Background: an optimization exercise with open tools, aiming at small area, a short achievable clock period and few clock cycles. Do not read the settings as production practice.
At most, simulation tests tie the RTL to the original design; equivalence was not proved.
Not every run is shown, and edits may drop behaviour that the tests do not exercise.
The RTL of runs 5 to 10 was laid out without a check of its function.
No activity file was given, so power comes from the tool's default toggle rates.

**Run 1: track usage over the die**

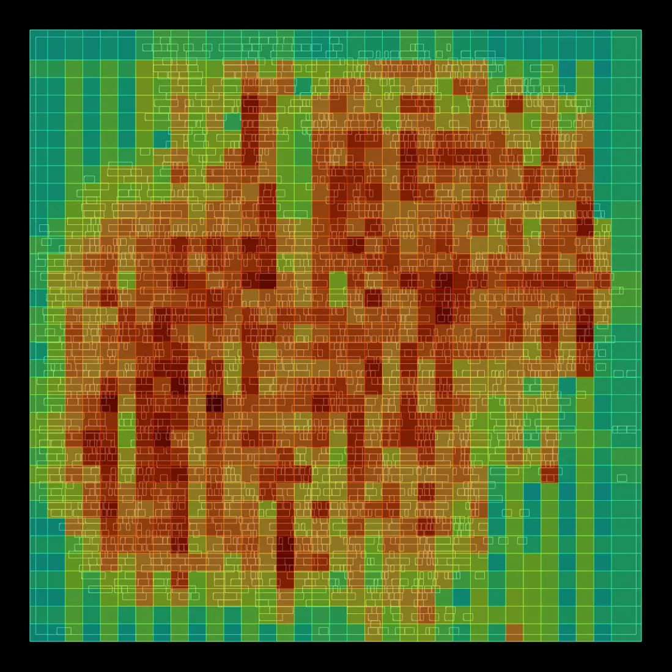
**Run 1: M3 wires**

(1.5 px per µm) Cells faint in the background.
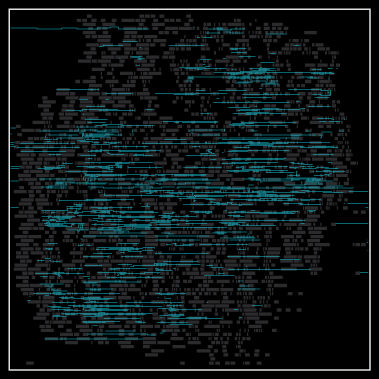
**Run 1: a small window of the routed layout**

Region (155, 155) to (205, 205) µm. Cells in gray, sequential cells in the stronger gray; small squares are vias.
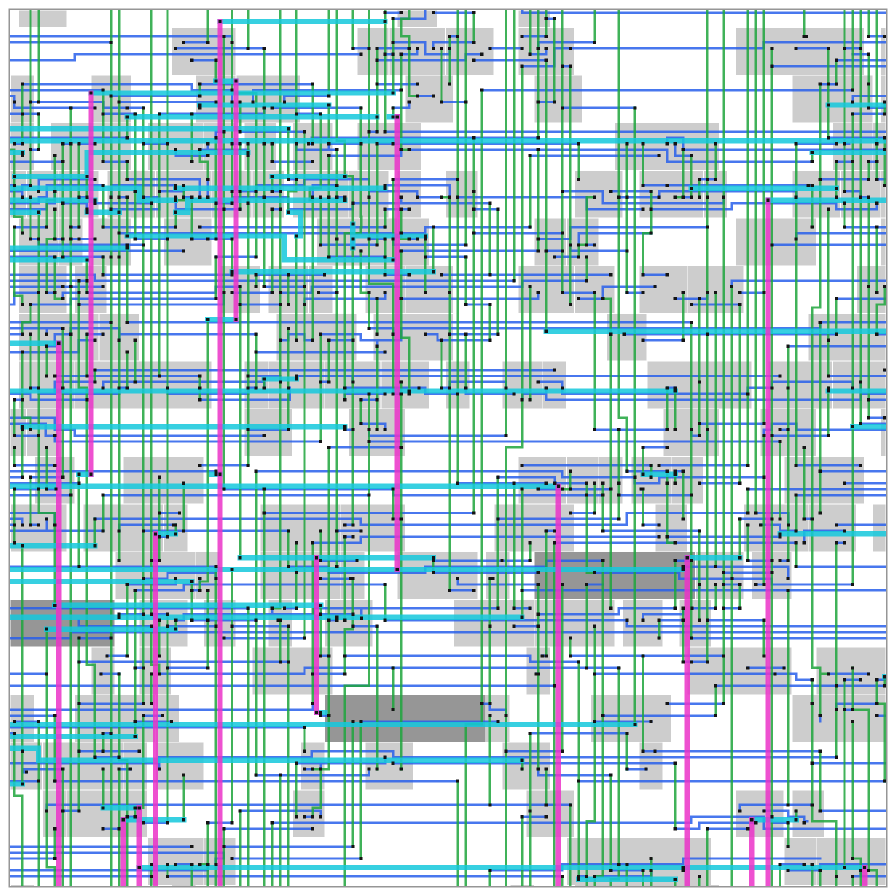
**Run 1: gate-type map**

(2 px per µm)
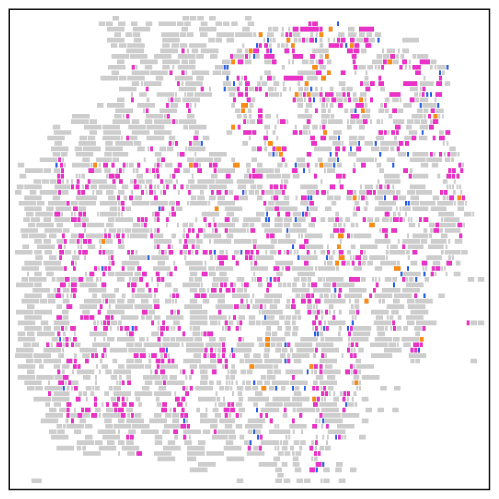
==> flow/design.v <==
`timescale 1ns / 1ps
module cpu_hazard(input wire clk,
           input wire rst,
           input wire enable,
           input wire start,
           output wire d_we,
           output wire [7:0] i_addr,
           output wire [7:0] d_addr,
           input  wire [15:0] i_datain,
           input  wire [15:0] d_datain,
           output wire [15:0] d_dataout,
           output wire busy
    );
    reg [7:0] pc;
    assign i_addr = pc;
    function automatic wr_reg(input [4:0] op);
      wr_reg = (op == 5'b00010) || (op == 5'b01000) || (op == 5'b10001) || (op == 5'b01010) || (op == 5'b10010)
            || (op == 5'b10000) || (op == 5'b01001) || (op == 5'b01011) || (op == 5'b01101) || (op == 5'b01110)
            || (op == 5'b01111)  || (op == 5'b00100)  || (op == 5'b00101)  || (op == 5'b00110) || (op == 5'b00111);
    endfunction
    function automatic rd_r1(input [4:0] op);
      rd_r1 = (op == 5'b00011) || (op == 5'b00010) || (op == 5'b01000) || (op == 5'b10001) || (op == 5'b01010)
           || (op == 5'b10010) || (op == 5'b01100) || (op == 5'b01101) || (op == 5'b01110) || (op == 5'b01111)
           || (op == 5'b00100) || (op == 5'b00110) || (op == 5'b00101) || (op == 5'b00111);
    endfunction
    function automatic rd_r2(input [4:0] op);
      rd_r2 = (op == 5'b01000) || (op == 5'b10001) || (op == 5'b01010) || (op == 5'b10010) || (op == 5'b01100)
           || (op == 5'b01101) || (op == 5'b01110) || (op == 5'b01111);
    endfunction
    function automatic rd_r0(input [4:0] op);
      rd_r0 = (op == 5'b10000) || (op == 5'b01011) || (op == 5'b01001) || (op == 5'b11001) || (op == 5'b11010)
           || (op == 5'b11011) || (op == 5'b11100) || (op == 5'b11101) || (op == 5'b11110) || (op == 5'b11111)
           || (op == 5'b00011);
    endfunction
    function automatic set_flags(input [4:0] op);
      set_flags = (op == 5'b01100) || (op == 5'b01000) || (op == 5'b01001) || (op == 5'b10001) || (op == 5'b01010)
               || (op == 5'b01011) || (op == 5'b10010) || (op == 5'b10000);
    endfunction
    reg state;
    reg next_state;
    reg [15:0] wb_ir;
    reg [15:0] id_ir;
    reg [15:0] ex_ir;
    reg [15:0] mem_ir;
    reg [15:0] reg_A;
    reg [15:0] reg_B;
    reg [15:0] smdr;
    reg [15:0] smdr1;
    reg [15:0] reg_C;
    reg [15:0] reg_C1;
    reg [15:0] gr [0:7];
    reg [15:0] ALUo;
    reg alu_cf;
    reg cf, nf, zf;
    reg dw;
    assign busy = state;
    always @(posedge clk or negedge rst)
    begin
      if (!rst) state <= 1'b0;
      else state <= next_state;
    end
    always @(*)
    begin
      case (state)
        1'b0: if (enable == 1 && start == 1) next_state = 1'b1;
               else next_state = 1'b0;
        default: if (enable == 0 || wb_ir[15:11] == 5'b00001) next_state = 1'b0;
               else next_state = 1'b1;
      endcase
    end
    wire branch_taken = ((ex_ir[15:11] == 5'b11010) && (zf == 1)) || ((ex_ir[15:11] == 5'b11100) && (nf == 1))
                     || ((ex_ir[15:11] == 5'b11011) && (zf == 0)) || ((ex_ir[15:11] == 5'b11101) && (nf == 0))
                     || ((ex_ir[15:11] == 5'b11110) && (cf == 1)) || ((ex_ir[15:11] == 5'b11111) && (cf == 0))
                     || (ex_ir[15:11] == 5'b11001);
    wire [4:0] if_op = i_datain[15:11];
    wire load_use = (id_ir[15:11] == 5'b00010) &&
                    ((rd_r1(if_op) && id_ir[10:8] == i_datain[6:4]) ||
                     (rd_r2(if_op) && id_ir[10:8] == i_datain[2:0]) ||
                     (rd_r0(if_op) && id_ir[10:8] == i_datain[10:8]));
    always @(posedge clk or negedge rst)
    begin
      if (!rst)
      begin
        id_ir <= 16'b0;
        pc <= 8'b0;
      end
      else if (state == 1'b1)
      begin
        if (branch_taken)
        begin
          pc <= ALUo[7:0];
          id_ir <= 16'b0;
        end
        else if (id_ir[15:11] == 5'b11000)
        begin
          pc <= id_ir[7:0];
          id_ir <= 16'b0;
        end
        else if (load_use)
        begin
          pc <= pc;
          id_ir <= 16'b0;
        end
        else
        begin
          pc <= pc + 1;
          id_ir <= i_datain;
        end
      end
    end
    function automatic [15:0] fwd(input [2:0] r);
      if (wr_reg(ex_ir[15:11]) && ex_ir[15:11] != 5'b00010 && ex_ir[10:8] == r)
        fwd = ALUo;
      else if (wr_reg(mem_ir[15:11]) && mem_ir[10:8] == r)
        fwd = (mem_ir[15:11] == 5'b00010) ? d_datain : reg_C;
      else if (wr_reg(wb_ir[15:11]) && wb_ir[10:8] == r)
        fwd = reg_C1;
      else
        fwd = gr[r];
    endfunction
    wire [4:0] id_op = id_ir[15:11];
    always @(posedge clk or negedge rst)
    begin
      if (!rst)
      begin
        ex_ir <= 0;
        reg_A <= 0;
        reg_B <= 0;
        smdr <= 0;
      end
      else if (state == 1'b1)
      begin
        if (branch_taken)
        begin
          ex_ir <= 16'b0;
          reg_A <= 16'b0;
          reg_B <= 16'b0;
        end
        else
        begin
          ex_ir <= id_ir;
          if (rd_r0(id_op) && id_op != 5'b00011)
            reg_A <= fwd(id_ir[10:8]);
          else if (rd_r1(id_op))
            reg_A <= fwd(id_ir[6:4]);
          if (id_op == 5'b00010 || id_op == 5'b00011 || id_op == 5'b00100 || id_op == 5'b00110
              || id_op == 5'b00101 || id_op == 5'b00111)
            reg_B <= {12'b0, id_ir[3:0]};
          else if (id_op == 5'b10000)
            reg_B <= {id_ir[7:0], 8'b0};
          else if (rd_r0(id_op))
            reg_B <= {8'b0, id_ir[7:0]};
          else if (rd_r2(id_op))
            reg_B <= fwd(id_ir[2:0]);
        end
        if (id_op == 5'b00011)
          smdr <= fwd(id_ir[10:8]);
      end
    end
    always @(*)
    begin
      alu_cf = cf;
      ALUo = reg_A + reg_B;
      case (ex_ir[15:11])
        5'b01000, 5'b01001, 5'b10000: {alu_cf, ALUo} = {1'b0, reg_A} + {1'b0, reg_B};
        5'b10001:              {alu_cf, ALUo} = {1'b0, reg_A} + {1'b0, reg_B} + {16'b0, cf};
        5'b01010, 5'b01011, 5'b01100:  {alu_cf, ALUo} = {1'b0, reg_A} - {1'b0, reg_B};
        5'b10010:              {alu_cf, ALUo} = {1'b0, reg_A} - {1'b0, reg_B} - {16'b0, cf};
        5'b01101:               ALUo = reg_A & reg_B;
        5'b01110:                ALUo = reg_A | reg_B;
        5'b01111:               ALUo = reg_A ^ reg_B;
        5'b00100, 5'b00101:         ALUo = reg_A << reg_B[3:0];
        5'b00110:               ALUo = reg_A >> reg_B[3:0];
        5'b00111:               ALUo = $signed(reg_A) >>> reg_B[3:0];
        default:            ALUo = reg_A + reg_B;
      endcase
    end
    always @(posedge clk or negedge rst)
    begin
      if (!rst)
      begin
        mem_ir <= 0;
        reg_C <= 0;
        zf <= 0;
        nf <= 0;
        cf <= 0;
        dw <= 0;
        smdr1 <= 0;
      end
      else if (state == 1'b1)
      begin
        mem_ir <= ex_ir;
        reg_C <= ALUo;
        smdr1 <= smdr;
        if (set_flags(ex_ir[15:11]))
        begin
          zf <= (ALUo == 0);
          nf <= ALUo[15];
          cf <= alu_cf;
        end
        dw <= (ex_ir[15:11] == 5'b00011);
      end
    end
    assign d_addr = reg_C[7:0];
    assign d_dataout = smdr1;
    assign d_we = dw;
    always @(posedge clk or negedge rst)
    begin
      if (!rst)
      begin
        wb_ir <= 0;
        reg_C1 <= 0;
      end
      else if (state == 1'b1)
      begin
        wb_ir <= mem_ir;
        if (mem_ir[15:11] == 5'b00010)
          reg_C1 <= d_datain;
        else
          reg_C1 <= reg_C;
      end
    end
    integer k;
    always @(posedge clk or negedge rst)
    begin
      if (!rst)
      begin
        for (k = 0; k < 8; k = k + 1) gr[k] <= 16'b0;
      end
      else if (state == 1'b1)
      begin
        if (wr_reg(wb_ir[15:11]))
          gr[wb_ir[10:8]] <= reg_C1;
      end
    end
endmodule
==> flow/run.sh <==
#!/bin/bash
# synth_recipe.tcl (not shown) runs the flow's synth.tcl, then flattens the netlist and writes it again
# the make line also repeats each setting of config.mk as NAME=value (left out here)
make -C /OpenROAD-flow-scripts/flow DESIGN_CONFIG=/design/flow/config.mk WORK_HOME=/design/flow/orfs CLKGATE_MAP_FILE= SYNTH_SCRIPT=/design/flow/synth_recipe.tcl finish
==> flow/config.mk <==
export PLATFORM = sky130hd
export DESIGN_NAME = cpu_hazard
export DESIGN_NICKNAME = cpu_hazard
export VERILOG_FILES = /design/flow/design.v
export SDC_FILE = /design/flow/constraint.sdc
export NUM_CORES = 4
export LEC_CHECK = 0
export CAP_MARGIN = 20
export CORE_MARGIN = 2
export CORE_UTILIZATION = 40
export SLEW_MARGIN = 20
==> flow/constraint.sdc <==
create_clock -name core_clock -period 6.0 [get_ports {clk}]
set_input_delay 1.2000 -clock core_clock [delete_from_list [all_inputs] [get_ports {clk}]]
set_output_delay 1.2000 -clock core_clock [all_outputs]
set_load 0.01 [all_outputs]
==> run notes, run 1 <==
Status = no timing/DRC/antenna violations
Max_cap viols = 0
Area delta synth->final = 11.8%
RSZ-0062 raised after global routing = false
Yosys warning total = 2
Clock Latency Late Sink = 0.56 ns
Share of cells above drive strength 1 = 17.4%
Hold Crit Class = reg2reg
RR Startpoint = reg_A[4]
# DRC = 0
Setup bufs post-CTS = 0
FF/Latch Area = 6940 µm²
Fin cells = 3,243
H-tree levels = 2
Tmin final = 4.85 ns
Multi-input gate area = 14,000 µm²
Post-synthesis sequential area ratio = 31.3%
CTS Buffer Depth = 3
Worst EP required = 6.46 ns
Drt total wl = 87.1 mm
Row cnt = 86
Yosys top cell area share = 31.3%
Async set-reset flop share out of synthesis = 100%
Lkg Pwr = 10.0 nW
Ports = 70
Global placer's final weighted congestion = 0.994
CTS tree = done
Final hold slack = 0.507 ns
FMAX = 206 MHz
Starting density of the core = 40.3%
Die Wd = 239 µm
Startpoint types = flop
Vias = 21,100
DR pass1 iterations = 13
Post-synth EDFFs = 0
Final critical-path share of the clock period = 80.8%
DR iter-0 viols = 2,567
Final TNS setup = 0 ns
Slew margin rel. = 13.1%
Fin Clk Skew = 0.0241 ns
Clk sink count = 277
Critical path launch point = reg_A[4]
Library cells used by synthesis = 111
Count leader, synth = dfrtp_1
I/O Buffers = 69
Max FO, Critical Path = 13
VDD IR max = 275 µV
Main flop type after synthesis = dfrtp_1
Seq cells post-synth = 277
FILL cells = 5,317
Placed cell count = 3,183
HPWL after DPL = 61.7 mm
Wire length of the first global-routing pass = 130 mm
Power per cell area = 696 nW/µm²
Clock-pin slew on the worst setup and hold paths = 0.07 ns
Die Y = 239 µm
Gate Count Post-Synth = 2,500
Full die area = 57,300 µm²
Number of gates resized after CTS = 0
Initial antenna violation count = 0
Arr. time, crit path = 5.32 ns
Final Hold Fails = 0
Pin count of the biggest net entering global routing = 93
FF-to-FF path depth = 11
Grt ovf = 0
Inserted Diodes = 0
Number of global-route vias before repair = 20,000
Vias per cell = 6.51
Reg2reg setup slack = 1.15 ns
Actual slew at the worst max-slew pin = 1.30 ns
Setup violators final = 0
Kind of critical path = reg2reg
Area leader, netlist = dfrtp_1
Syn_area_per_cell = 8.87 µm²
Crit path capture type = flop
Reg2reg end = zf
Pins over their slew limit = 0
Root buffer cell = clkbuf_16
Antenna viol nets, final = 0
Setup crit end = zf
Total Power = 17.2 mW
Testbench counts for the RTL of run 1, summed over its fixed seeds: cycles 104,304.
Notes on 'track usage over the die' above:
met1 Track Usage GR: 40.3%
DR WL/cell: 26.8 µm
most used routing layer: met2
GR Util All Layers: 30.2%
GRT met2 Usage: 47.8%

Notes on 'M3 wires' above:
longest straight run = 115 µm
nets with wire on the layer = 358
share of all routed wire = 9.5%
wire length on this layer = 8,290 µm

Notes on 'a small window of the routed layout' above:
met1 -> blue
met3 -> cyan
met4 -> magenta
met2 -> green
netlist names of flops here include = `reg_B` (2), `reg_A` (1)
sequential cells in the window = 3
cells with their middle in the window = 150
most frequent = ha_1 (18), inv_1 (11), o21ai_0 (9)

Notes on 'gate-type map' above:
inverting AOI/OAI gates -> magenta  # cells 663, where widely spread
inverters -> blue  # cells 96
AND and OR gates -> orange  # cells 49

[run 1: flip-flops by register name, summed over array words and instances, names as in the netlist, 16 cells and up]
register and flops:
gr 128, id_ir 16, reg_A 16, reg_B 16, reg_C1 16, reg_C 16, smdr1 16, smdr 16
[run 1: per-stage QoR]
step	cell area [µm²]	setup slack [ns]	util (%)
floorplan	22200	1.90	-
global placement	23500	1.45	42.8
detailed placement	23500	1.26	42.8
CTS	24800	1.27	45.1
global route	24800	0.870	45.1
finish	24800	1.15	45.1
[run 1: logic make-up after synthesis]
group / synth area share, %
DFF: 31.3
and+or+nand+nor: 14.9
xor gates and xnor gates: 3.22
muxes: 19.5
buffers and inverters: 5.58
adders and majority gates: 3.23
AOI/OAI and AO/OA: 22.3
[run 1: layout make-up]
class	instances	share of cell area [%]
clock inverters	15	1.13
inverters	96	1.45
clock buffers	45	3.98
multi-input cells	1923	56.7
flip-flops and latches	277	28.0
well taps	748	3.78
repair buffers	139	4.98
[run 1: worst max-delay path: stages, from the launching register on]
cell and delay [ns]:
dfrtp_1 0.56, inv_1 0.09, ha_1 0.49, a21oi_1 0.81, o22ai_1 0.27, and4_1 0.31
nor4b_4 0.48, nand4_4 0.19, xnor2_1 0.18, a221oi_1 0.71, or4b_1 0.51, o21ai_1 0.15
[run 1: layout by cell type (no fill, tap or decap), drive strengths merged, types with 40 or more instances in the layout]
cell type,instances
clkdlybuf4s50,68
buf,71
ha,54
nand3,67
o211ai,40
nand2,186
o21ai,213
mux4,40
clkbuf,45
mux2,190
inv,93
nor2,224
mux2i,127
dfrtp,277
a21oi,178
nor3,46
xnor2,42
[run 1: report_power, final]
group,switching [mW],total (mW),internal (mW)
sequential,1.33,4.03,2.69
clock,0.892,2.36,1.47
combinational,6.65,10.9,4.21
[run 1: worst min path at each step]
stage / from / end / slack (ns) / depth (start not counted)
2_1_floorplan: nf / nf / 0.45 / 2
3_3_place_gp: nf / nf / 0.49 / 2
3_5_place_dp: smdr1[14] / smdr1[14] / 0.50 / 1
4_1_cts: smdr1[14] / smdr1[14] / 0.51 / 1
5_1_grt: smdr1[1] / smdr1[1] / 0.53 / 1
6_report: smdr1[14] / smdr1[14] / 0.51 / 1
[run 1: layer usage]
layer  global-route usage (%)  routed length [µm]  up-vias
li1                         -                   -     9151
met1                     40.3               34900    10500
met2                     47.8               39800     1223
met3                     4.82                8290      242
met4                     14.1                4120        0
met5                        0                   0        -
**Run 1: I/O nets highlighted**

(2 px per µm)
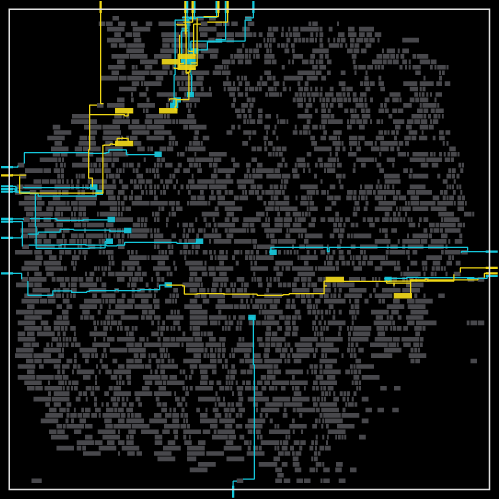

==> run 2, diff against run 1 <==
==> flow/design.v (replaced) <==
`timescale 1ns / 1ps
module cpu_hazard(input wire clk,
           input wire rst,
           input wire enable,
           input wire start,
           output wire d_we,
           output wire [7:0] i_addr,
           output wire [7:0] d_addr,
           input  wire [15:0] i_datain,
           input  wire [15:0] d_datain,
           output wire [15:0] d_dataout,
           output wire busy
    );
    reg state;
    reg [7:0] pc;
    reg [15:0] gr [0:7];
    reg zf, nf, cf;
    assign i_addr = pc;
    assign busy = state;
    wire ex = state & enable;
    wire [4:0] op = i_datain[15:11];
    wire [2:0] rd = i_datain[10:8];
    wire [2:0] r1 = i_datain[6:4];
    wire [2:0] r2 = i_datain[2:0];
    wire [7:0] imm8 = i_datain[7:0];
    wire [3:0] imm4 = i_datain[3:0];
    wire op_halt  = (op == 5'b00001);
    wire op_load  = (op == 5'b00010);
    wire op_store = (op == 5'b00011);
    wire op_shl   = (op == 5'b00100) || (op == 5'b00101);
    wire op_srl   = (op == 5'b00110);
    wire op_sra   = (op == 5'b00111);
    wire op_and   = (op == 5'b01101);
    wire op_or    = (op == 5'b01110);
    wire op_xor   = (op == 5'b01111);
    wire op_ldih  = (op == 5'b10000);
    wire op_imm   = (op == 5'b01001) || (op == 5'b01011);
    wire op_sub   = (op == 5'b01010) || (op == 5'b01011) || (op == 5'b01100) || (op == 5'b10010);
    wire op_addc  = (op == 5'b10001);
    wire op_subc  = (op == 5'b10010);
    wire op_ctl   = (op[4:3] == 2'b11);             
    wire op_arith = (op == 5'b01000) || (op == 5'b01001) || (op == 5'b01010) || (op == 5'b01011) || (op == 5'b01100)
                 || (op == 5'b10000) || (op == 5'b10001) || (op == 5'b10010);
    wire wr_reg   = op_load || op_shl || op_srl || op_sra || op_and || op_or || op_xor
                 || (op_arith && op != 5'b01100);
    wire a_is_rd = op_imm || op_ldih || op_ctl;
    wire [2:0] ra = a_is_rd ? rd : r1;
    wire [2:0] rb = op_store ? rd : r2;
    wire [15:0] A = gr[ra];
    wire [15:0] Bv = gr[rb];
    wire [15:0] B = op_ldih ? {imm8, 8'b0} : (op_imm || op_ctl) ? {8'b0, imm8} : Bv;
    wire cin = op_sub ? ~(op_subc & cf) : (op_addc & cf);
    wire [16:0] sum = {1'b0, A} + {1'b0, (op_sub ? ~B : B)} + {16'b0, cin};
    wire alu_cf = op_sub ? ~sum[16] : sum[16];
    reg [15:0] res;
    always @(*)
    begin
      if (op_shl)      res = A << imm4;
      else if (op_srl) res = A >> imm4;
      else if (op_sra) res = $signed(A) >>> imm4;
      else if (op_and) res = A & Bv;
      else if (op_or)  res = A | Bv;
      else if (op_xor) res = A ^ Bv;
      else             res = sum[15:0];
    end
    assign d_addr = A[7:0] + {4'b0, imm4};
    assign d_dataout = Bv;
    assign d_we = ex & op_store;
    wire taken = (op == 5'b11001) || ((op == 5'b11010) && zf) || ((op == 5'b11011) && !zf)
              || ((op == 5'b11100) && nf) || ((op == 5'b11101) && !nf)
              || ((op == 5'b11110) && cf) || ((op == 5'b11111) && !cf);
    always @(posedge clk or negedge rst)
    begin
      if (!rst) state <= 1'b0;
      else if (!state) state <= enable & start;
      else state <= enable & ~op_halt;
    end
    always @(posedge clk or negedge rst)
    begin
      if (!rst) pc <= 8'b0;
      else if (ex)
      begin
        if (op == 5'b11000) pc <= imm8;
        else if (taken) pc <= sum[7:0];
        else if (!op_halt) pc <= pc + 8'd1;
      end
    end
    always @(posedge clk or negedge rst)
    begin
      if (!rst)
      begin
        zf <= 1'b0;
        nf <= 1'b0;
        cf <= 1'b0;
      end
      else if (ex && op_arith)
      begin
        zf <= (sum[15:0] == 16'b0);
        nf <= sum[15];
        cf <= alu_cf;
      end
    end
    integer k;
    always @(posedge clk or negedge rst)
    begin
      if (!rst)
      begin
        for (k = 0; k < 8; k = k + 1) gr[k] <= 16'b0;
      end
      else if (ex && wr_reg)
        gr[rd] <= op_load ? d_datain : res;
    end
endmodule
**Run 2: I/O nets highlighted**

(2 px per µm)
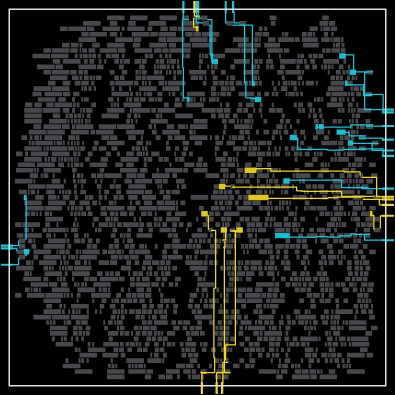
`d_datain` -> cyan  # direction input, end cells 19, buffers 16, wire 609 µm
`d_addr` -> yellow  # direction output, end cells 8, buffers 12, wire 522 µm

**Run 2: gate-type map**

(2 px per µm)
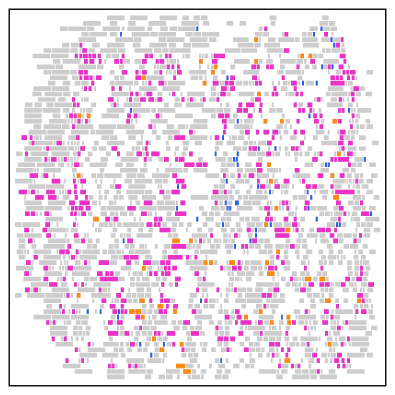
inverters -> blue  # cells 60
AND and OR gates -> orange  # cells 57
inverting AOI/OAI gates -> magenta  # cells 492, where widely spread

==> run 2 against run 1 <==
Against the previous run:
- largest power group unchanged
- die area down 39%
- worst hold slack worse by 0.0021 ns
- critical path type is now in2out
- highest routed layer unchanged
- via count shrank 27%
- still clean on timing, DRC and antenna
- sequential power decreased by 64%
==> run notes, run 2 <==
Status = no timing/DRC/antenna violations
Final Hold Fails = 0
DR iter-0 viols = 1,549
CTS Buffer Depth = 2
FMAX = 171 MHz
Psw = 2.42 mW
Comb pwr share = 54.5%
Startpoint types = input pin
DR WL/cell = 26.2 µm
FILL cells = 3,215
Kind of critical path = in2out
Max FFs per register = 128
Clock share of power = 19.5%
Actual slew at the worst max-slew pin = 0.878 ns
Pre-CTS setup slack = -0.800 ns
Post-synthesis sequential area ratio = 26.0%
Final critical-path share of the clock period = 97.6%
Fin worst setup slack = 0.143 ns
Multi-input gate area = 9610 µm²
Setup violators final = 0
Gate Count Post-Synth = 1,665
Lkg Pwr = 7.96 nW
Tmin final = 5.86 ns
Vias = 15,500
Pins over their slew limit = 0
Number of global-route vias before repair = 14,700
Main flop type after synthesis = dfrtp_1
Arr. time, crit path = 4.66 ns
Clock Latency Late Sink = 0.46 ns
Die Wd = 188 µm
Vias per cell = 6.28
Ports = 70
Synth top area cells = dfrtp_1, nand2_1, mux2_2
Initial antenna violation count = 0
Inserted Diodes = 0
Library cells used by synthesis = 106
Syn_area_per_cell = 8.09 µm²
Share of cells above drive strength 1 = 31.0%
Post-synth top cells = nand2_1, dfrtp_1, nor2_1
Crit path capture type = output port
Commonest non-fill, non-tap cell in the layout = buf_4
Commonest non-fill, non-tap cells in the layout = buf_4, nand2_1, dfrtp_1
Sequential Power Share = 25.9%
Antenna viol nets, final = 0
Mapped cell area = 13,500 µm²
# DRC = 0
H-tree levels = 4
CTS tree = done
Drt total wl = 64.3 mm
Yosys warning total = 2
Top Registers = gr (128), pc (8)
Int Pwr = 3.26 mW
Pin count of the biggest net entering global routing = 64
Clock-pin slew on the worst setup and hold paths = 0.07 ns
Max_cap viols = 0
Post-synth EDFFs = 0
Yosys top cell area share = 26.0%
Wire length of the first global-routing pass = 95.1 mm
Worst EP required = 4.80 ns
Core footprint = 33,400 µm²
Fin area = 18,100 µm²
Net Sw Frac = 42.6%
Seq cells post-synth = 140
Area delta synth->final = 34.6%
Inserted Clock Buffers = 17
Full die area = 35,200 µm²
GR Util All Layers = 36.3%
Count leader, synth = nand2_1
Hold Crit Class = reg2reg
I/O Buffers = 69
HPWL after DPL = 50.5 mm
Nets = 2,085
Area leader, netlist = dfrtp_1
Row cnt = 67
Clk sink count = 140
Power per cell area = 313 nW/µm²
Root buffer cell = clkbuf_16
Starting density of the core = 40.4%
Slew margin rel. = 40.9%
Top reg by flops = gr
FF/Latch Area = 3500 µm²
Die Y = 188 µm
VDD IR max = 232 µV
Async set-reset flop share out of synthesis = 100%
Placed Instance Area = 17,000 µm²
Global placer's final weighted congestion = 1.04
Max FO, Critical Path = 5
DR pass1 iterations = 6
Grt ovf = 0
Fin Clk Skew = 0.0125 ns
Testbench counts for the RTL of run 2, summed over its fixed seeds: cycles 82,088.
[run 2: cell types whose count changed after synthesis, sizes merged, moves of 50 or more]
cell / before / now
mux2: 190 / 65
mux2i: 127 / 48
clkbuf: 140 / 82
nor2: 224 / 134
a21oi: 178 / 103
nand2: 186 / 236
dfrtp: 277 / 140
o21ai: 213 / 147
[run 2: timing repair]
action	in CTS	in global routing
gates resized for setup	44	70
hold buffers	0	0
pin swaps	14	30
buffers inserted	8	7
endpoints found under the setup margin	66	118
cloned	0	1
[run 2: final timing paths]
check                      depth (start not counted)    startpoint  slack, ns         to
max                                               18  i_datain[15]       0.14  d_addr[3]
min                                                1         state       0.50      state
max reg2reg                                       17      gr[5][0]       1.83   gr[6][6]
min reg2reg                                        1         state       0.50      state
max in group asynchronous                          2           rst       4.21  gr[7][13]
min in group asynchronous                          1           rst       0.71      pc[2]
[run 2: logic make-up (layout without fill, tap and decap cells)]
group                    Yosys count  in the layout  synth area share (%)
AND/OR/NAND/NOR                  569            569                  19.7
flip-flops                       140            140                  26.0
buffers and inverters            182            529                  5.70
multiplexers                     136            136                  13.2
adder cells (fa/ha/maj)           51             51                  4.88
AO/OA/AOI/OAI                    550            550                  28.0
XOR/XNOR                          37             37                  2.46
[run 2: metrics by stage]
| step | std cells | hold WS [ns] | total power [mW] | TNS (ns) | utilization, % |
|---|---|---|---|---|---|
| 2_1_floorplan | 1665 | 0.449 | 2.90 | 0 | - |
| 3_3_place_gp | 2411 | 0.480 | 4.36 | -55.03 | 50.9 |
| 3_5_place_dp | 2412 | 0.493 | 4.39 | -56.29 | 51.0 |
| 4_1_cts | 2452 | 0.501 | 5.54 | 0 | 53.4 |
| 5_1_grt | 2460 | 0.530 | 5.95 | -0.00442 | 54.3 |
| 6_report | 2460 | 0.505 | 5.68 | 0 | 54.3 |
[run 2: worst max-delay path: stages]
cell           delay [ns]
dlygate4sd2_1        0.24
or4b_4               0.55
and3_4               0.22
buf_12               0.15
buf_12               0.13
mux2i_4              0.18
o22ai_2              0.21
a31oi_2              0.08
a21oi_2              0.21
inv_1                0.09
ha_1                 0.30
a21o_1               0.20
a21oi_2              0.16
buf_4                0.13
buf_4                0.09
xnor2_1              0.10
buf_4                0.15
dlygate4sd2_1        0.26
[run 2: layout make-up]
cell class                      count  area share [%]
Tap cell                          448            3.09
Timing Repair Buffer              437            20.0
Clock buffer                       19            2.44
Sequential cell                   140            19.3
Clock inverter                     13           0.856
Inverter                           60            1.26
Multi-Input combinational cell   1343            53.0
[run 2: per-layer routing]
layer	global-route usage, %	share of wire (%)
met1	46.6	40
met2	57.5	45
met3	5.45	8.0
met4	23.0	7.1
met5	0	0
[run 2: power by group through the flow]
stage                     Clock [mW]  Combinational (mW)  Sequential (mW)
after floorplan                    0                1.52             1.38
after global placement             0                2.89             1.47
after detailed placement           0                2.92             1.47
after CTS                       1.12                2.96             1.46
after global routing            1.17                3.29             1.50
final                           1.11                3.10             1.47
**Run 2: track usage over the die**

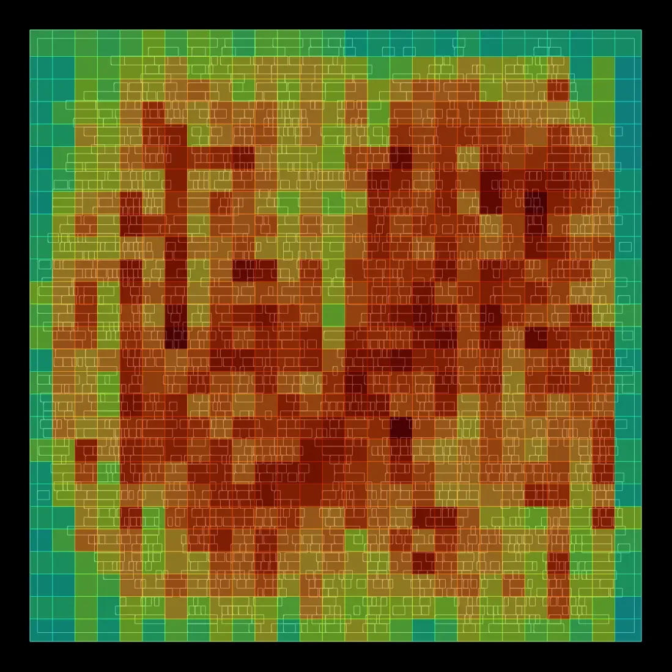

==> run 3: a larger rewrite; changed files in full <==
==> flow/design.v <==
`timescale 1ns / 1ps
module cpu_hazard(input wire clk,
           input wire rst,
           input wire enable,
           input wire start,
           output wire d_we,
           output wire [7:0] i_addr,
           output wire [7:0] d_addr,
           input  wire [15:0] i_datain,
           input  wire [15:0] d_datain,
           output wire [15:0] d_dataout,
           output wire busy
    );
    reg state;
    reg [7:0] pc;
    reg [15:0] gr [0:7];
    reg zf, nf, cf;
    reg [15:0] ex_a;           
    reg [15:0] ex_b;           
    reg [3:0]  ex_sh;          
    reg [2:0]  ex_rd;          
    reg        ex_wr;          
    reg        ex_load;
    reg        ex_store;
    reg        ex_flags;       
    reg        ex_sub;         
    reg        ex_addc;
    reg        ex_subc;
    reg        ex_shl, ex_srl, ex_sra, ex_and, ex_or, ex_xor;
    assign i_addr = pc;
    assign busy = state;
    wire ex = state & enable;
    wire cin = ex_sub ? ~(ex_subc & cf) : (ex_addc & cf);
    wire [16:0] sum = {1'b0, ex_a} + {1'b0, (ex_sub ? ~ex_b : ex_b)} + {16'b0, cin};
    wire alu_cf = ex_sub ? ~sum[16] : sum[16];
    wire alu_zf = (sum[15:0] == 16'b0);
    wire alu_nf = sum[15];
    reg [15:0] res;
    always @(*)
    begin
      if (ex_shl)      res = ex_a << ex_sh;
      else if (ex_srl) res = ex_a >> ex_sh;
      else if (ex_sra) res = $signed(ex_a) >>> ex_sh;
      else if (ex_and) res = ex_a & ex_b;
      else if (ex_or)  res = ex_a | ex_b;
      else if (ex_xor) res = ex_a ^ ex_b;
      else             res = sum[15:0];
    end
    wire [15:0] wd = ex_load ? d_datain : res;
    assign d_addr = ex_a[7:0] + {4'b0, ex_sh};
    assign d_dataout = ex_b;
    assign d_we = ex_store;
    wire zf_n = ex_flags ? alu_zf : zf;
    wire nf_n = ex_flags ? alu_nf : nf;
    wire cf_n = ex_flags ? alu_cf : cf;
    always @(posedge clk or negedge rst)
    begin
      if (!rst)
      begin
        zf <= 1'b0;
        nf <= 1'b0;
        cf <= 1'b0;
      end
      else
      begin
        zf <= zf_n;
        nf <= nf_n;
        cf <= cf_n;
      end
    end
    integer k;
    always @(posedge clk or negedge rst)
    begin
      if (!rst)
      begin
        for (k = 0; k < 8; k = k + 1) gr[k] <= 16'b0;
      end
      else if (ex_wr)
        gr[ex_rd] <= wd;
    end
    wire [4:0] op = i_datain[15:11];
    wire [2:0] rd = i_datain[10:8];
    wire [2:0] r1 = i_datain[6:4];
    wire [2:0] r2 = i_datain[2:0];
    wire [7:0] imm8 = i_datain[7:0];
    wire [3:0] imm4 = i_datain[3:0];
    wire op_halt  = (op == 5'b00001);
    wire op_load  = (op == 5'b00010);
    wire op_store = (op == 5'b00011);
    wire op_shl   = (op == 5'b00100) || (op == 5'b00101);
    wire op_srl   = (op == 5'b00110);
    wire op_sra   = (op == 5'b00111);
    wire op_and   = (op == 5'b01101);
    wire op_or    = (op == 5'b01110);
    wire op_xor   = (op == 5'b01111);
    wire op_ldih  = (op == 5'b10000);
    wire op_imm   = (op == 5'b01001) || (op == 5'b01011);
    wire op_sub   = (op == 5'b01010) || (op == 5'b01011) || (op == 5'b01100) || (op == 5'b10010);
    wire op_addc  = (op == 5'b10001);
    wire op_subc  = (op == 5'b10010);
    wire op_jump  = (op == 5'b11000);
    wire op_br    = (op[4:3] == 2'b11) && !op_jump;   
    wire op_arith = (op == 5'b01000) || (op == 5'b01001) || (op == 5'b01010) || (op == 5'b01011) || (op == 5'b01100)
                 || (op == 5'b10000) || (op == 5'b10001) || (op == 5'b10010);
    wire wr_reg   = op_load || op_shl || op_srl || op_sra || op_and || op_or || op_xor
                 || (op_arith && op != 5'b01100);
    wire a_is_rd  = op_imm || op_ldih;
    wire [15:0] v_rd = (ex_wr && ex_rd == rd) ? wd : gr[rd];
    wire [15:0] v_r1 = (ex_wr && ex_rd == r1) ? wd : gr[r1];
    wire [15:0] v_r2 = (ex_wr && ex_rd == r2) ? wd : gr[r2];
    wire br_stall = op_br && ex_wr && (ex_rd == rd);
    wire [7:0] target = gr[rd][7:0] + imm8;
    wire taken = (op == 5'b11001) || ((op == 5'b11010) && zf_n) || ((op == 5'b11011) && !zf_n)
              || ((op == 5'b11100) && nf_n) || ((op == 5'b11101) && !nf_n)
              || ((op == 5'b11110) && cf_n) || ((op == 5'b11111) && !cf_n);
    wire go = ex && !br_stall;      
    always @(posedge clk or negedge rst)
    begin
      if (!rst) state <= 1'b0;
      else if (!state) state <= enable & start;
      else state <= enable & ~op_halt;
    end
    always @(posedge clk or negedge rst)
    begin
      if (!rst) pc <= 8'b0;
      else if (go)
      begin
        if (op_jump) pc <= imm8;
        else if (taken) pc <= target;
        else if (!op_halt) pc <= pc + 8'd1;
      end
    end
    always @(posedge clk or negedge rst)
    begin
      if (!rst)
      begin
        ex_wr <= 1'b0;
        ex_load <= 1'b0;
        ex_store <= 1'b0;
        ex_flags <= 1'b0;
      end
      else
      begin
        ex_wr <= go && wr_reg;
        ex_load <= go && op_load;
        ex_store <= go && op_store;
        ex_flags <= go && op_arith;
      end
    end
    always @(posedge clk)
    begin
      ex_rd <= rd;
      ex_sub <= op_sub;
      ex_addc <= op_addc;
      ex_subc <= op_subc;
      ex_shl <= op_shl;
      ex_srl <= op_srl;
      ex_sra <= op_sra;
      ex_and <= op_and;
      ex_or <= op_or;
      ex_xor <= op_xor;
      ex_sh <= imm4;
      ex_a <= a_is_rd ? v_rd : v_r1;
      ex_b <= op_ldih ? {imm8, 8'b0} : op_imm ? {8'b0, imm8} : op_store ? v_rd : v_r2;
    end
endmodule
==> flow/config.mk <==
export PLATFORM = sky130hd
export DESIGN_NAME = cpu_hazard
export DESIGN_NICKNAME = cpu_hazard
export VERILOG_FILES = /design/flow/design.v
export SDC_FILE = /design/flow/constraint.sdc
export NUM_CORES = 4
export LEC_CHECK = 0
export ABC_CLOCK_PERIOD_IN_PS = 3000
export CAP_MARGIN = 20
export CORE_MARGIN = 2
export CORE_UTILIZATION = 40
export SETUP_SLACK_MARGIN = 2.5
export SLEW_MARGIN = 20
**Run 3: track usage over the die**

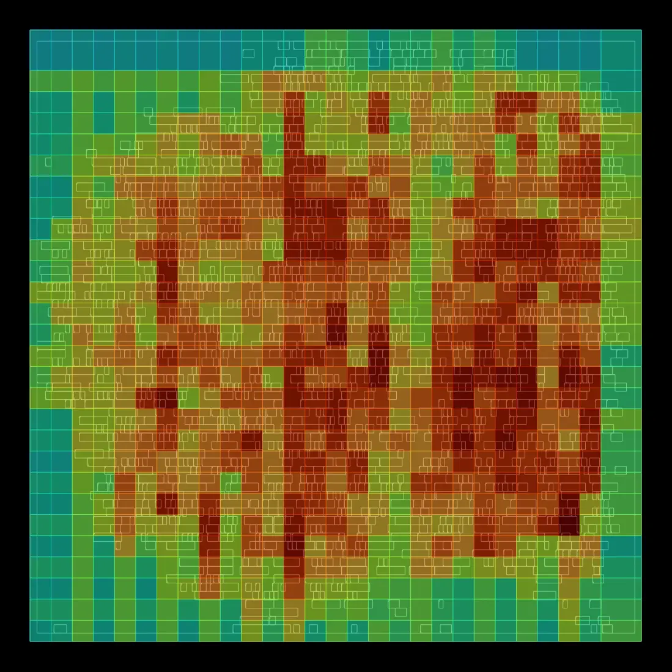
GRT met2 Usage: 48.3%
GR Util All Layers: 30.2%

**Run 3: a small window of the routed layout**

Region (125, 125) to (175, 175) µm. Cells in gray, sequential cells in the stronger gray; small squares are vias.
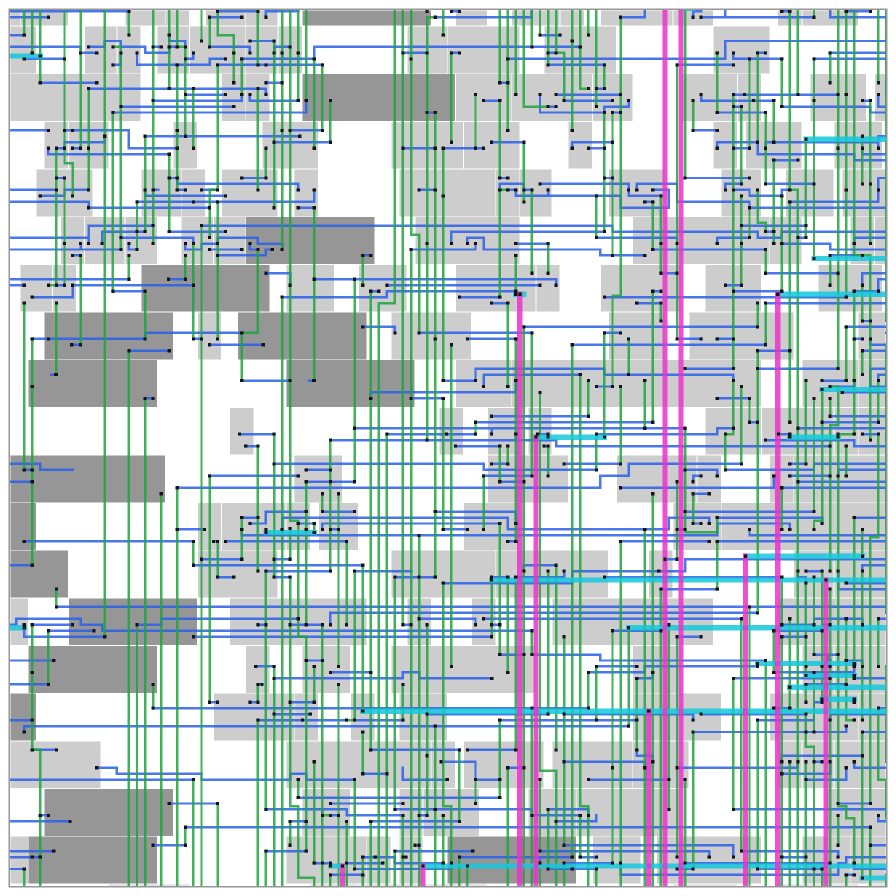
met1 -> blue
met4 -> magenta
met2 -> green
met3 -> cyan
most frequent = nor2_1 (16), inv_1 (11), dfxtp_1 (11)
sequential cells in the window = 13
cells with their middle in the window = 149
netlist names of flops here include = `ex_b` (5)

==> run 3 against run 2 <==
Against the previous run:
- core utilization is 5.3 points lower
- worst setup slack better by 1.8 ns
- power up 27%
- largest cell class unchanged
==> run notes, run 3 <==
Status = no timing/DRC/antenna violations
Slowest Stage Delay on Critical Path = 0.53 ns
Core footprint = 37,700 µm²
Die Y = 199 µm
Root buffer cell = clkbuf_16
Lkg Pwr = 7.78 nW
Clk sink count = 192
Post-synth EDFFs = 0
Grt ovf = 0
Power per cell area = 390 nW/µm²
Most frequent CP cell = fa_2
Fin Clk Skew = 0.0110 ns
Number of global-route vias before repair = 14,700
Final TNS setup = 0 ns
Global placer's final weighted congestion = 1.00
Commonest non-fill, non-tap cell in the layout = nand2_1
DR WL/cell = 24.8 µm
Pin count of the biggest net entering global routing = 94
CTS Buffer Depth = 2
Max FO, Critical Path = 7
Top Registers = gr (128), ex_a (16), ex_b (16)
RSZ-0062 raised after global routing = true
Pins over their slew limit = 0
Worst EP required = 6.33 ns
Post-synthesis sequential area ratio = 29.9%
Hold Crit Class = reg2reg
Seq cells post-synth = 192
Mapped cell area = 15,300 µm²
Slew margin rel. = 19.7%
RR Startpoint = cf
Antenna viol nets, final = 0
Setup violators final = 0
Top reg by flops = gr
Final Hold Fails = 0
Row cnt = 71
Inserted Clock Buffers = 17
I/O Buffers = 69
Count leader, synth = nand2_1
Max_cap viols = 0
DR pass1 iterations = 8
Final critical-path share of the clock period = 66.9%
VDD IR max = 173 µV
Clock Latency Late Sink = 0.45 ns
CP Cell Sequence = a21oi_2 > a31oi_2 > fa_2 > inv_2 > fa_2 > nand2b_4 > a211oi_4 > o21ai_2 > a2111oi_4 > nand3_2 > or4_4 > o211ai_4 > o21ai_4 > mux2i_1 > o22ai_1
Tmin final = 4.01 ns
Quantity of hold-fixing buffers added after cts = 0
CP top delay family = compound AO/OA/AOI/OAI gates
CP Buf/Inv Count = 1
Arr. time, crit path = 4.35 ns
Gate Count Post-Synth = 1,883
Max FFs per register = 128
Wire length of the first global-routing pass = 90.7 mm
Vias per cell = 6.37
Die Wd = 199 µm
Drt total wl = 60.5 mm
Synth top area cells = dfrtp_1, o21ai_0, mux4_2
Fin area = 18,500 µm²
Post-synth top cells = nand2_1, o21ai_0, nor2_1
# DRC = 0
Main flop type after synthesis = dfrtp_1
Commonest non-fill, non-tap cells in the layout = nand2_1, o21ai_0, dfrtp_1
Kind of critical path = reg2reg
Crit path capture type = flop
Starting density of the core = 40.6%
CTS tree = done
Full die area = 39,800 µm²
Syn_area_per_cell = 8.12 µm²
DR iter-0 viols = 2,002
Area delta synth->final = 20.9%
Async set-reset flop share out of synthesis = 75.0%
Min-delay src = gr[1][11]
H-tree levels = 4
Clock-pin slew on the worst setup and hold paths = 0.07 ns
Startpoint types = flop
CP max-delay cell = or4_4
Placed Instance Area = 16,400 µm²
Yosys top cell area share = 23.6%
Initial antenna violation count = 0
Yosys warning total = 2
HPWL after DPL = 41.5 mm
Vias = 15,600
FMAX = 249 MHz
Critical path launch point = cf
Actual slew at the worst max-slew pin = 1.20 ns
Testbench counts for the RTL of run 3, summed over its fixed seeds: cycles 82,400.
-- run 3: stage by stage --
stage	std cells	util, %	worst slack, ns	power, mW	hold WS (ns)
final	2441	49.1	1.99	7.21	0.494
after global routing	2440	49.1	1.81	7.59	0.519
after CTS	2414	46.8	2.16	6.58	0.502
after detailed placement	2352	43.6	1.38	5.10	0.484
after global placement	2350	43.6	1.40	5.04	0.465
after floorplan	1883	-	2.42	3.97	0.450
-- run 3: path summary, 6_finish.rpt --
check,slack (ns),cells past startpoint,to
min in group asynchronous,0.82,1,gr[4][14]
worst max-delay path,1.99,15,pc[4]
worst min-delay path,0.49,2,gr[1][11]
worst max register to register,1.99,15,pc[4]
worst min register to register,0.49,2,gr[1][11]
max in group asynchronous,3.86,2,gr[4][1]
-- run 3: logic make-up after synthesis --
family,count (synthesis),share of synthesized area (%)
AO/OA/AOI/OAI,627,25.9
XOR/XNOR,55,3.15
adder cells (fa/ha/maj),65,5.52
buffers and inverters,236,5.89
flip-flops,192,29.9
multiplexers,135,13.1
AND/OR/NAND/NOR,573,16.6
-- run 3: metal layers --
metal  global-route usage (%)  part of all wire, %  vias up
met3                     4.83                  8.1      189
li1                         -                    -     6939
met5                        0                    0        -
met2                     48.3                   46      848
met4                     15.3                  5.2        0
met1                     39.6                   41     7574
-- run 3: worst min-delay path: cells and delay by family, from the launching register on --
kind,cells,cell delay (ns)
AOI/OAI and AO/OA,1,0.05
DFF,1,0.34
and+or+nand+nor,1,0.07
-- run 3: repair_timing --
action	4_1_cts	5_1_grt
setup endpoints to repair	136	113
gates resized for setup	84	172
gates cloned	1	1
setup buffers	29	25
pin swaps	21	72
-- run 3: layout make-up --
type	count	area [µm²]
antenna	1	2.50
clock buffer	21	482
clock inverter	11	118
fill	3647	19200
inverter	72	283
multi-input combinational	1455	10700
sequential	192	4590
tap	511	639
timing repair buffer	177	1680
timing repair inverter	1	5.00
-- run 3: power by group --
part | switching (mW) | internal, mW | total [mW]
logic | 2.11 | 1.78 | 3.89
clock network | 0.550 | 0.633 | 1.18
registers | 0.501 | 1.64 | 2.14
total | 3.16 | 4.05 | 7.21
**Run 3: gate-type map**

(2 px per µm)
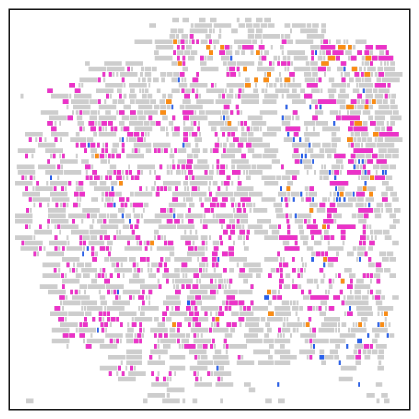

==> run 4, diff against run 3 <==
--- a/flow/config.mk
+++ b/flow/config.mk
@@ -7,3 +7,2 @@
 export LEC_CHECK = 0
-export ABC_CLOCK_PERIOD_IN_PS = 3000
 export CAP_MARGIN = 20
@@ -11,3 +10,2 @@
 export CORE_UTILIZATION = 40
-export SETUP_SLACK_MARGIN = 2.5
 export SLEW_MARGIN = 20
**Run 4: gate-type map**

(2 px per µm)
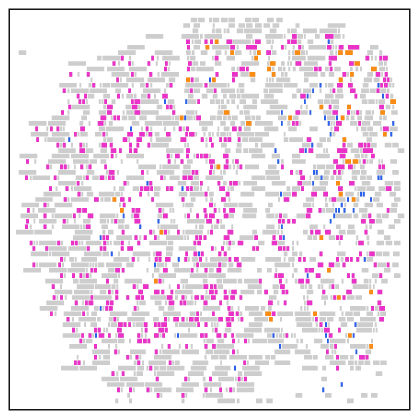
AND and OR gates -> orange  # cells 48
inverters -> blue  # cells 72
inverting AOI/OAI gates -> magenta  # cells 567, where widely spread
fin cells: 2,386
commonest non-fill, non-tap cell in the layout: nand2_1
fraction of area in multi-input gates: 58.1%

**Run 4: track usage over the die**

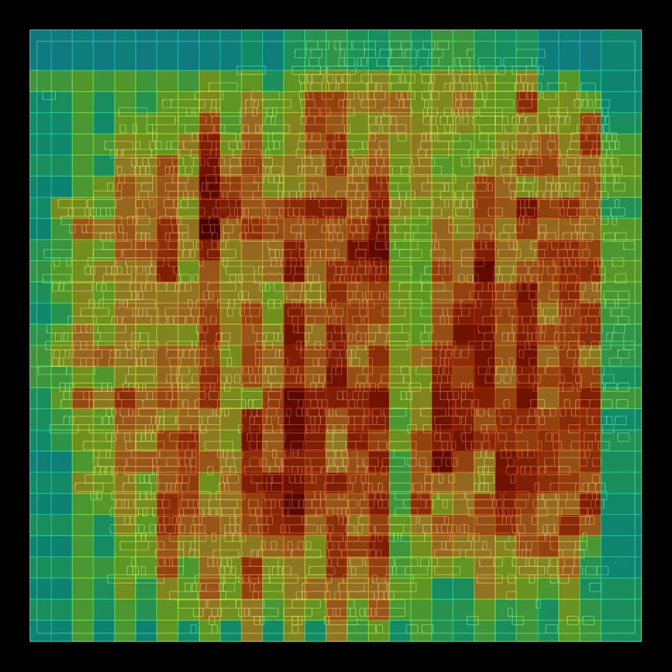
met1 Track Usage GR: 39.6%
DR WL/cell: 24.4 µm
GR Util All Layers: 29.6%
post-layout util: 44.9%
routing usage on met3: 3.97%

==> run 4 against run 3 <==
Against the previous run:
- sequential share of layout area is 2.1 points higher
- routed wire length is 3.8% lower
- worst setup slack worse by 0.53 ns
- global-route usage is 0.58 points lower
- clock skew is 0.0016 ns higher
- power is 13% lower
- clock power is 7% lower
- flip-flop and latch count stayed put
- critical endpoint is now ex_b[4]
==> run notes, run 4 <==
Clock Latency Late Sink = 0.45 ns
Hold depth = 2
Fin area = 16,900 µm²
Hold Crit Class = reg2reg
Actual slew at the worst max-slew pin = 1.15 ns
Yosys top cell area share = 23.6%
Post-synthesis sequential area ratio = 29.9%
Number of global-route vias before repair = 14,200
Setup violators final = 0
Area leader, netlist = dfrtp_1
Gate Count Post-Synth = 1,883
CP Buf/Inv Count = 2
Vias per cell = 6.20
Critical path launch point = ex_sub
Nets = 1,963
Die Wd = 199 µm
Crit path capture type = flop
Quantity of hold-fixing buffers added after cts = 0
Pin count of the biggest net entering global routing = 103
Slew margin rel. = 23.2%
Initial antenna violation count = 0
Top Registers = gr (128), ex_a (16), ex_b (16)
FF-to-FF path depth = 15
Slowest Stage Delay on Critical Path = 0.88 ns
H-tree levels = 4
Clock-pin slew on the worst setup and hold paths = 0.08 ns
Tmin final = 4.55 ns
Most frequent CP cell = a211oi_1
Arr. time, crit path = 4.84 ns
Vias = 14,800
Final TNS setup = 0 ns
Area delta synth->final = 10.7%
I/O Buffers = 69
Fin Clk Skew = 0.0126 ns
Post-synth EDFFs = 0
FMAX = 220 MHz
Root buffer cell = clkbuf_16
Setup bufs post-CTS = 0
# DRC = 0
Synth top area cells = dfrtp_1, o21ai_0, mux4_2
RR Startpoint = ex_sub
Commonest non-fill, non-tap cells in the layout = nand2_1, o21ai_0, nor2_1
Clk sink count = 192
Yosys warning total = 2
Async set-reset flop share out of synthesis = 75.0%
Max FFs per register = 128
CP Depth = 15
CP max-delay cell = o221ai_1
Inserted Clock Buffers = 17
Library cells used by synthesis = 80
CP Cell Sequence = buf_4 > xor2_1 > fa_1 > inv_1 > fa_1 > nand2b_1 > a21oi_1 > xor2_1 > a211oi_1 > o31ai_1 > a221o_1 > o221ai_1 > o21ai_0 > a211oi_1 > a211oi_1
Startpoint types = flop
Final critical-path share of the clock period = 75.8%
HPWL after DPL = 41.8 mm
Pins over their slew limit = 0
Final Hold Fails = 0
Multi-input gate area = 9830 µm²
Count leader, synth = nand2_1
Reg2reg setup slack = 1.45 ns
Mapped cell area = 15,300 µm²
Starting density of the core = 40.6%
Lkg Pwr = 7.25 nW
Top reg by flops = gr
Ports = 70
DR pass1 iterations = 6
Drt total wl = 58.2 mm
Max FO, Critical Path = 18
VDD IR max = 160 µV
CP top delay family = compound AO/OA/AOI/OAI gates
Placed Instance Area = 16,400 µm²
Status = no timing/DRC/antenna violations
Kind of critical path = reg2reg
RSZ-0062 raised after global routing = false
CTS tree = done
Full die area = 39,800 µm²
Main flop type after synthesis = dfrtp_1
Seq cells post-synth = 192
Power per cell area = 369 nW/µm²
## run 4: cell counts after synthesis
No cell type changed its count.
## run 4: per-layer routing
layer,track usage [%],vias up,wire length [µm]
met2,48.0,723,26700
met4,13.1,0,2660
met3,3.97,159,4360
met1,39.6,7096,24500
met5,0,-,0
li1,-,6811,-
## run 4: metrics by stage
stage | power [mW] | cells | setup slack, ns | hold slack, ns
after global routing | 6.64 | 2386 | 1.17 | 0.519
after global placement | 5.06 | 2352 | 1.49 | 0.466
after floorplan | 3.93 | 1883 | 1.60 | 0.450
after CTS | 6.21 | 2384 | 1.54 | 0.500
final | 6.25 | 2386 | 1.45 | 0.503
after detailed placement | 5.10 | 2352 | 1.53 | 0.481
## run 4: worst min path at each step
stage	startpoint	end	slack, ns
floorplan	gr[1][11]	gr[1][11]	0.45
global placement	gr[1][5]	gr[1][5]	0.47
detailed placement	gr[1][11]	gr[1][11]	0.48
CTS	gr[1][11]	gr[1][11]	0.50
global route	gr[1][11]	gr[1][11]	0.52
finish	gr[1][11]	gr[1][11]	0.50
## run 4: power by group
part | internal [mW] | switching, mW
logic | 1.25 | 1.75
registers | 1.63 | 0.515
clock network | 0.550 | 0.552
## run 4: tightest hold or removal path, cell delays in order (launching register included)
cell     delay [ns]
dfrtp_1        0.35
nand2_1        0.05
o21ai_0        0.06
## run 4: final cells by class
| class | count | area share [%] |
|---|---|---|
| tap | 511 | 3.78 |
| multi-input combinational | 1455 | 58.1 |
| clock buffer | 19 | 2.62 |
| sequential | 192 | 27.0 |
| clock inverter | 13 | 0.599 |
| inverter | 72 | 1.60 |
| timing repair buffer | 124 | 6.36 |
## run 4: logic make-up after synthesis
family | Yosys count | share of synthesized area, %
AO/OA/AOI/OAI | 627 | 25.9
AND/OR/NAND/NOR | 573 | 16.6
buffers and inverters | 236 | 5.89
flip-flops | 192 | 29.9
multiplexers | 135 | 13.1
adder cells (fa/ha/maj) | 65 | 5.52
XOR/XNOR | 55 | 3.15
**Run 4: I/O nets highlighted**

(2 px per µm)
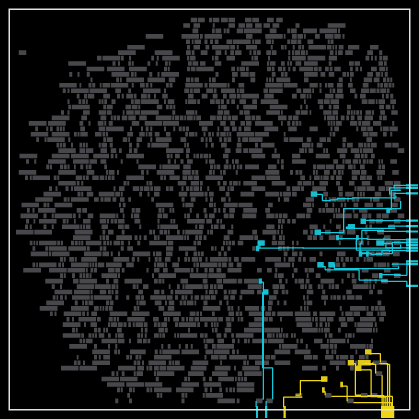

==> run 5, diff against run 4 <==
--- a/flow/design.v
+++ b/flow/design.v
@@ -17,2 +17,32 @@
     reg zf, nf, cf;
+    function automatic [8:0] add8(input [7:0] x, input [7:0] y, input ci);
+      reg [7:0] p, g, pp, gg;
+      integer d, i;
+      begin
+        p = x ^ y;
+        g = x & y;
+        gg = g;
+        pp = p;
+        gg[0] = g[0] | (p[0] & ci);
+        for (d = 1; d < 8; d = d * 2)
+          for (i = 7; i >= d; i = i - 1)
+          begin
+            gg[i] = gg[i] | (pp[i] & gg[i - d]);
+            pp[i] = pp[i] & pp[i - d];
+          end
+        add8 = {gg[7], p ^ {gg[6:0], ci}};
+      end
+    endfunction
+    function automatic [7:0] inc8(input [7:0] x);
+      integer i;
+      reg c;
+      begin
+        c = 1'b1;
+        for (i = 0; i < 8; i = i + 1)
+        begin
+          inc8[i] = x[i] ^ c;
+          c = c & x[i];
+        end
+      end
+    endfunction
     reg [15:0] ex_a;           
@@ -33,5 +63,23 @@
     wire cin = ex_sub ? ~(ex_subc & cf) : (ex_addc & cf);
-    wire [16:0] sum = {1'b0, ex_a} + {1'b0, (ex_sub ? ~ex_b : ex_b)} + {16'b0, cin};
+    wire [15:0] y = ex_sub ? ~ex_b : ex_b;
+    wire [15:0] ap = ex_a ^ y;
+    wire [15:0] ag = ex_a & y;
+    wire [15:0] ao = ex_a | y;
+    reg [15:0] kg, kp;
+    integer d, i;
+    always @(*)
+    begin
+      kg = ag;
+      kp = ap;
+      kg[0] = ag[0] | (ap[0] & cin);
+      for (d = 1; d < 16; d = d * 2)
+        for (i = 15; i >= d; i = i - 1)
+        begin
+          kg[i] = kg[i] | (kp[i] & kg[i - d]);
+          kp[i] = kp[i] & kp[i - d];
+        end
+    end
+    wire [16:0] sum = {kg[15], ap ^ {kg[14:0], cin}};
     wire alu_cf = ex_sub ? ~sum[16] : sum[16];
-    wire alu_zf = (sum[15:0] == 16'b0);
+    wire alu_zf = (ap == {ao[14:0], cin});
     wire alu_nf = sum[15];
@@ -49,3 +97,4 @@
     wire [15:0] wd = ex_load ? d_datain : res;
-    assign d_addr = ex_a[7:0] + {4'b0, ex_sh};
+    wire [8:0] d_sum = add8(ex_a[7:0], {4'b0, ex_sh}, 1'b0);
+    assign d_addr = d_sum[7:0];
     assign d_dataout = ex_b;
@@ -111,3 +160,5 @@
     wire br_stall = op_br && ex_wr && (ex_rd == rd);
-    wire [7:0] target = gr[rd][7:0] + imm8;
+    wire [15:0] g_rd = gr[rd];
+    wire [8:0] t_sum = add8(g_rd[7:0], imm8, 1'b0);
+    wire [7:0] target = t_sum[7:0];
     wire taken = (op == 5'b11001) || ((op == 5'b11010) && zf_n) || ((op == 5'b11011) && !zf_n)
@@ -129,3 +180,3 @@
         else if (taken) pc <= target;
-        else if (!op_halt) pc <= pc + 8'd1;
+        else if (!op_halt) pc <= inc8(pc);
       end
--- a/flow/config.mk
+++ b/flow/config.mk
@@ -10,2 +10,3 @@
 export CORE_UTILIZATION = 40
+export SETUP_SLACK_MARGIN = 3.5
 export SLEW_MARGIN = 20
**Run 5: I/O nets highlighted**

(2 px per µm)
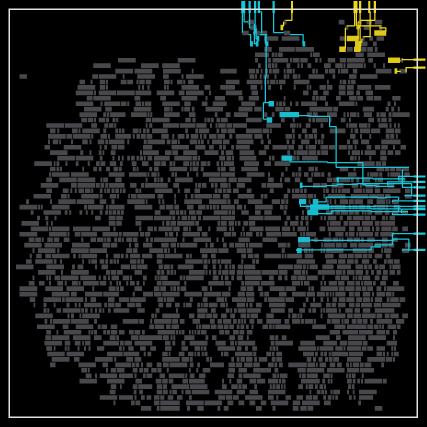
`d_addr` -> yellow  # direction output, end cells 8, buffers 8, wire 136 µm
`d_datain` -> cyan  # direction input, end cells 18, buffers 16, wire 818 µm
Ports: 70
I/O Buffers: 69

**Run 5: gate-type map**

(2 px per µm)
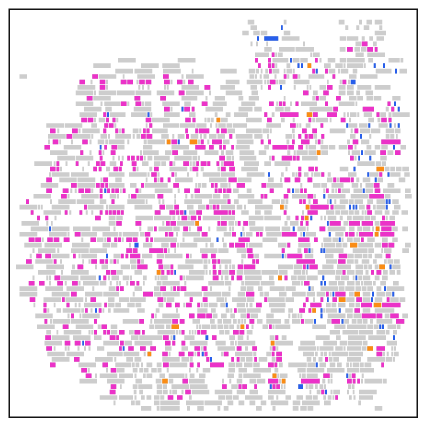
inverting AOI/OAI gates -> magenta  # cells 548
inverters -> blue  # cells 96, where widely spread
AND and OR gates -> orange  # cells 29

==> run 5 against run 4 <==
Against the previous run:
- fmax rose by 30%
- cell area rose by 20%
- final cell count rose by 5.6%
- synthesized cell count rose by 2.5%
- flip-flop and latch count did not move
- worst setup slack improved by 1.1 ns
- non-clock buffer count rose by 86
- sequential share of layout area fell by 4.2 points
- worst hold slack got worse by 0.023 ns
==> run notes, run 5 <==
Worst EP required = 6.37 ns
Commonest non-fill, non-tap cell in the layout = nand2_1
Commonest non-fill, non-tap cells in the layout = nand2_1, dfrtp_1, nor2_1
Seq cells post-synth = 192
Top Registers = gr (128), ex_a (16), ex_b (16)
CP Buf/Inv Count = 1
Wire length of the first global-routing pass = 94.8 mm
VDD IR max = 245 µV
Mapped cell area = 15,900 µm²
# DRC = 0
CTS Buffer Depth = 2
H-tree levels = 4
HPWL after DPL = 41.9 mm
Sequential Power Share = 27.9%
Area leader, netlist = dfrtp_1
Net Sw Frac = 44.5%
Final Hold Fails = 0
Reg2reg setup slack = 2.53 ns
Final critical-path share of the clock period = 58.1%
Row cnt = 72
Slew margin rel. = 35.3%
Actual slew at the worst max-slew pin = 0.970 ns
Die Wd = 203 µm
Max FFs per register = 128
Psw = 3.47 mW
Vias per cell = 6.40
CP max-delay cell = fa_2
Area delta synth->final = 28.0%
Yosys top cell area share = 22.7%
Pins over their slew limit = 0
Die Y = 203 µm
Clk sink count = 192
Post-synthesis sequential area ratio = 28.7%
Vias = 16,100
Post-synth top cells = nand2_1, o21ai_0, dfrtp_1
Pin count of the biggest net entering global routing = 105
CP top delay family = compound AO/OA/AOI/OAI gates
Pre-CTS setup slack = 1.32 ns
Power per cell area = 383 nW/µm²
DR WL/cell = 24.6 µm
Arr. time, crit path = 3.86 ns
Tmin final = 3.49 ns
Yosys warning total = 2
Root buffer cell = clkbuf_16
Top reg by flops = gr
GR Util All Layers = 29.9%
Crit path capture type = flop
RSZ-0062 raised after global routing = true
Starting density of the core = 40.8%
Syn_area_per_cell = 8.23 µm²
Slowest Stage Delay on Critical Path = 0.35 ns
Clock share of power = 14.1%
Clock-pin slew on the worst setup and hold paths = 0.08 ns
Max FO, Critical Path = 4
Quantity of hold-fixing buffers added after cts = 0
Library cells used by synthesis = 99
Status = no timing/DRC/antenna violations
Antenna viol nets, final = 0
Fin Clk Skew = 0.0147 ns
Gate Count Post-Synth = 1,930
Inserted Diodes = 0
Hold Crit Class = reg2reg
Drt total wl = 62.0 mm
Core footprint = 38,900 µm²
Startpoint types = input pin
Main flop type after synthesis = dfrtp_1
Full die area = 41,300 µm²
Synth top area cells = dfrtp_1, o21ai_0, mux4_2
Nets = 2,109
Async set-reset flop share out of synthesis = 75.0%
DR iter-0 viols = 1,883
Inserted Clock Buffers = 17
Final TNS setup = 0 ns
Count leader, synth = nand2_1
Final hold slack = 0.479 ns
Int Pwr = 4.32 mW
Kind of critical path = in2reg
Number of global-route vias before repair = 15,400
Share of cells above drive strength 1 = 30.4%
Global placer's final weighted congestion = 1.02
Most frequent CP cell = a21o_1
DR pass1 iterations = 6
Post-synth EDFFs = 0
Grt ovf = 0
Lkg Pwr = 8.48 nW
Initial antenna violation count = 0
Fin worst setup slack = 2.51 ns
Setup violators final = 0
CP Cell Sequence = buf_16 > mux2_4 > a22o_1 > a221oi_2 > a21oi_2 > ha_2 > fa_2 > a21o_1 > a21o_1 > a21o_1 > a21oi_2 > xnor2_1 > nand2_1 > o211ai_1
FMAX = 287 MHz
CTS tree = done
Clock Latency Late Sink = 0.46 ns
Comb pwr share = 58.0%
## run 5: cell count changes after synthesis, moves of 9 or more
cell / previous run / this run
nand2_1: 267 / 253
buf_2: 8 / 36
clkbuf_1: 135 / 99
ha_1: 61 / 80
o21ai_1: 5 / 17
o21ai_0: 238 / 226
nor2_1: 147 / 126
inv_1: 67 / 92
a211oi_1: 24 / 15
nor3_1: 19 / 41
## run 5: worst min-delay path: cells and delay by family, from the launching register on
kind | cells | cell delay (ns)
compound gates | 1 | 0.05
flops | 1 | 0.34
simple gates | 1 | 0.06
## run 5: final cells by class
class	count	area [µm²]
clock buffers	18	439
fillers	3584	18600
repair buffers	210	2230
clock inverters	13	108
flip-flops and latches	192	4640
multi-input cells	1472	11900
inverters	96	388
well taps	518	648
## run 5: repair_timing
item,4_1_cts,5_1_grt
endpoints found under the setup margin,211,179
buffers inserted,86,17
resized for setup,420,104
cloned,4,0
pin swaps,82,59
## run 5: kinds of logic (layout without fill, tap and decap cells)
family | count (synthesis) | count (layout) | share of synthesized area (%)
AO/OA/AOI/OAI | 628 | 628 | 25.2
XOR/XNOR | 57 | 57 | 3.14
adder cells (fa/ha/maj) | 84 | 84 | 6.81
buffers and inverters | 266 | 337 | 7.14
flip-flops | 192 | 192 | 28.7
multiplexers | 146 | 146 | 13.4
AND/OR/NAND/NOR | 557 | 557 | 15.6
## run 5: worst paths after layout
kind,start,endpoint,cells after the start
worst max-delay path,i_datain[9],pc[6],14
worst min-delay path,gr[1][7],gr[1][7],2
worst max register to register,ex_sub,ex_b[4],15
worst min register to register,gr[1][7],gr[1][7],2
max in group asynchronous,rst,pc[0],2
min in group asynchronous,rst,gr[1][9],1
## run 5: metrics by stage
step	cells	utilization (%)	total power, mW	cell area (µm²)
floorplan	1930	-	4.30	16500
global placement	2381	43.8	5.23	17000
detailed placement	2381	43.8	5.27	17000
CTS	2502	50.8	7.38	19800
global route	2519	52.2	8.19	20300
finish	2519	52.2	7.78	20300
## run 5: power by group through the flow
stage / sequential, mW / combinational (mW) / clock (mW)
final: 2.17 / 4.52 / 1.10
after global routing: 2.20 / 4.82 / 1.17
after CTS: 2.14 / 4.12 / 1.12
after detailed placement: 2.16 / 3.12 / 0
after global placement: 2.14 / 3.09 / 0
after floorplan: 1.93 / 2.37 / 0
## run 5: routing by layer
layer / global-route usage [%] / vias to the layer above / part of all wire [%]
li1: - / 7160 / -
met1: 40.2 / 7957 / 41
met2: 46.7 / 826 / 46
met3: 4.87 / 177 / 7.9
met4: 14.8 / 0 / 5.5
met5: 0 / - / 0
**Run 5: a small window of the routed layout**

Region (127, 127) to (177, 177) µm. Cells in gray, sequential cells in the stronger gray; small squares are vias.
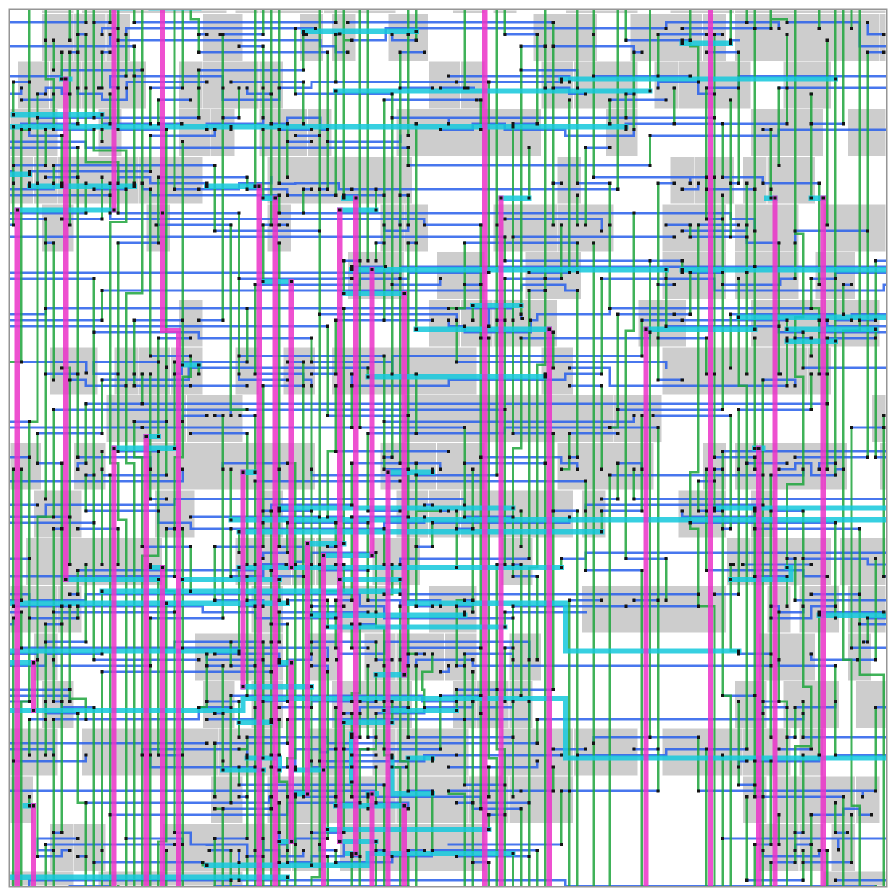

==> run 6, diff against run 5 <==
--- a/flow/config.mk
+++ b/flow/config.mk
@@ -10,3 +10,3 @@
 export CORE_UTILIZATION = 40
-export SETUP_SLACK_MARGIN = 3.5
+export SETUP_SLACK_MARGIN = 2.5
 export SLEW_MARGIN = 20
**Run 6: a small window of the routed layout**

Region (127, 127) to (177, 177) µm. Cells in gray, sequential cells in the stronger gray; small squares are vias.
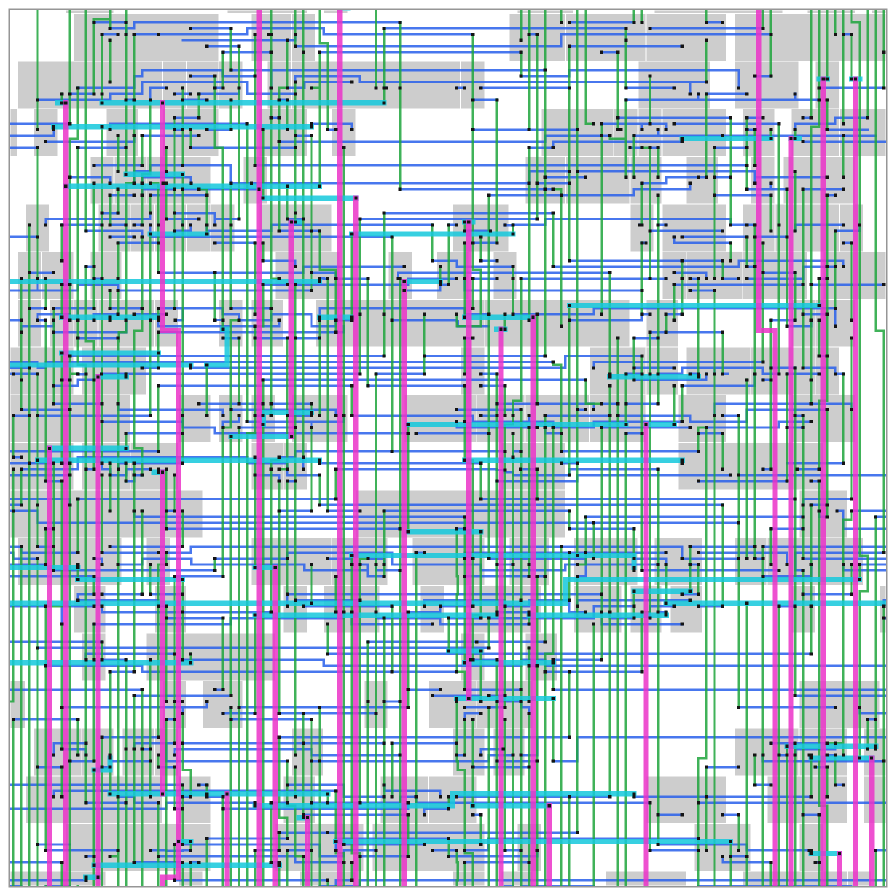
met4 -> magenta
met2 -> green
met1 -> blue
met3 -> cyan
most frequent = nor2_1 (21), nand2_1 (20), mux2i_1 (16)
sequential cells in the window = 0
cells with their middle in the window = 161

==> run 6 against run 5 <==
Against the previous run:
- first-iteration DRC count decreased by 8.0%
- global-route usage decreased by 0.91 points
- worst hold slack better by 0.010 ns
- combinational power down 24%
- via count decreased by 3.5%
- highest routed layer unchanged
- still clean
==> run notes, run 6 <==
Status = no timing/DRC/antenna violations
Setup violators final = 0
Mapped cell area = 15,900 µm²
Synth Area in XOR/XNOR = 3.14%
Yosys warning total = 2
Max_cap viols = 0
Power per cell area = 367 nW/µm²
Arr. time, crit path = 3.87 ns
Final critical-path share of the clock period = 58.3%
Commonest non-fill, non-tap cell in the layout = nand2_1
Clock Latency Late Sink = 0.46 ns
Share of cells above drive strength 1 = 16.4%
Clock-pin slew on the worst setup and hold paths = 0.08 ns
Max FFs per register = 128
# DRC = 0
Nets = 2,057
Post-synthesis mux area share = 13.4%
Commonest non-fill, non-tap cells in the layout = nand2_1, o21ai_0, dfrtp_1
Clk sink count = 192
Post-synth EDFFs = 0
Max FO, Critical Path = 10
Full die area = 41,300 µm²
CTS tree = done
Root buffer cell = clkbuf_16
Multi-input gate area = 10,600 µm²
Inserted Diodes = 0
Antenna viol nets, final = 0
Gate Count Post-Synth = 1,930
Worst EP required = 6.37 ns
DR iter-0 viols = 1,733
Pin count of the biggest net entering global routing = 99
Grt ovf = 0
Top reg by flops = gr
Lkg Pwr = 7.88 nW
Area delta synth->final = 16.0%
Synth top area cells = dfrtp_1, o21ai_0, mux4_2
Main flop type after synthesis = dfrtp_1
Hold Crit Class = reg2reg
I/O Buffers = 69
Pins over their slew limit = 0
Kind of critical path = in2reg
**Run 6: track usage over the die**

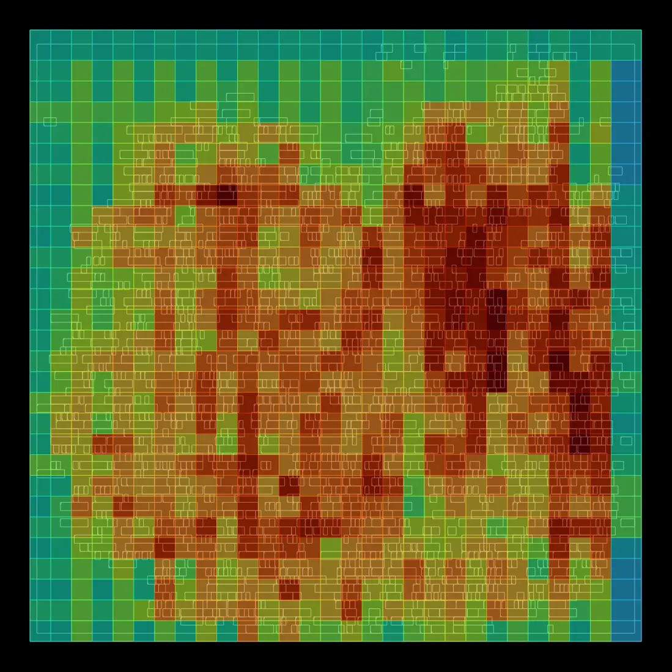
met1 Track Usage GR: 39.5%
DR WL/cell: 24.3 µm

-- run 6: cell types whose count changed in the layout (fill, tap and decap cells not counted), moves of 11 or more --
| cell | before | now |
|---|---|---|
| a21oi_1 | 102 | 114 |
| a21oi_2 | 19 | 8 |
| buf_6 | 48 | 7 |
| clkdlybuf4s50_1 | 21 | 52 |
| dfxtp_1 | 20 | 36 |
| dfxtp_4 | 15 | 3 |
| dlygate4sd2_1 | 27 | 0 |
| o21ai_0 | 90 | 218 |
| o21ai_1 | 40 | 23 |
| o21ai_2 | 111 | 3 |
-- run 6: power by group --
group / leakage, nW / internal, mW / switching, mW / total [mW]
clock network: 0.303 / 0.636 / 0.579 / 1.21
logic: 5.61 / 1.51 / 1.91 / 3.42
registers: 1.97 / 1.63 / 0.499 / 2.13
total: 7.88 / 3.77 / 2.99 / 6.76
-- run 6: metal layers --
| metal | GRT usage (%) | wire (µm) | vias to the layer above |
|---|---|---|---|
| met4 | 14.8 | 3050 | 0 |
| met3 | 4.39 | 4750 | 143 |
| met2 | 44.7 | 27000 | 815 |
| met5 | 0 | 0 | - |
| met1 | 39.5 | 25200 | 7572 |
| li1 | - | - | 7031 |
-- run 6: critical path: stages --
cell	delay, ns
buf_16	0.13
mux2_4	0.29
a22o_1	0.20
a221oi_2	0.32
a21oi_2	0.11
ha_2	0.21
fa_2	0.35
a21o_1	0.20
a21o_1	0.18
a21o_1	0.17
a21oi_2	0.13
xnor2_1	0.14
nand2_1	0.07
o211ai_1	0.18
-- run 6: layout make-up --
class | count | share of cell area (%)
multi-input combinational | 1473 | 57.7
inverter | 96 | 2.03
timing repair buffer | 157 | 8.47
sequential | 192 | 24.9
tap | 518 | 3.52
clock buffer | 17 | 2.31
clock inverter | 15 | 1.05
-- run 6: per-stage QoR --
step	setup WS (ns)	std cells
6_report	2.50	2468
5_1_grt	2.38	2468
4_1_cts	2.45	2444
3_5_place_dp	1.41	2390
3_3_place_gp	1.48	2390
2_1_floorplan	2.26	1930
-- run 6: what timing repair did --
| action | CTS | global route |
|---|---|---|
| gates resized for setup | 83 | 68 |
| cloned | 4 | 2 |
| buffers inserted | 18 | 22 |
| endpoints found under the setup margin | 115 | 108 |
| pin swaps | 11 | 37 |
-- run 6: cells by family after synthesis --
group                      count (synthesis)
and+or+nand+nor                          557
AOI/OAI and AO/OA                        628
buffers and inverters                    266
DFF                                      192
adders and majority gates                 84
muxes                                    146
xor gates and xnor gates                  57
-- run 6: worst paths after layout --
check                            start  endpoint  slack (ns)  depth (start not counted)
setup reg to reg                ex_sub   ex_a[5]        2.56                         15
min in group asynchronous          rst  gr[5][9]        0.85                          1
hold / removal                gr[1][2]  gr[1][2]        0.49                          2
max in group asynchronous          rst  gr[5][0]        3.96                          2
hold reg to reg               gr[1][2]  gr[1][2]        0.49                          2
setup / recovery           i_datain[9]     pc[6]        2.50                         14
**Run 6: I/O nets highlighted**

(2 px per µm)
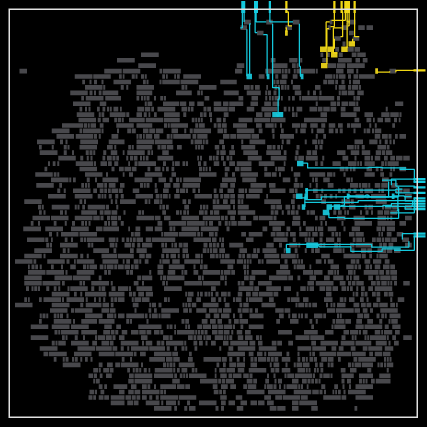

==> run 7, diff against run 6 <==
--- a/flow/design.v
+++ b/flow/design.v
@@ -13,6 +13,2 @@
     );
-    reg state;
-    reg [7:0] pc;
-    reg [15:0] gr [0:7];
-    reg zf, nf, cf;
     function automatic [8:0] add8(input [7:0] x, input [7:0] y, input ci);
@@ -47,2 +43,10 @@
     endfunction
+    function automatic [15:0] rev16(input [15:0] x);
+      integer i;
+      for (i = 0; i < 16; i = i + 1) rev16[i] = x[15 - i];
+    endfunction
+    reg state;
+    reg [7:0] pc;
+    reg [15:0] gr [0:7];
+    reg zf, nf, cf;
     reg [15:0] ex_a;           
@@ -58,3 +62,4 @@
     reg        ex_subc;
-    reg        ex_shl, ex_srl, ex_sra, ex_and, ex_or, ex_xor;
+    reg        ex_sra;         
+    reg        ex_s_add, ex_s_and, ex_s_or, ex_s_xor, ex_s_shr, ex_s_shl;
     assign i_addr = pc;
@@ -81,17 +86,10 @@
     end
-    wire [16:0] sum = {kg[15], ap ^ {kg[14:0], cin}};
-    wire alu_cf = ex_sub ? ~sum[16] : sum[16];
+    wire [15:0] sum = ap ^ {kg[14:0], cin};
+    wire alu_cf = ex_sub ? ~kg[15] : kg[15];
     wire alu_zf = (ap == {ao[14:0], cin});
     wire alu_nf = sum[15];
-    reg [15:0] res;
-    always @(*)
-    begin
-      if (ex_shl)      res = ex_a << ex_sh;
-      else if (ex_srl) res = ex_a >> ex_sh;
-      else if (ex_sra) res = $signed(ex_a) >>> ex_sh;
-      else if (ex_and) res = ex_a & ex_b;
-      else if (ex_or)  res = ex_a | ex_b;
-      else if (ex_xor) res = ex_a ^ ex_b;
-      else             res = sum[15:0];
-    end
+    wire [31:0] shr = {{16{ex_sra & ex_a[15]}}, ex_a} >> ex_sh;
+    wire [15:0] res = ({16{ex_s_add}} & sum) | ({16{ex_s_and}} & ag) | ({16{ex_s_or}} & ao)
+                    | ({16{ex_s_xor}} & ap) | ({16{ex_s_shr}} & shr[15:0])
+                    | ({16{ex_s_shl}} & rev16(shr[15:0]));
     wire [15:0] wd = ex_load ? d_datain : res;
@@ -156,3 +154,4 @@
     wire a_is_rd  = op_imm || op_ldih;
-    wire [15:0] v_rd = (ex_wr && ex_rd == rd) ? wd : gr[rd];
+    wire [15:0] g_rd = gr[rd];
+    wire [15:0] v_rd = (ex_wr && ex_rd == rd) ? wd : g_rd;
     wire [15:0] v_r1 = (ex_wr && ex_rd == r1) ? wd : gr[r1];
@@ -160,5 +159,3 @@
     wire br_stall = op_br && ex_wr && (ex_rd == rd);
-    wire [15:0] g_rd = gr[rd];
     wire [8:0] t_sum = add8(g_rd[7:0], imm8, 1'b0);
-    wire [7:0] target = t_sum[7:0];
     wire taken = (op == 5'b11001) || ((op == 5'b11010) && zf_n) || ((op == 5'b11011) && !zf_n)
@@ -179,3 +176,3 @@
         if (op_jump) pc <= imm8;
-        else if (taken) pc <= target;
+        else if (taken) pc <= t_sum[7:0];
         else if (!op_halt) pc <= inc8(pc);
@@ -206,10 +203,11 @@
       ex_subc <= op_subc;
-      ex_shl <= op_shl;
-      ex_srl <= op_srl;
       ex_sra <= op_sra;
-      ex_and <= op_and;
-      ex_or <= op_or;
-      ex_xor <= op_xor;
+      ex_s_add <= op_arith;
+      ex_s_and <= op_and;
+      ex_s_or <= op_or;
+      ex_s_xor <= op_xor;
+      ex_s_shr <= op_srl || op_sra;
+      ex_s_shl <= op_shl;
       ex_sh <= imm4;
-      ex_a <= a_is_rd ? v_rd : v_r1;
+      ex_a <= a_is_rd ? v_rd : op_shl ? rev16(v_r1) : v_r1;
       ex_b <= op_ldih ? {imm8, 8'b0} : op_imm ? {8'b0, imm8} : op_store ? v_rd : v_r2;
**Run 7: I/O nets highlighted**

(2 px per µm)
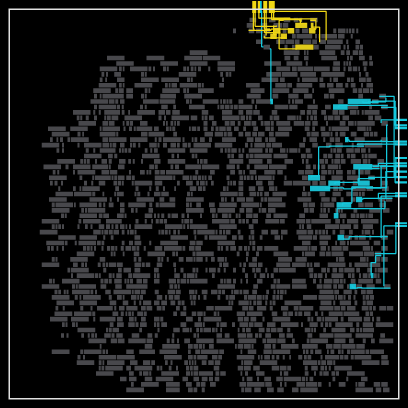
`d_addr` -> yellow  # direction output, end cells 8, buffers 8, wire 260 µm
`d_datain` -> cyan  # direction input, end cells 16, buffers 16, wire 736 µm

**Run 7: track usage over the die**

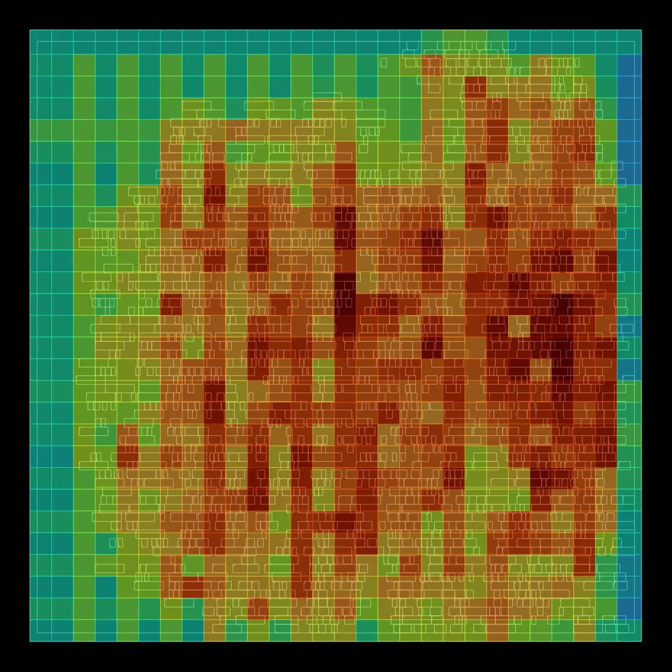
met1 Track Usage GR: 37.9%
routing usage on met3: 4.09%
GRT met2 Usage: 47.6%

==> run 7 against run 6 <==
Against the previous run:
- worst setup slack got worse by 0.11 ns
- non-clock buffer count fell by 7
- die area fell by 8.9%
- via count fell by 8.7%
- fmax fell by 3.1%
- cell area fell by 6.8%
- sequential share of layout area rose by 1.9 points
- critical endpoint is now pc[2]
==> run notes, run 7 <==
Status = no timing/DRC/antenna violations
Row cnt = 69
Actual slew at the worst max-slew pin = 1.21 ns
Ports = 70
CP top delay family = compound AO/OA/AOI/OAI gates
Commonest non-fill, non-tap cells in the layout = nand2_1, o21ai_0, dfrtp_1
Commonest non-fill, non-tap cell in the layout = nand2_1
HPWL after DPL = 39.1 mm
Seq cells post-synth = 193
Placed cell count = 2,147
Die Y = 194 µm
H-tree levels = 4
Full die area = 37,600 µm²
DR iter-0 viols = 1,510
Nets = 1,843
FILL cells = 3,452
Slowest Stage Delay on Critical Path = 0.42 ns
Post-synthesis sequential area ratio = 31.7%
Fin cells = 2,228
Compound-Gate Fraction of Synth Area = 27.5%
Inserted Diodes = 0
Final critical-path share of the clock period = 60.1%
Final hold slack = 0.520 ns
Max_cap viols = 0
Core footprint = 35,600 µm²
Grt ovf = 0
Root buffer cell = clkbuf_16
Number of global-route vias before repair = 13,500
DR WL/cell = 25.2 µm
CP Cell Sequence = buf_12 > a21oi_4 > a31oi_2 > fa_2 > inv_2 > fa_2 > nor2b_2 > o31a_1 > a311oi_2 > nand2_2 > a211oi_4 > o21bai_4 > mux2i_4 > buf_12 > mux2i_1 > o221ai_1
Starting density of the core = 40.6%
Post-synth top cells = nand2_1, o21ai_0, dfrtp_1
Simple-gate area share of the yosys netlist = 14.3%
Top Registers = gr (128), ex_a (16), ex_b (16)
Arr. time, crit path = 3.92 ns
FMAX = 277 MHz
CTS Buffer Depth = 2
Max FO, Critical Path = 7
Kind of critical path = reg2reg
Worst EP required = 6.31 ns
VDD IR max = 175 µV
Antenna viol nets, final = 0
Gate Count Post-Synth = 1,739
Clk sink count = 193
Share of cells above drive strength 1 = 18.0%
Clock Latency Late Sink = 0.46 ns
RSZ-0062 raised after global routing = true
Synth top area cells = dfrtp_1, o21ai_0, dfxtp_1
Area delta synth->final = 18.9%
Pins over their slew limit = 0
Hold Crit Class = reg2reg
Final TNS setup = 0 ns
Vias = 14,200
Setup violators final = 0
Power per cell area = 338 nW/µm²
Clock-pin slew on the worst setup and hold paths = 0.08 ns
Area leader, netlist = dfrtp_1
Fin area = 17,200 µm²
Syn_area_per_cell = 8.31 µm²
Library cells used by synthesis = 80
Inserted Clock Buffers = 17
Pin count of the biggest net entering global routing = 101
Vias per cell = 6.37
Crit path capture type = flop
Quantity of hold-fixing buffers added after cts = 0
Startpoint types = flop
Yosys warning total = 2
Post-synth EDFFs = 0
Yosys top cell area share = 25.0%
CTS tree = done
Count leader, synth = nand2_1
Initial antenna violation count = 0
Final Hold Fails = 0
Post-synthesis mux area share = 11.8%
I/O Buffers = 69
Lkg Pwr = 7.09 nW
Tmin final = 3.61 ns
GR Util All Layers = 29.0%
Largest family of logic cells by synthesized area = compound AO/OA/AOI/OAI gates
Mapped cell area = 14,400 µm²
Fin Clk Skew = 0.0158 ns
Top reg by flops = gr
CP max-delay cell = fa_2
Max FFs per register = 128
Slew margin rel. = 19.5%
Main flop type after synthesis = dfrtp_1
Die Wd = 194 µm
# DRC = 0
==> run 7: final cells by class <==
cell class | instances | area [µm²] | area share (%)
clock buffer | 17 | 425 | 2.48
tap | 461 | 577 | 3.36
sequential | 193 | 4610 | 26.8
timing repair buffer | 150 | 1440 | 8.37
inverter | 69 | 274 | 1.60
clock inverter | 15 | 215 | 1.25
multi-input combinational | 1323 | 9640 | 56.1
==> run 7: worst reg2reg max path: cells and delay by family (launching register included) <==
family          cells  cell delay, ns
buf+inv             3            0.37
mux                 2            0.38
flops               1            0.40
fa+ha+maj           2            0.62
simple gates        2            0.24
compound gates      7            1.44
==> run 7: report_power, final <==
group | internal [mW] | switching, mW | total (mW) | leakage (nW)
Combinational | 1.15 | 1.39 | 2.53 | 4.76
Sequential | 1.60 | 0.423 | 2.03 | 2.01
Clock | 0.645 | 0.600 | 1.25 | 0.308
Total | 3.40 | 2.41 | 5.81 | 7.09
==> run 7: stage by stage <==
stage | setup slack (ns) | power [mW] | utilization [%]
floorplan | 2.35 | 3.40 | -
global placement | 1.31 | 4.15 | 43.1
detailed placement | 1.27 | 4.19 | 43.1
CTS | 2.33 | 5.59 | 46.6
global route | 2.32 | 6.11 | 48.3
finish | 2.39 | 5.81 | 48.3
==> run 7: repair_timing <==
item                                    4_1_cts  5_1_grt
pin swaps                                    16       21
setup buffers                                22       23
resized for setup                            97       87
cloned                                        3        1
endpoints found under the setup margin      119       45
==> run 7: worst paths after layout <==
kind / start / endpoint / slack (ns) / depth (start not counted)
max in group asynchronous: rst / gr[0][13] / 3.89 / 2
max: ex_sub / pc[2] / 2.39 / 16
min in group asynchronous: rst / pc[7] / 0.83 / 1
min reg2reg: gr[4][7] / gr[4][7] / 0.52 / 2
max reg2reg: ex_sub / pc[2] / 2.39 / 16
min: gr[4][7] / gr[4][7] / 0.52 / 2
==> run 7: per-layer routing <==
metal,vias up,global-route usage [%],wire (µm),part of all wire [%]
li1,6398,-,-,-
met1,6868,37.9,22400,40
met2,769,47.6,25900,46
met3,168,4.09,4420,7.9
met4,0,13.7,3350,6.0
met5,-,0,0,0
==> run 7: cell families after synthesis <==
family	count (synthesis)
flops	193
buf+inv	224
fa+ha+maj	53
xor+xnor	60
simple gates	467
compound gates	619
mux	123
**Run 7: M3 wires**

(2 px per µm) Cells faint in the background.
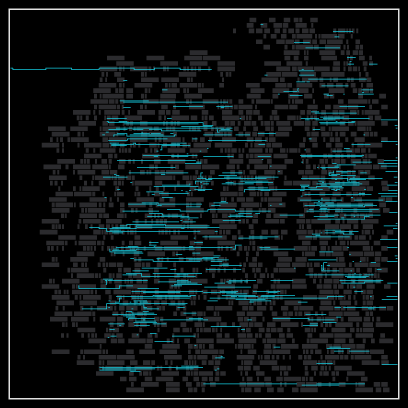

==> run 8, diff against run 7 <==
--- a/flow/design.v
+++ b/flow/design.v
@@ -60,4 +60,3 @@
     reg        ex_sub;         
-    reg        ex_addc;
-    reg        ex_subc;
+    reg        ex_cin;         
     reg        ex_sra;         
@@ -67,7 +66,6 @@
     wire ex = state & enable;
-    wire cin = ex_sub ? ~(ex_subc & cf) : (ex_addc & cf);
-    wire [15:0] y = ex_sub ? ~ex_b : ex_b;
-    wire [15:0] ap = ex_a ^ y;
-    wire [15:0] ag = ex_a & y;
-    wire [15:0] ao = ex_a | y;
+    wire cin = ex_cin;
+    wire [15:0] ap = ex_a ^ ex_b;
+    wire [15:0] ag = ex_a & ex_b;
+    wire [15:0] ao = ex_a | ex_b;
     reg [15:0] kg, kp;
@@ -91,6 +89,5 @@
     wire [31:0] shr = {{16{ex_sra & ex_a[15]}}, ex_a} >> ex_sh;
-    wire [15:0] res = ({16{ex_s_add}} & sum) | ({16{ex_s_and}} & ag) | ({16{ex_s_or}} & ao)
-                    | ({16{ex_s_xor}} & ap) | ({16{ex_s_shr}} & shr[15:0])
-                    | ({16{ex_s_shl}} & rev16(shr[15:0]));
-    wire [15:0] wd = ex_load ? d_datain : res;
+    wire [15:0] wd = ({16{ex_s_add}} & sum) | ({16{ex_s_and}} & ag) | ({16{ex_s_or}} & ao)
+                   | ({16{ex_s_xor}} & ap) | ({16{ex_s_shr}} & shr[15:0])
+                   | ({16{ex_s_shl}} & rev16(shr[15:0])) | ({16{ex_load}} & d_datain);
     wire [8:0] d_sum = add8(ex_a[7:0], {4'b0, ex_sh}, 1'b0);
@@ -201,4 +198,3 @@
       ex_sub <= op_sub;
-      ex_addc <= op_addc;
-      ex_subc <= op_subc;
+      ex_cin <= op_sub ? ~(op_subc & cf_n) : (op_addc & cf_n);
       ex_sra <= op_sra;
@@ -212,3 +208,3 @@
       ex_a <= a_is_rd ? v_rd : op_shl ? rev16(v_r1) : v_r1;
-      ex_b <= op_ldih ? {imm8, 8'b0} : op_imm ? {8'b0, imm8} : op_store ? v_rd : v_r2;
+      ex_b <= {16{op_sub}} ^ (op_ldih ? {imm8, 8'b0} : op_imm ? {8'b0, imm8} : op_store ? v_rd : v_r2);
     end
--- a/flow/config.mk
+++ b/flow/config.mk
@@ -10,3 +10,3 @@
 export CORE_UTILIZATION = 40
-export SETUP_SLACK_MARGIN = 2.5
+export SETUP_SLACK_MARGIN = 3.2
 export SLEW_MARGIN = 20
**Run 8: M3 wires**

(2 px per µm) Cells faint in the background.
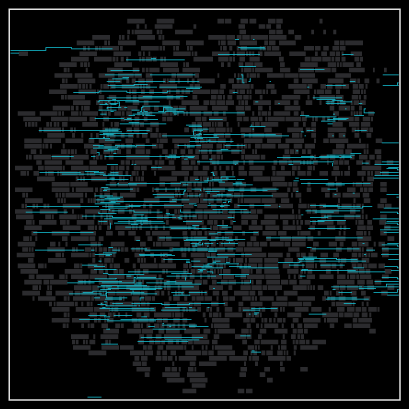
main direction = horizontal
wire length on this layer = 4,730 µm
nets with wire on the layer = 301
drt total wl: 56.8 mm
vias: 14,500
routing usage on met3: 4.46%

==> run 8 against run 7 <==
Against the previous run:
- register-to-register slack gained 0.16 ns
- power grew 9.6%
- clock-buffer cell count is the same
- cell area grew 7.8%
- die area grew 0.58%
- first-iteration DRC count grew 25%
- flip-flop and latch count shrank 1
==> run notes, run 8 <==
Status = no timing/DRC/antenna violations
Gate Count Post-Synth = 1,724
Kind of critical path = reg2out
Synth top area cells = dfrtp_1, dfxtp_1, mux4_2
Lkg Pwr = 7.39 nW
Wire length of the first global-routing pass = 85.2 mm
Pin count of the biggest net entering global routing = 110
Post-synth top cells = nand2_1, a21oi_1, o21ai_0
Async set-reset flop share out of synthesis = 75.0%
Die Y = 195 µm
FMAX = 289 MHz
Initial antenna violation count = 0
Clk sink count = 192
Max FO, Critical Path = 4
Crit path capture type = output port
Setup violators final = 0
DR WL/cell = 25.0 µm
Main flop type after synthesis = dfrtp_1
Hold Crit Class = reg2reg
Slew margin rel. = 29.9%
Fin Clk Skew = 0.0162 ns
Top Registers = gr (128), ex_a (16), ex_b (16)
Root buffer cell = clkbuf_16
DR iter-0 viols = 1,881
Arr. time, crit path = 2.26 ns
Number of global-route vias before repair = 13,500
HPWL after DPL = 39.0 mm
Post-synthesis sequential area ratio = 31.4%
Placed cell count = 2,137
Final Hold Fails = 0
Nets = 1,891
Quantity of hold-fixing buffers added after cts = 0
Grt ovf = 0
Yosys top cell area share = 24.8%
H-tree levels = 4
FILL cells = 3,302
Tmin final = 3.46 ns
Core footprint = 35,700 µm²
Syn_area_per_cell = 8.43 µm²
DR pass1 iterations = 6
VDD IR max = 185 µV
Fin area = 18,500 µm²
Max FFs per register = 128
Final TNS setup = 0 ns
Global placer's final weighted congestion = 0.953
Max_cap viols = 0
Full die area = 37,900 µm²
Ports = 70
Library cells used by synthesis = 87
Starting density of the core = 40.7%
# DRC = 0
Row cnt = 69
Seq cells post-synth = 192
Commonest non-fill, non-tap cell in the layout = nand2_1
Share of cells above drive strength 1 = 29.0%
Count leader, synth = nand2_1
Fin cells = 2,276
Worst EP required = 4.80 ns
Area leader, netlist = dfrtp_1
GR Util All Layers = 29.3%
Top reg by flops = gr
Clock Latency Late Sink = 0.47 ns
Die Wd = 195 µm
Inserted Diodes = 0
Total Power = 6.36 mW
I/O Buffers = 69
Area delta synth->final = 27.5%
CTS tree = done
Antenna viol nets, final = 0
Final critical-path share of the clock period = 57.7%
Post-synth EDFFs = 0
Actual slew at the worst max-slew pin = 1.05 ns
**Run 8: I/O nets highlighted**

(2 px per µm)
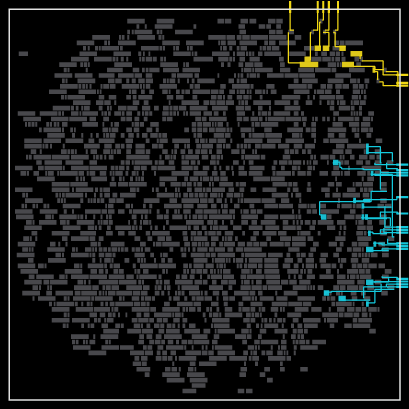
`d_addr` -> yellow  # direction output, end cells 8, buffers 8, wire 199 µm
`d_datain` -> cyan  # direction input, end cells 16, buffers 16, wire 513 µm

[run 8: kinds of logic (layout without fill, tap and decap cells)]
kind of cell / after synthesis / count (layout) / synth area share (%)
AOI/OAI and AO/OA: 588 / 588 / 26.4
xor gates and xnor gates: 55 / 55 / 3.41
adders and majority gates: 53 / 53 / 4.77
buffers and inverters: 222 / 311 / 6.26
DFF: 192 / 192 / 31.4
muxes: 130 / 130 / 13.2
and+or+nand+nor: 484 / 486 / 14.6
[run 8: worst max-delay path, cell delays in order (launching register included)]
cell and delay, ns:
dfxtp_4 0.42, buf_6 0.12, ha_4 0.13, inv_2 0.04
fa_2 0.40, nor2b_1 0.13, o21ai_1 0.07, nand2b_1 0.12
nand3_2 0.10, xnor2_2 0.13, buf_2 0.14
[run 8: repair_timing]
action / 4_1_cts / 5_1_grt
setup buffers: 74 / 28
pin swaps: 79 / 90
setup endpoints to repair: 185 / 146
resized for setup: 272 / 202
cloned: 4 / 1
[run 8: per-stage QoR]
stage | setup WS, ns | utilization, % | hold WS, ns
CTS | 2.50 | 49.3 | 0.544
global placement | 0.977 | 43.6 | 0.509
floorplan | 2.24 | - | 0.477
finish | 2.54 | 51.9 | 0.540
global route | 2.46 | 51.9 | 0.579
detailed placement | 0.916 | 43.6 | 0.524
[run 8: routing by layer]
metal / wire length, µm / track usage, %
met5: 0 / 0
met4: 2870 / 12.5
met3: 4730 / 4.46
met2: 26100 / 47.2
met1: 23100 / 39.2
[run 8: area by class of cell]
cell class,count,area (µm²),area share [%]
Inverter,68,279,1.51
Multi-Input combinational cell,1312,10300,55.8
Timing Repair Buffer,211,2130,11.5
Sequential cell,192,4610,24.9
Tap cell,461,577,3.11
Clock buffer,17,425,2.30
Clock inverter,15,168,0.905
[run 8: path summary, 6_finish.rpt]
check / startpoint / endpoint / slack [ns] / cells after the start
worst min-delay path: gr[5][14] / gr[5][14] / 0.54 / 2
worst min register to register: gr[5][14] / gr[5][14] / 0.54 / 2
worst max-delay path: ex_a[0] / d_addr[6] / 2.54 / 10
worst max register to register: ex_a[0] / pc[2] / 2.55 / 12
max in group asynchronous: rst / gr[1][10] / 4.07 / 2
min in group asynchronous: rst / gr[4][5] / 0.87 / 1
[run 8: where the power goes]
group	switching, mW	total [mW]	internal, mW
clock	0.587	1.18	0.595
combinational	1.64	3.11	1.47
sequential	0.460	2.07	1.61
total	2.69	6.36	3.67
**Run 8: gate-type map**

(2 px per µm)
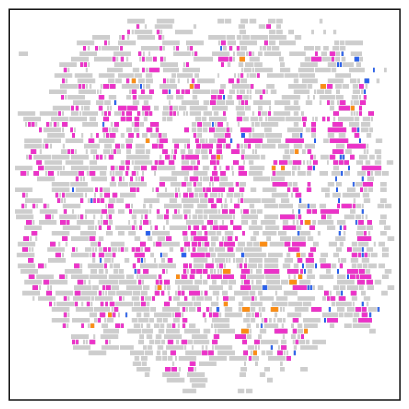

==> run 9, diff against run 8 <==
--- a/flow/config.mk
+++ b/flow/config.mk
@@ -10,3 +10,3 @@
 export CORE_UTILIZATION = 40
-export SETUP_SLACK_MARGIN = 3.2
+export SETUP_SLACK_MARGIN = 2.5
 export SLEW_MARGIN = 20
**Run 9: gate-type map**

(2 px per µm)
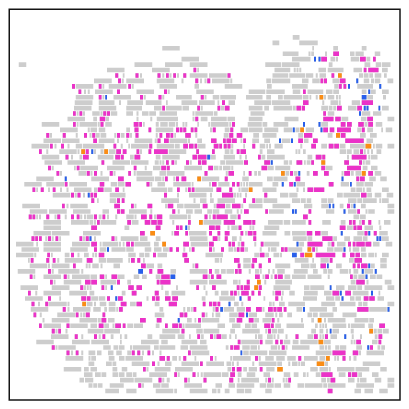
fraction of area in multi-input gates: 55.9%
fin cells: 2,218

**Run 9: a small window of the routed layout**

Region (121, 121) to (171, 171) µm. Cells in gray, sequential cells in the stronger gray; small squares are vias.
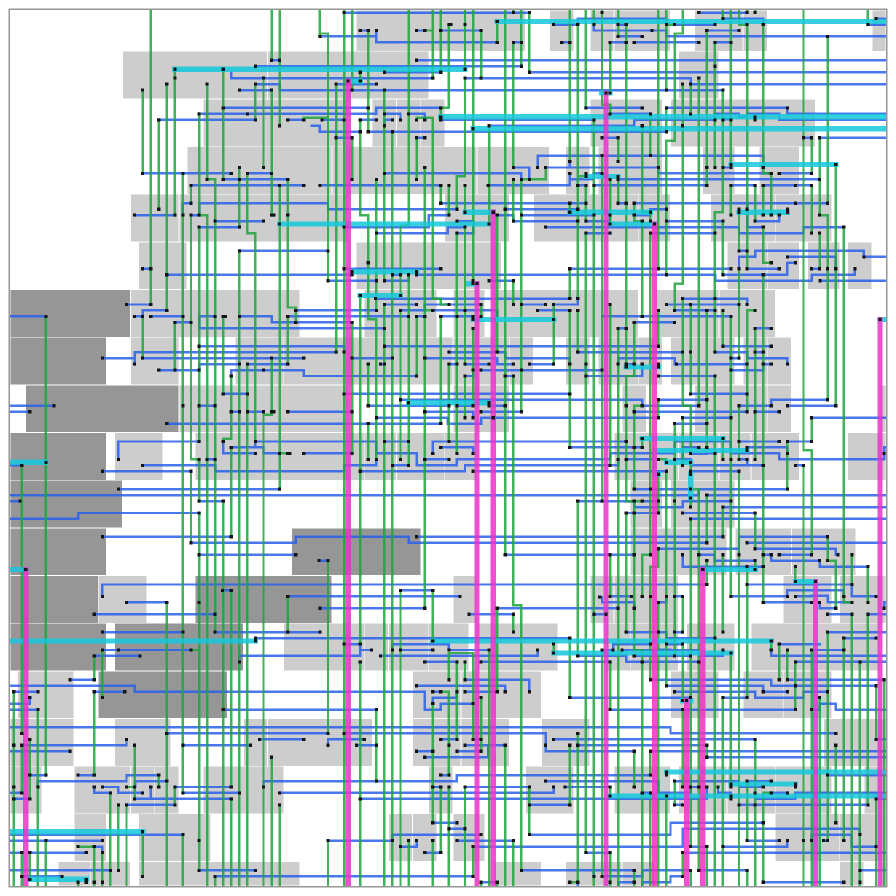
met2 -> green
met1 -> blue
met3 -> cyan
met4 -> magenta
sequential cells in the window = 12
most frequent = nor2_1 (10), buf_4 (10)
netlist names of flops here include = `ex_a` (4), `ex_b` (4), `ex_sh` (4)
cells with their middle in the window = 138

==> run 9 against run 8 <==
Against the previous run:
- critical path depth increased by 1
- worst hold slack got worse by 0.0083 ns
- cell area decreased by 8.8%
- still clean
- worst setup slack got worse by 0.078 ns
- critical path type is now reg2reg
==> run notes, run 9 <==
Status = no timing/DRC/antenna violations
# DRC = 0
Fin Clk Skew = 0.0140 ns
Final hold slack = 0.532 ns
Clock-pin slew on the worst setup and hold paths = 0.08 ns
Final Hold Fails = 0
Max_cap viols = 0
Post-synth top cells = nand2_1, a21oi_1, o21ai_0
Nets = 1,833
Wire length of the first global-routing pass = 82.3 mm
Clk sink count = 192
DR pass1 iterations = 6
HPWL after DPL = 38.2 mm
CTS tree = done
I/O Buffers = 69
Placed cell count = 2,141
DR iter-0 viols = 1,385
Count leader, synth = nand2_1
Drt total wl = 53.1 mm
Pins over their slew limit = 0
Final TNS setup = 0 ns
Reg2reg setup slack = 2.46 ns
Commonest non-fill, non-tap cells in the layout = nand2_1, o21ai_0, a21oi_1
RSZ-0062 raised after global routing = true
Antenna viol nets, final = 0
Core footprint = 35,700 µm²
Die Wd = 195 µm
FF/Latch Area = 4590 µm²
Vias per cell = 6.18
CTS Buffer Depth = 2
Multi-input gate area = 9440 µm²
Setup violators final = 0
Hold Crit Class = reg2reg
Gate Count Post-Synth = 1,724
Crit path capture type = flop
Max FO, Critical Path = 7
Die Y = 195 µm
Syn_area_per_cell = 8.43 µm²
Yosys warning total = 2
DR WL/cell = 23.9 µm
Synth top area cells = dfrtp_1, dfxtp_1, mux4_2
Row cnt = 69
Yosys top cell area share = 24.8%
FILL cells = 3,421
Lkg Pwr = 6.84 nW
Share of cells above drive strength 1 = 16.6%
Final critical-path share of the clock period = 59.0%
VDD IR max = 269 µV
Power per cell area = 345 nW/µm²
Area delta synth->final = 16.3%
Starting density of the core = 40.7%
Area leader, netlist = dfrtp_1
Slew margin rel. = 21.1%
Post-synth EDFFs = 0
Seq cells post-synth = 192
Commonest non-fill, non-tap cell in the layout = nand2_1
H-tree levels = 4
GR Util All Layers = 28.2%
Post-synthesis sequential area ratio = 31.4%
Root buffer cell = clkbuf_16
Clock Latency Late Sink = 0.46 ns
Top Registers = gr (128), ex_a (16), ex_b (16)
Worst EP required = 6.34 ns
Library cells used by synthesis = 87
FMAX = 282 MHz
Initial antenna violation count = 0
Inserted Clock Buffers = 17
Actual slew at the worst max-slew pin = 1.17 ns
Async set-reset flop share out of synthesis = 75.0%
Main flop type after synthesis = dfrtp_1
Pin count of the biggest net entering global routing = 98
Full die area = 37,900 µm²
Ports = 70
Grt ovf = 0
Max FFs per register = 128
Global placer's final weighted congestion = 0.981
Top reg by flops = gr
Number of global-route vias before repair = 13,300
Kind of critical path = reg2reg
Startpoint types = flop
Vias = 13,700
Mapped cell area = 14,500 µm²
Inserted Diodes = 0
Arr. time, crit path = 3.88 ns
Tmin final = 3.54 ns
Quantity of hold-fixing buffers added after cts = 0
## run 9: per-stage QoR
stage	cell area, µm²	util [%]	power (mW)	setup slack (ns)
finish	16900	47.4	5.83	2.46
global route	16900	47.4	6.15	2.35
CTS	16600	46.5	5.71	2.34
detailed placement	15500	43.5	4.34	0.876
global placement	15500	43.5	4.32	1.00
floorplan	14600	-	3.51	2.24
## run 9: cell families after synthesis
kind of cell | count (synthesis) | share of synthesized area [%]
AO/OA/AOI/OAI | 588 | 26.4
AND/OR/NAND/NOR | 484 | 14.6
buffers and inverters | 222 | 6.26
multiplexers | 130 | 13.2
adder cells (fa/ha/maj) | 53 | 4.77
XOR/XNOR | 55 | 3.41
flip-flops | 192 | 31.4
## run 9: cell type report
class | instances | share of cell area [%]
timing repair buffer | 155 | 8.18
inverter | 68 | 1.61
sequential | 192 | 27.2
multi-input combinational | 1310 | 55.9
clock buffer | 18 | 2.54
clock inverter | 14 | 1.21
tap | 461 | 3.41
## run 9: per-layer routing
layer / up-vias / global-route usage (%) / part of all wire [%] / routed length, µm
met5: - / 0 / 0 / 0
met4: 0 / 11.5 / 4.5 / 2420
met3: 121 / 5.05 / 7.2 / 3830
met2: 645 / 43.6 / 44 / 23600
met1: 6619 / 39.0 / 44 / 23300
li1: 6327 / - / - / -
## run 9: timing repair
action                     CTS  global route
gates resized for setup     84            48
gates cloned                 0             1
pin swaps                   22            27
setup endpoints to repair   66            37
buffers inserted            30            14
## run 9: final timing paths
path | start | end | cells past startpoint
max in group asynchronous | rst | nf | 2
min in group asynchronous | rst | gr[5][8] | 1
hold reg to reg | gr[7][9] | gr[7][9] | 2
setup / recovery | ex_a[0] | pc[6] | 11
setup reg to reg | ex_a[0] | pc[6] | 11
hold / removal | gr[7][9] | gr[7][9] | 2
## run 9: worst max-delay path, stage by stage, from the launching register on
cell and delay [ns]:
dfxtp_4 0.40, fa_2 0.42, fa_2 0.38, a211oi_2 0.29
o21ai_2 0.12, o221a_4 0.26, o31ai_4 0.32, a31oi_4 0.15
xnor3_1 0.20, or3_4 0.35, and2_4 0.18, a311o_1 0.35
## run 9: power breakdown
part           total, mW  internal (mW)  leakage, nW  switching [mW]
Clock               1.24          0.674        0.306           0.566
Combinational       2.53           1.15         4.60            1.38
Sequential          2.05           1.61         1.93           0.447
**Run 9: track usage over the die**

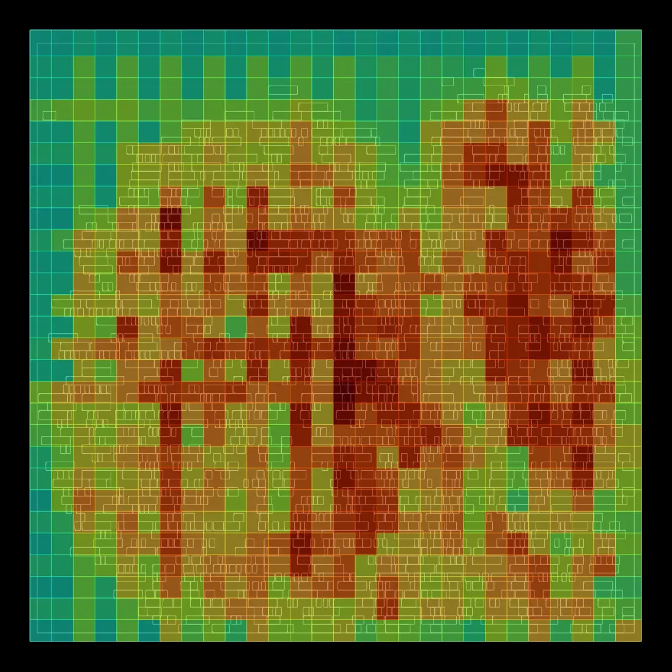

==> run 10, diff against run 9 <==
--- a/flow/design.v
+++ b/flow/design.v
@@ -13,20 +13,2 @@
     );
-    function automatic [8:0] add8(input [7:0] x, input [7:0] y, input ci);
-      reg [7:0] p, g, pp, gg;
-      integer d, i;
-      begin
-        p = x ^ y;
-        g = x & y;
-        gg = g;
-        pp = p;
-        gg[0] = g[0] | (p[0] & ci);
-        for (d = 1; d < 8; d = d * 2)
-          for (i = 7; i >= d; i = i - 1)
-          begin
-            gg[i] = gg[i] | (pp[i] & gg[i - d]);
-            pp[i] = pp[i] & pp[i - d];
-          end
-        add8 = {gg[7], p ^ {gg[6:0], ci}};
-      end
-    endfunction
     function automatic [7:0] inc8(input [7:0] x);
@@ -60,3 +42,4 @@
     reg        ex_sub;         
-    reg        ex_cin;         
+    reg        ex_addc;
+    reg        ex_subc;
     reg        ex_sra;         
@@ -66,21 +49,10 @@
     wire ex = state & enable;
-    wire cin = ex_cin;
-    wire [15:0] ap = ex_a ^ ex_b;
-    wire [15:0] ag = ex_a & ex_b;
-    wire [15:0] ao = ex_a | ex_b;
-    reg [15:0] kg, kp;
-    integer d, i;
-    always @(*)
-    begin
-      kg = ag;
-      kp = ap;
-      kg[0] = ag[0] | (ap[0] & cin);
-      for (d = 1; d < 16; d = d * 2)
-        for (i = 15; i >= d; i = i - 1)
-        begin
-          kg[i] = kg[i] | (kp[i] & kg[i - d]);
-          kp[i] = kp[i] & kp[i - d];
-        end
-    end
-    wire [15:0] sum = ap ^ {kg[14:0], cin};
+    wire cin = ex_sub ? ~(ex_subc & cf) : (ex_addc & cf);
+    wire [15:0] y = ex_sub ? ~ex_b : ex_b;
+    wire [15:0] ap = ex_a ^ y;
+    wire [15:0] ag = ex_a & y;
+    wire [15:0] ao = ex_a | y;
+    wire [15:0] sum;
+    wire [15:0] kg;
+    cpu_add16 u_add(.ap(ap), .ag(ag), .ci(cin), .s(sum), .co(kg[15]));
     wire alu_cf = ex_sub ? ~kg[15] : kg[15];
@@ -89,6 +61,8 @@
     wire [31:0] shr = {{16{ex_sra & ex_a[15]}}, ex_a} >> ex_sh;
-    wire [15:0] wd = ({16{ex_s_add}} & sum) | ({16{ex_s_and}} & ag) | ({16{ex_s_or}} & ao)
-                   | ({16{ex_s_xor}} & ap) | ({16{ex_s_shr}} & shr[15:0])
-                   | ({16{ex_s_shl}} & rev16(shr[15:0])) | ({16{ex_load}} & d_datain);
-    wire [8:0] d_sum = add8(ex_a[7:0], {4'b0, ex_sh}, 1'b0);
+    wire [15:0] res = ({16{ex_s_add}} & sum) | ({16{ex_s_and}} & ag) | ({16{ex_s_or}} & ao)
+                    | ({16{ex_s_xor}} & ap) | ({16{ex_s_shr}} & shr[15:0])
+                    | ({16{ex_s_shl}} & rev16(shr[15:0]));
+    wire [15:0] wd = ex_load ? d_datain : res;
+    wire [8:0] d_sum;
+    cpu_add8 u_dadd(.x(ex_a[7:0]), .y({4'b0, ex_sh}), .ci(1'b0), .s(d_sum));
     assign d_addr = d_sum[7:0];
@@ -156,3 +130,4 @@
     wire br_stall = op_br && ex_wr && (ex_rd == rd);
-    wire [8:0] t_sum = add8(g_rd[7:0], imm8, 1'b0);
+    wire [8:0] t_sum;
+    cpu_add8 u_tadd(.x(g_rd[7:0]), .y(imm8), .ci(1'b0), .s(t_sum));
     wire taken = (op == 5'b11001) || ((op == 5'b11010) && zf_n) || ((op == 5'b11011) && !zf_n)
@@ -198,3 +173,4 @@
       ex_sub <= op_sub;
-      ex_cin <= op_sub ? ~(op_subc & cf_n) : (op_addc & cf_n);
+      ex_addc <= op_addc;
+      ex_subc <= op_subc;
       ex_sra <= op_sra;
@@ -208,4 +184,40 @@
       ex_a <= a_is_rd ? v_rd : op_shl ? rev16(v_r1) : v_r1;
-      ex_b <= {16{op_sub}} ^ (op_ldih ? {imm8, 8'b0} : op_imm ? {8'b0, imm8} : op_store ? v_rd : v_r2);
+      ex_b <= op_ldih ? {imm8, 8'b0} : op_imm ? {8'b0, imm8} : op_store ? v_rd : v_r2;
     end
 endmodule
+module cpu_add8(input wire [7:0] x, input wire [7:0] y, input wire ci, output wire [8:0] s);
+    reg [7:0] gg, pp;
+    integer d, i;
+    always @(*)
+    begin
+      gg = x & y;
+      pp = x ^ y;
+      gg[0] = gg[0] | (pp[0] & ci);
+      for (d = 1; d < 8; d = d * 2)
+        for (i = 7; i >= d; i = i - 1)
+        begin
+          gg[i] = gg[i] | (pp[i] & gg[i - d]);
+          pp[i] = pp[i] & pp[i - d];
+        end
+    end
+    assign s = {gg[7], (x ^ y) ^ {gg[6:0], ci}};
+endmodule
+module cpu_add16(input wire [15:0] ap, input wire [15:0] ag, input wire ci,
+                 output wire [15:0] s, output wire co);
+    reg [15:0] kg, kp;
+    integer d, i;
+    always @(*)
+    begin
+      kg = ag;
+      kp = ap;
+      kg[0] = ag[0] | (ap[0] & ci);
+      for (d = 1; d < 16; d = d * 2)
+        for (i = 15; i >= d; i = i - 1)
+        begin
+          kg[i] = kg[i] | (kp[i] & kg[i - d]);
+          kp[i] = kp[i] & kp[i - d];
+        end
+    end
+    assign s = ap ^ {kg[14:0], ci};
+    assign co = kg[15];
+endmodule
--- a/flow/config.mk
+++ b/flow/config.mk
@@ -12 +12,3 @@
 export SLEW_MARGIN = 20
+export SYNTH_HIERARCHICAL = 1
+export SYNTH_MINIMUM_KEEP_SIZE = 0
**Run 10: track usage over the die**

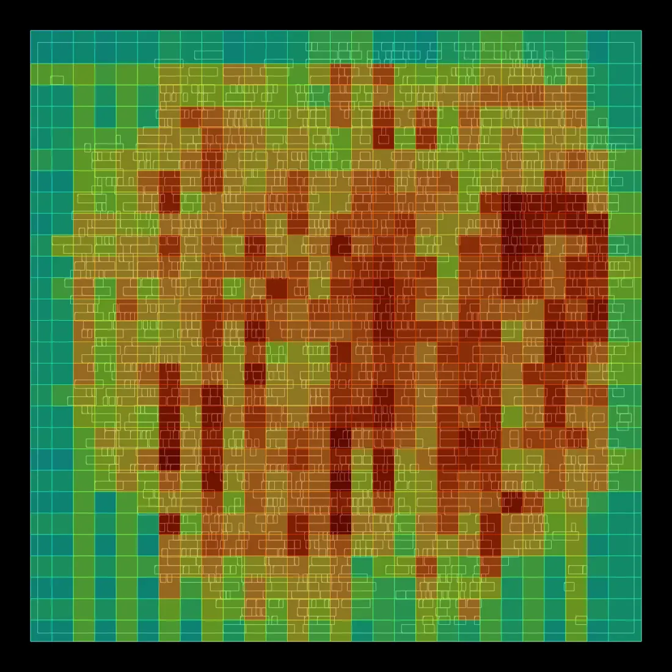
post-layout util: 49.4%
GR Util All Layers: 28.0%
met1 Track Usage GR: 37.9%
routing usage on met3: 3.92%

**Run 10: I/O nets highlighted**

(2 px per µm)
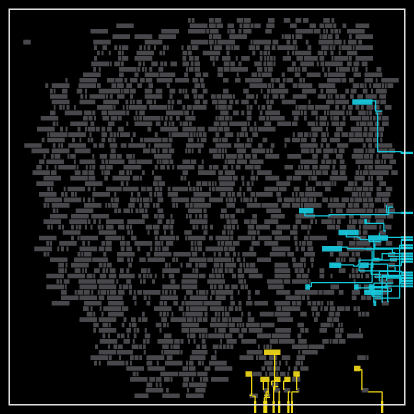

==> run 10 against run 9 <==
Against the previous run:
- still clean on timing, DRC and antenna
- critical path depth grew 5
- fmax down 8.3%
- power up 4.5%
- global-route usage shrank 0.21 points
- synthesized area grew 2.5%
- clock skew decreased by 0.0013 ns
- combinational power increased by 14%
- clock-buffer cell count down 1
- die area up 2.4%
- synthesized cell count up 0.81%
- critical endpoint is now ex_a[7]
- largest power group unchanged
- highest routed layer unchanged
==> run notes, run 10 <==
Status = no timing/DRC/antenna violations
Clock-pin slew on the worst setup and hold paths = 0.08 ns
Fin cells = 2,253
HPWL after DPL = 38.3 mm
Inserted Diodes = 0
DR WL/cell = 24.1 µm
Full die area = 38,800 µm²
Reg2reg end = ex_a[7]
Fin Clk Skew = 0.0127 ns
Vias per cell = 6.28
Commonest non-fill, non-tap cell in the layout = nand2_1
Clk sink count = 193
Root buffer cell = clkbuf_16
Yosys warning total = 10
Max FO, Critical Path = 8
FF-to-FF path depth = 16
Area delta synth->final = 21.4%
DR iter-0 viols = 1,377
Die Wd = 197 µm
Initial antenna violation count = 0
Reg2reg setup slack = 2.14 ns
RSZ-0062 raised after global routing = true
Final Hold Fails = 0
Top Registers = gr (128), ex_a (16), ex_b (16)
Inserted Clock Buffers = 17
Hold Path Sink = gr[1][2]
Syn_area_per_cell = 8.57 µm²
Lkg Pwr = 7.45 nW
Placed cell count = 2,169
Core footprint = 36,600 µm²
# DRC = 0
Nets = 1,866
FMAX = 259 MHz
Power per cell area = 337 nW/µm²
Startpoint types = flop
Tmin final = 3.86 ns
Arr. time, crit path = 4.18 ns
Number of global-route vias before repair = 13,500
Gate Count Post-Synth = 1,738
CTS Buffer Depth = 2
Die Y = 197 µm
Max_cap viols = 0
VDD IR max = 227 µV
DR pass1 iterations = 6
Top reg by flops = gr
Setup violators final = 0
Row cnt = 70
Vias = 14,200
I/O Buffers = 69
Slew margin rel. = 22.3%
Starting density of the core = 40.7%
Mapped cell area = 14,900 µm²
Hold depth = 2
Actual slew at the worst max-slew pin = 1.16 ns
Clock Latency Late Sink = 0.45 ns
Commonest non-fill, non-tap cells in the layout = nand2_1, dfrtp_1, o21ai_0
Max FFs per register = 128
CTS tree = done
Global placer's final weighted congestion = 0.957
Wire length of the first global-routing pass = 83.2 mm
Hold Crit Class = reg2reg
Drt total wl = 54.2 mm
RR Startpoint = ex_sub
Final critical-path share of the clock period = 64.3%
Share of cells above drive strength 1 = 22.6%
Ports = 70
Worst EP required = 6.32 ns
Antenna viol nets, final = 0
Min-delay src = gr[1][2]
Pin count of the biggest net entering global routing = 97
Grt ovf = 0
FILL cells = 3,472
Kind of critical path = reg2reg
Crit path capture type = flop
Pins over their slew limit = 0
Final TNS setup = 0 ns
H-tree levels = 4
-- run 10: what timing repair did --
| action | CTS | global route |
|---|---|---|
| hold buffers | 0 | 0 |
| resized for setup | 94 | 222 |
| setup endpoints to repair | 160 | 141 |
| cloned | 1 | 0 |
| pin swaps | 37 | 96 |
| setup buffers | 25 | 26 |
-- run 10: area by class of cell --
class | instances | area (µm²) | area share, %
Tap cell | 468 | 586 | 3.24
Clock buffer | 17 | 425 | 2.35
Timing Repair Buffer | 155 | 1550 | 8.55
Inverter | 80 | 308 | 1.70
Sequential cell | 193 | 4600 | 25.4
Clock inverter | 15 | 164 | 0.906
Multi-Input combinational cell | 1325 | 10500 | 57.8
-- run 10: critical path: stages, from the launching register on --
cell      delay (ns)
dfxtp_4         0.43
buf_12          0.19
buf_12          0.12
xor2_4          0.14
inv_2           0.07
ha_4            0.31
o21ai_2         0.08
a22oi_2         0.24
o22a_2          0.27
xor2_2          0.09
a222oi_1        0.65
o211ai_1        0.18
o32ai_1         0.32
buf_4           0.25
o22ai_4         0.10
mux2i_1         0.16
a21oi_1         0.08
-- run 10: power by group --
group	total [mW]	switching (mW)	leakage, nW	internal [mW]
Sequential	2.03	0.429	2.00	1.60
Combinational	2.88	1.51	5.16	1.38
Clock	1.18	0.585	0.286	0.594
Total	6.09	2.52	7.45	3.57
-- run 10: per-layer routing --
metal | vias to the layer above | wire, µm | track usage (%)
li1 | 6454 | - | -
met1 | 6976 | 23000 | 37.9
met2 | 613 | 25300 | 44.9
met3 | 111 | 3710 | 3.92
met4 | 0 | 2210 | 11.9
met5 | - | 0 | 0
-- run 10: per-stage QoR --
| stage | area (µm²) | hold WS [ns] | total power, mW | worst slack, ns | util, % |
|---|---|---|---|---|---|
| finish | 18100 | 0.491 | 6.09 | 2.14 | 49.4 |
| global route | 18100 | 0.548 | 6.42 | 2.00 | 49.4 |
| CTS | 17100 | 0.496 | 5.63 | 2.17 | 46.7 |
| detailed placement | 15900 | 0.478 | 4.28 | 1.25 | 43.4 |
| global placement | 15900 | 0.467 | 4.24 | 1.33 | 43.4 |
| floorplan | 15100 | 0.450 | 3.48 | 2.33 | - |
-- run 10: how the worst max path moves through the flow --
stage	start	to	slack [ns]	depth (start not counted)
after floorplan	ex_sub	pc[1]	2.33	21
after global placement	i_datain[8]	pc[7]	1.33	14
after detailed placement	i_datain[8]	pc[7]	1.25	12
after CTS	ex_sub	gr[6][14]	2.17	18
after global routing	ex_sub	ex_b[14]	2.00	19
final	ex_sub	ex_a[7]	2.14	16

==> layout pictures side by side <==
M3 wires.
(2 px per µm) Cells faint in the background.
image #1
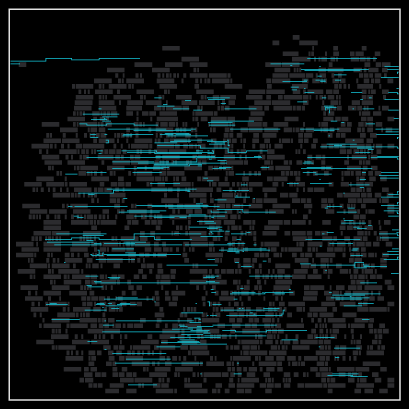
image #2
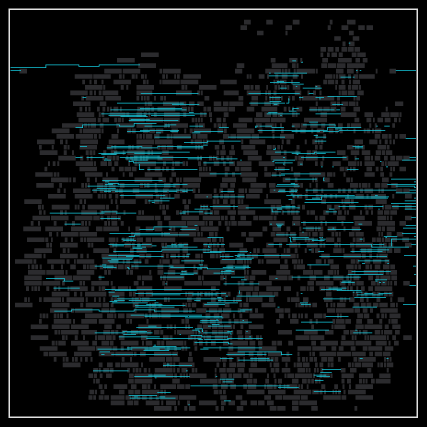
image #3
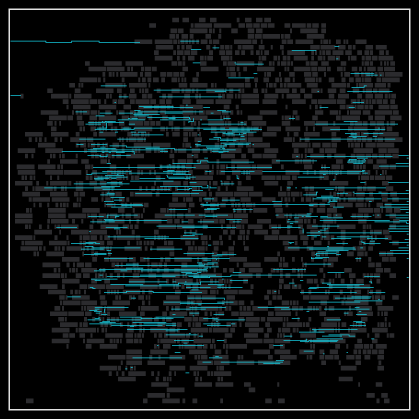
image #4
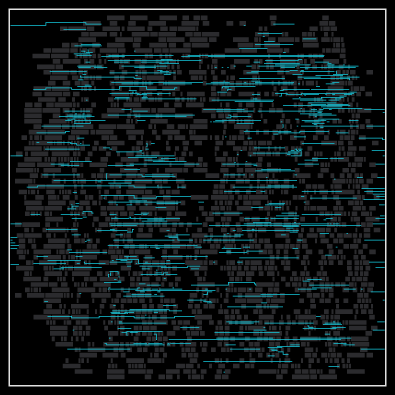
image #5
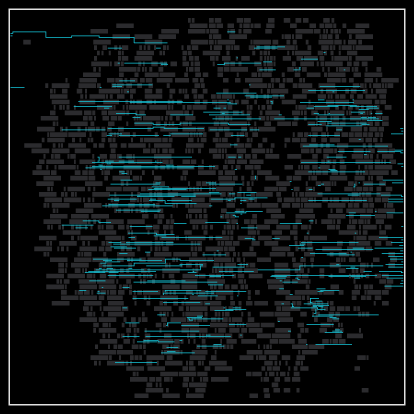
| picture | from |
|---|---|
| image #2 | run 6 |
| image #1 | run 9 |
| image #5 | run 10 |
| image #4 | run 2 |
| image #3 | run 3 |

Key to image #3:
share of all routed wire = 8.1%
wire length on this layer = 4,870 µm
main direction = horizontal


==> layout pictures side by side <==
Gate-type map.
(2 px per µm)
panel A
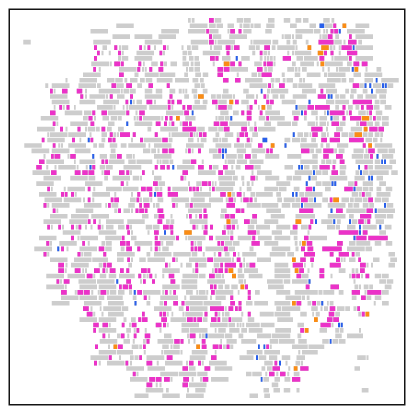
panel B
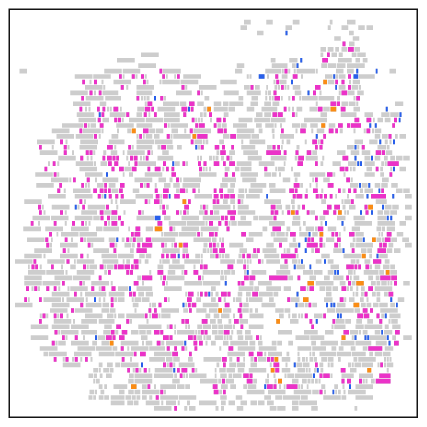
panel C
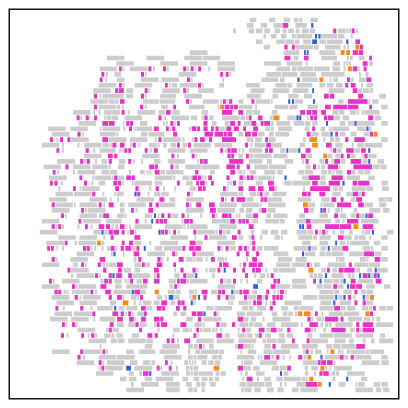
panel C: run 7
panel B: run 6
panel A: run 10

==> what the ideal ports hide <==
In the flow no input, the clock included, has a driving cell. The finished layouts below were timed again as built, in two steps. Step 1: set_driving_cell puts a clkbuf_16 on clk and a buf_2 on each other input, an assumption about the parent block. Step 2 also shifts input and output timing later by t, the mid clock arrival at the registers, as if the neighbouring blocks saw the same clock. a / b / c = ideal / step 1 / step 2; a / b = the first two.
run	t (ns)	setup WS [ns]	worst setup path at the end	clock arrival spread, ns	worst register clock-pin slew, ns
run 1	0.606	1.149 / 1.149 / 1.149	register to register	0.026 / 0.026	0.07 / 0.07
run 2	0.509	0.143 / 0.120 / -0.305	input to register	0.013 / 0.012	0.07 / 0.07
run 3	0.491	1.985 / 1.985 / 1.713	input to register	0.011 / 0.011	0.08 / 0.08
run 4	0.497	1.451 / 1.451 / 1.445	input to register	0.016 / 0.016	0.08 / 0.08
run 5	0.504	2.512 / 2.408 / 1.904	input to register	0.016 / 0.016	0.08 / 0.08
run 6	0.506	2.502 / 2.381 / 1.874	input to register	0.017 / 0.017	0.08 / 0.08
run 7	0.504	2.391 / 2.391 / 2.062	input to register	0.015 / 0.016	0.08 / 0.08
run 8	0.508	2.536 / 2.463 / 1.954	input to register	0.017 / 0.017	0.09 / 0.09
run 9	0.509	2.458 / 2.458 / 1.978	input to register	0.014 / 0.014	0.08 / 0.08
run 10	0.500	2.139 / 2.139 / 1.781	input to register	0.014 / 0.014	0.08 / 0.08
With both steps, setup timing fails in run 2, where it was met with ideal ports. For run 6, which loses most, drivers alone change the setup slack by -0.121 ns; drivers and shift together by -0.628 ns.
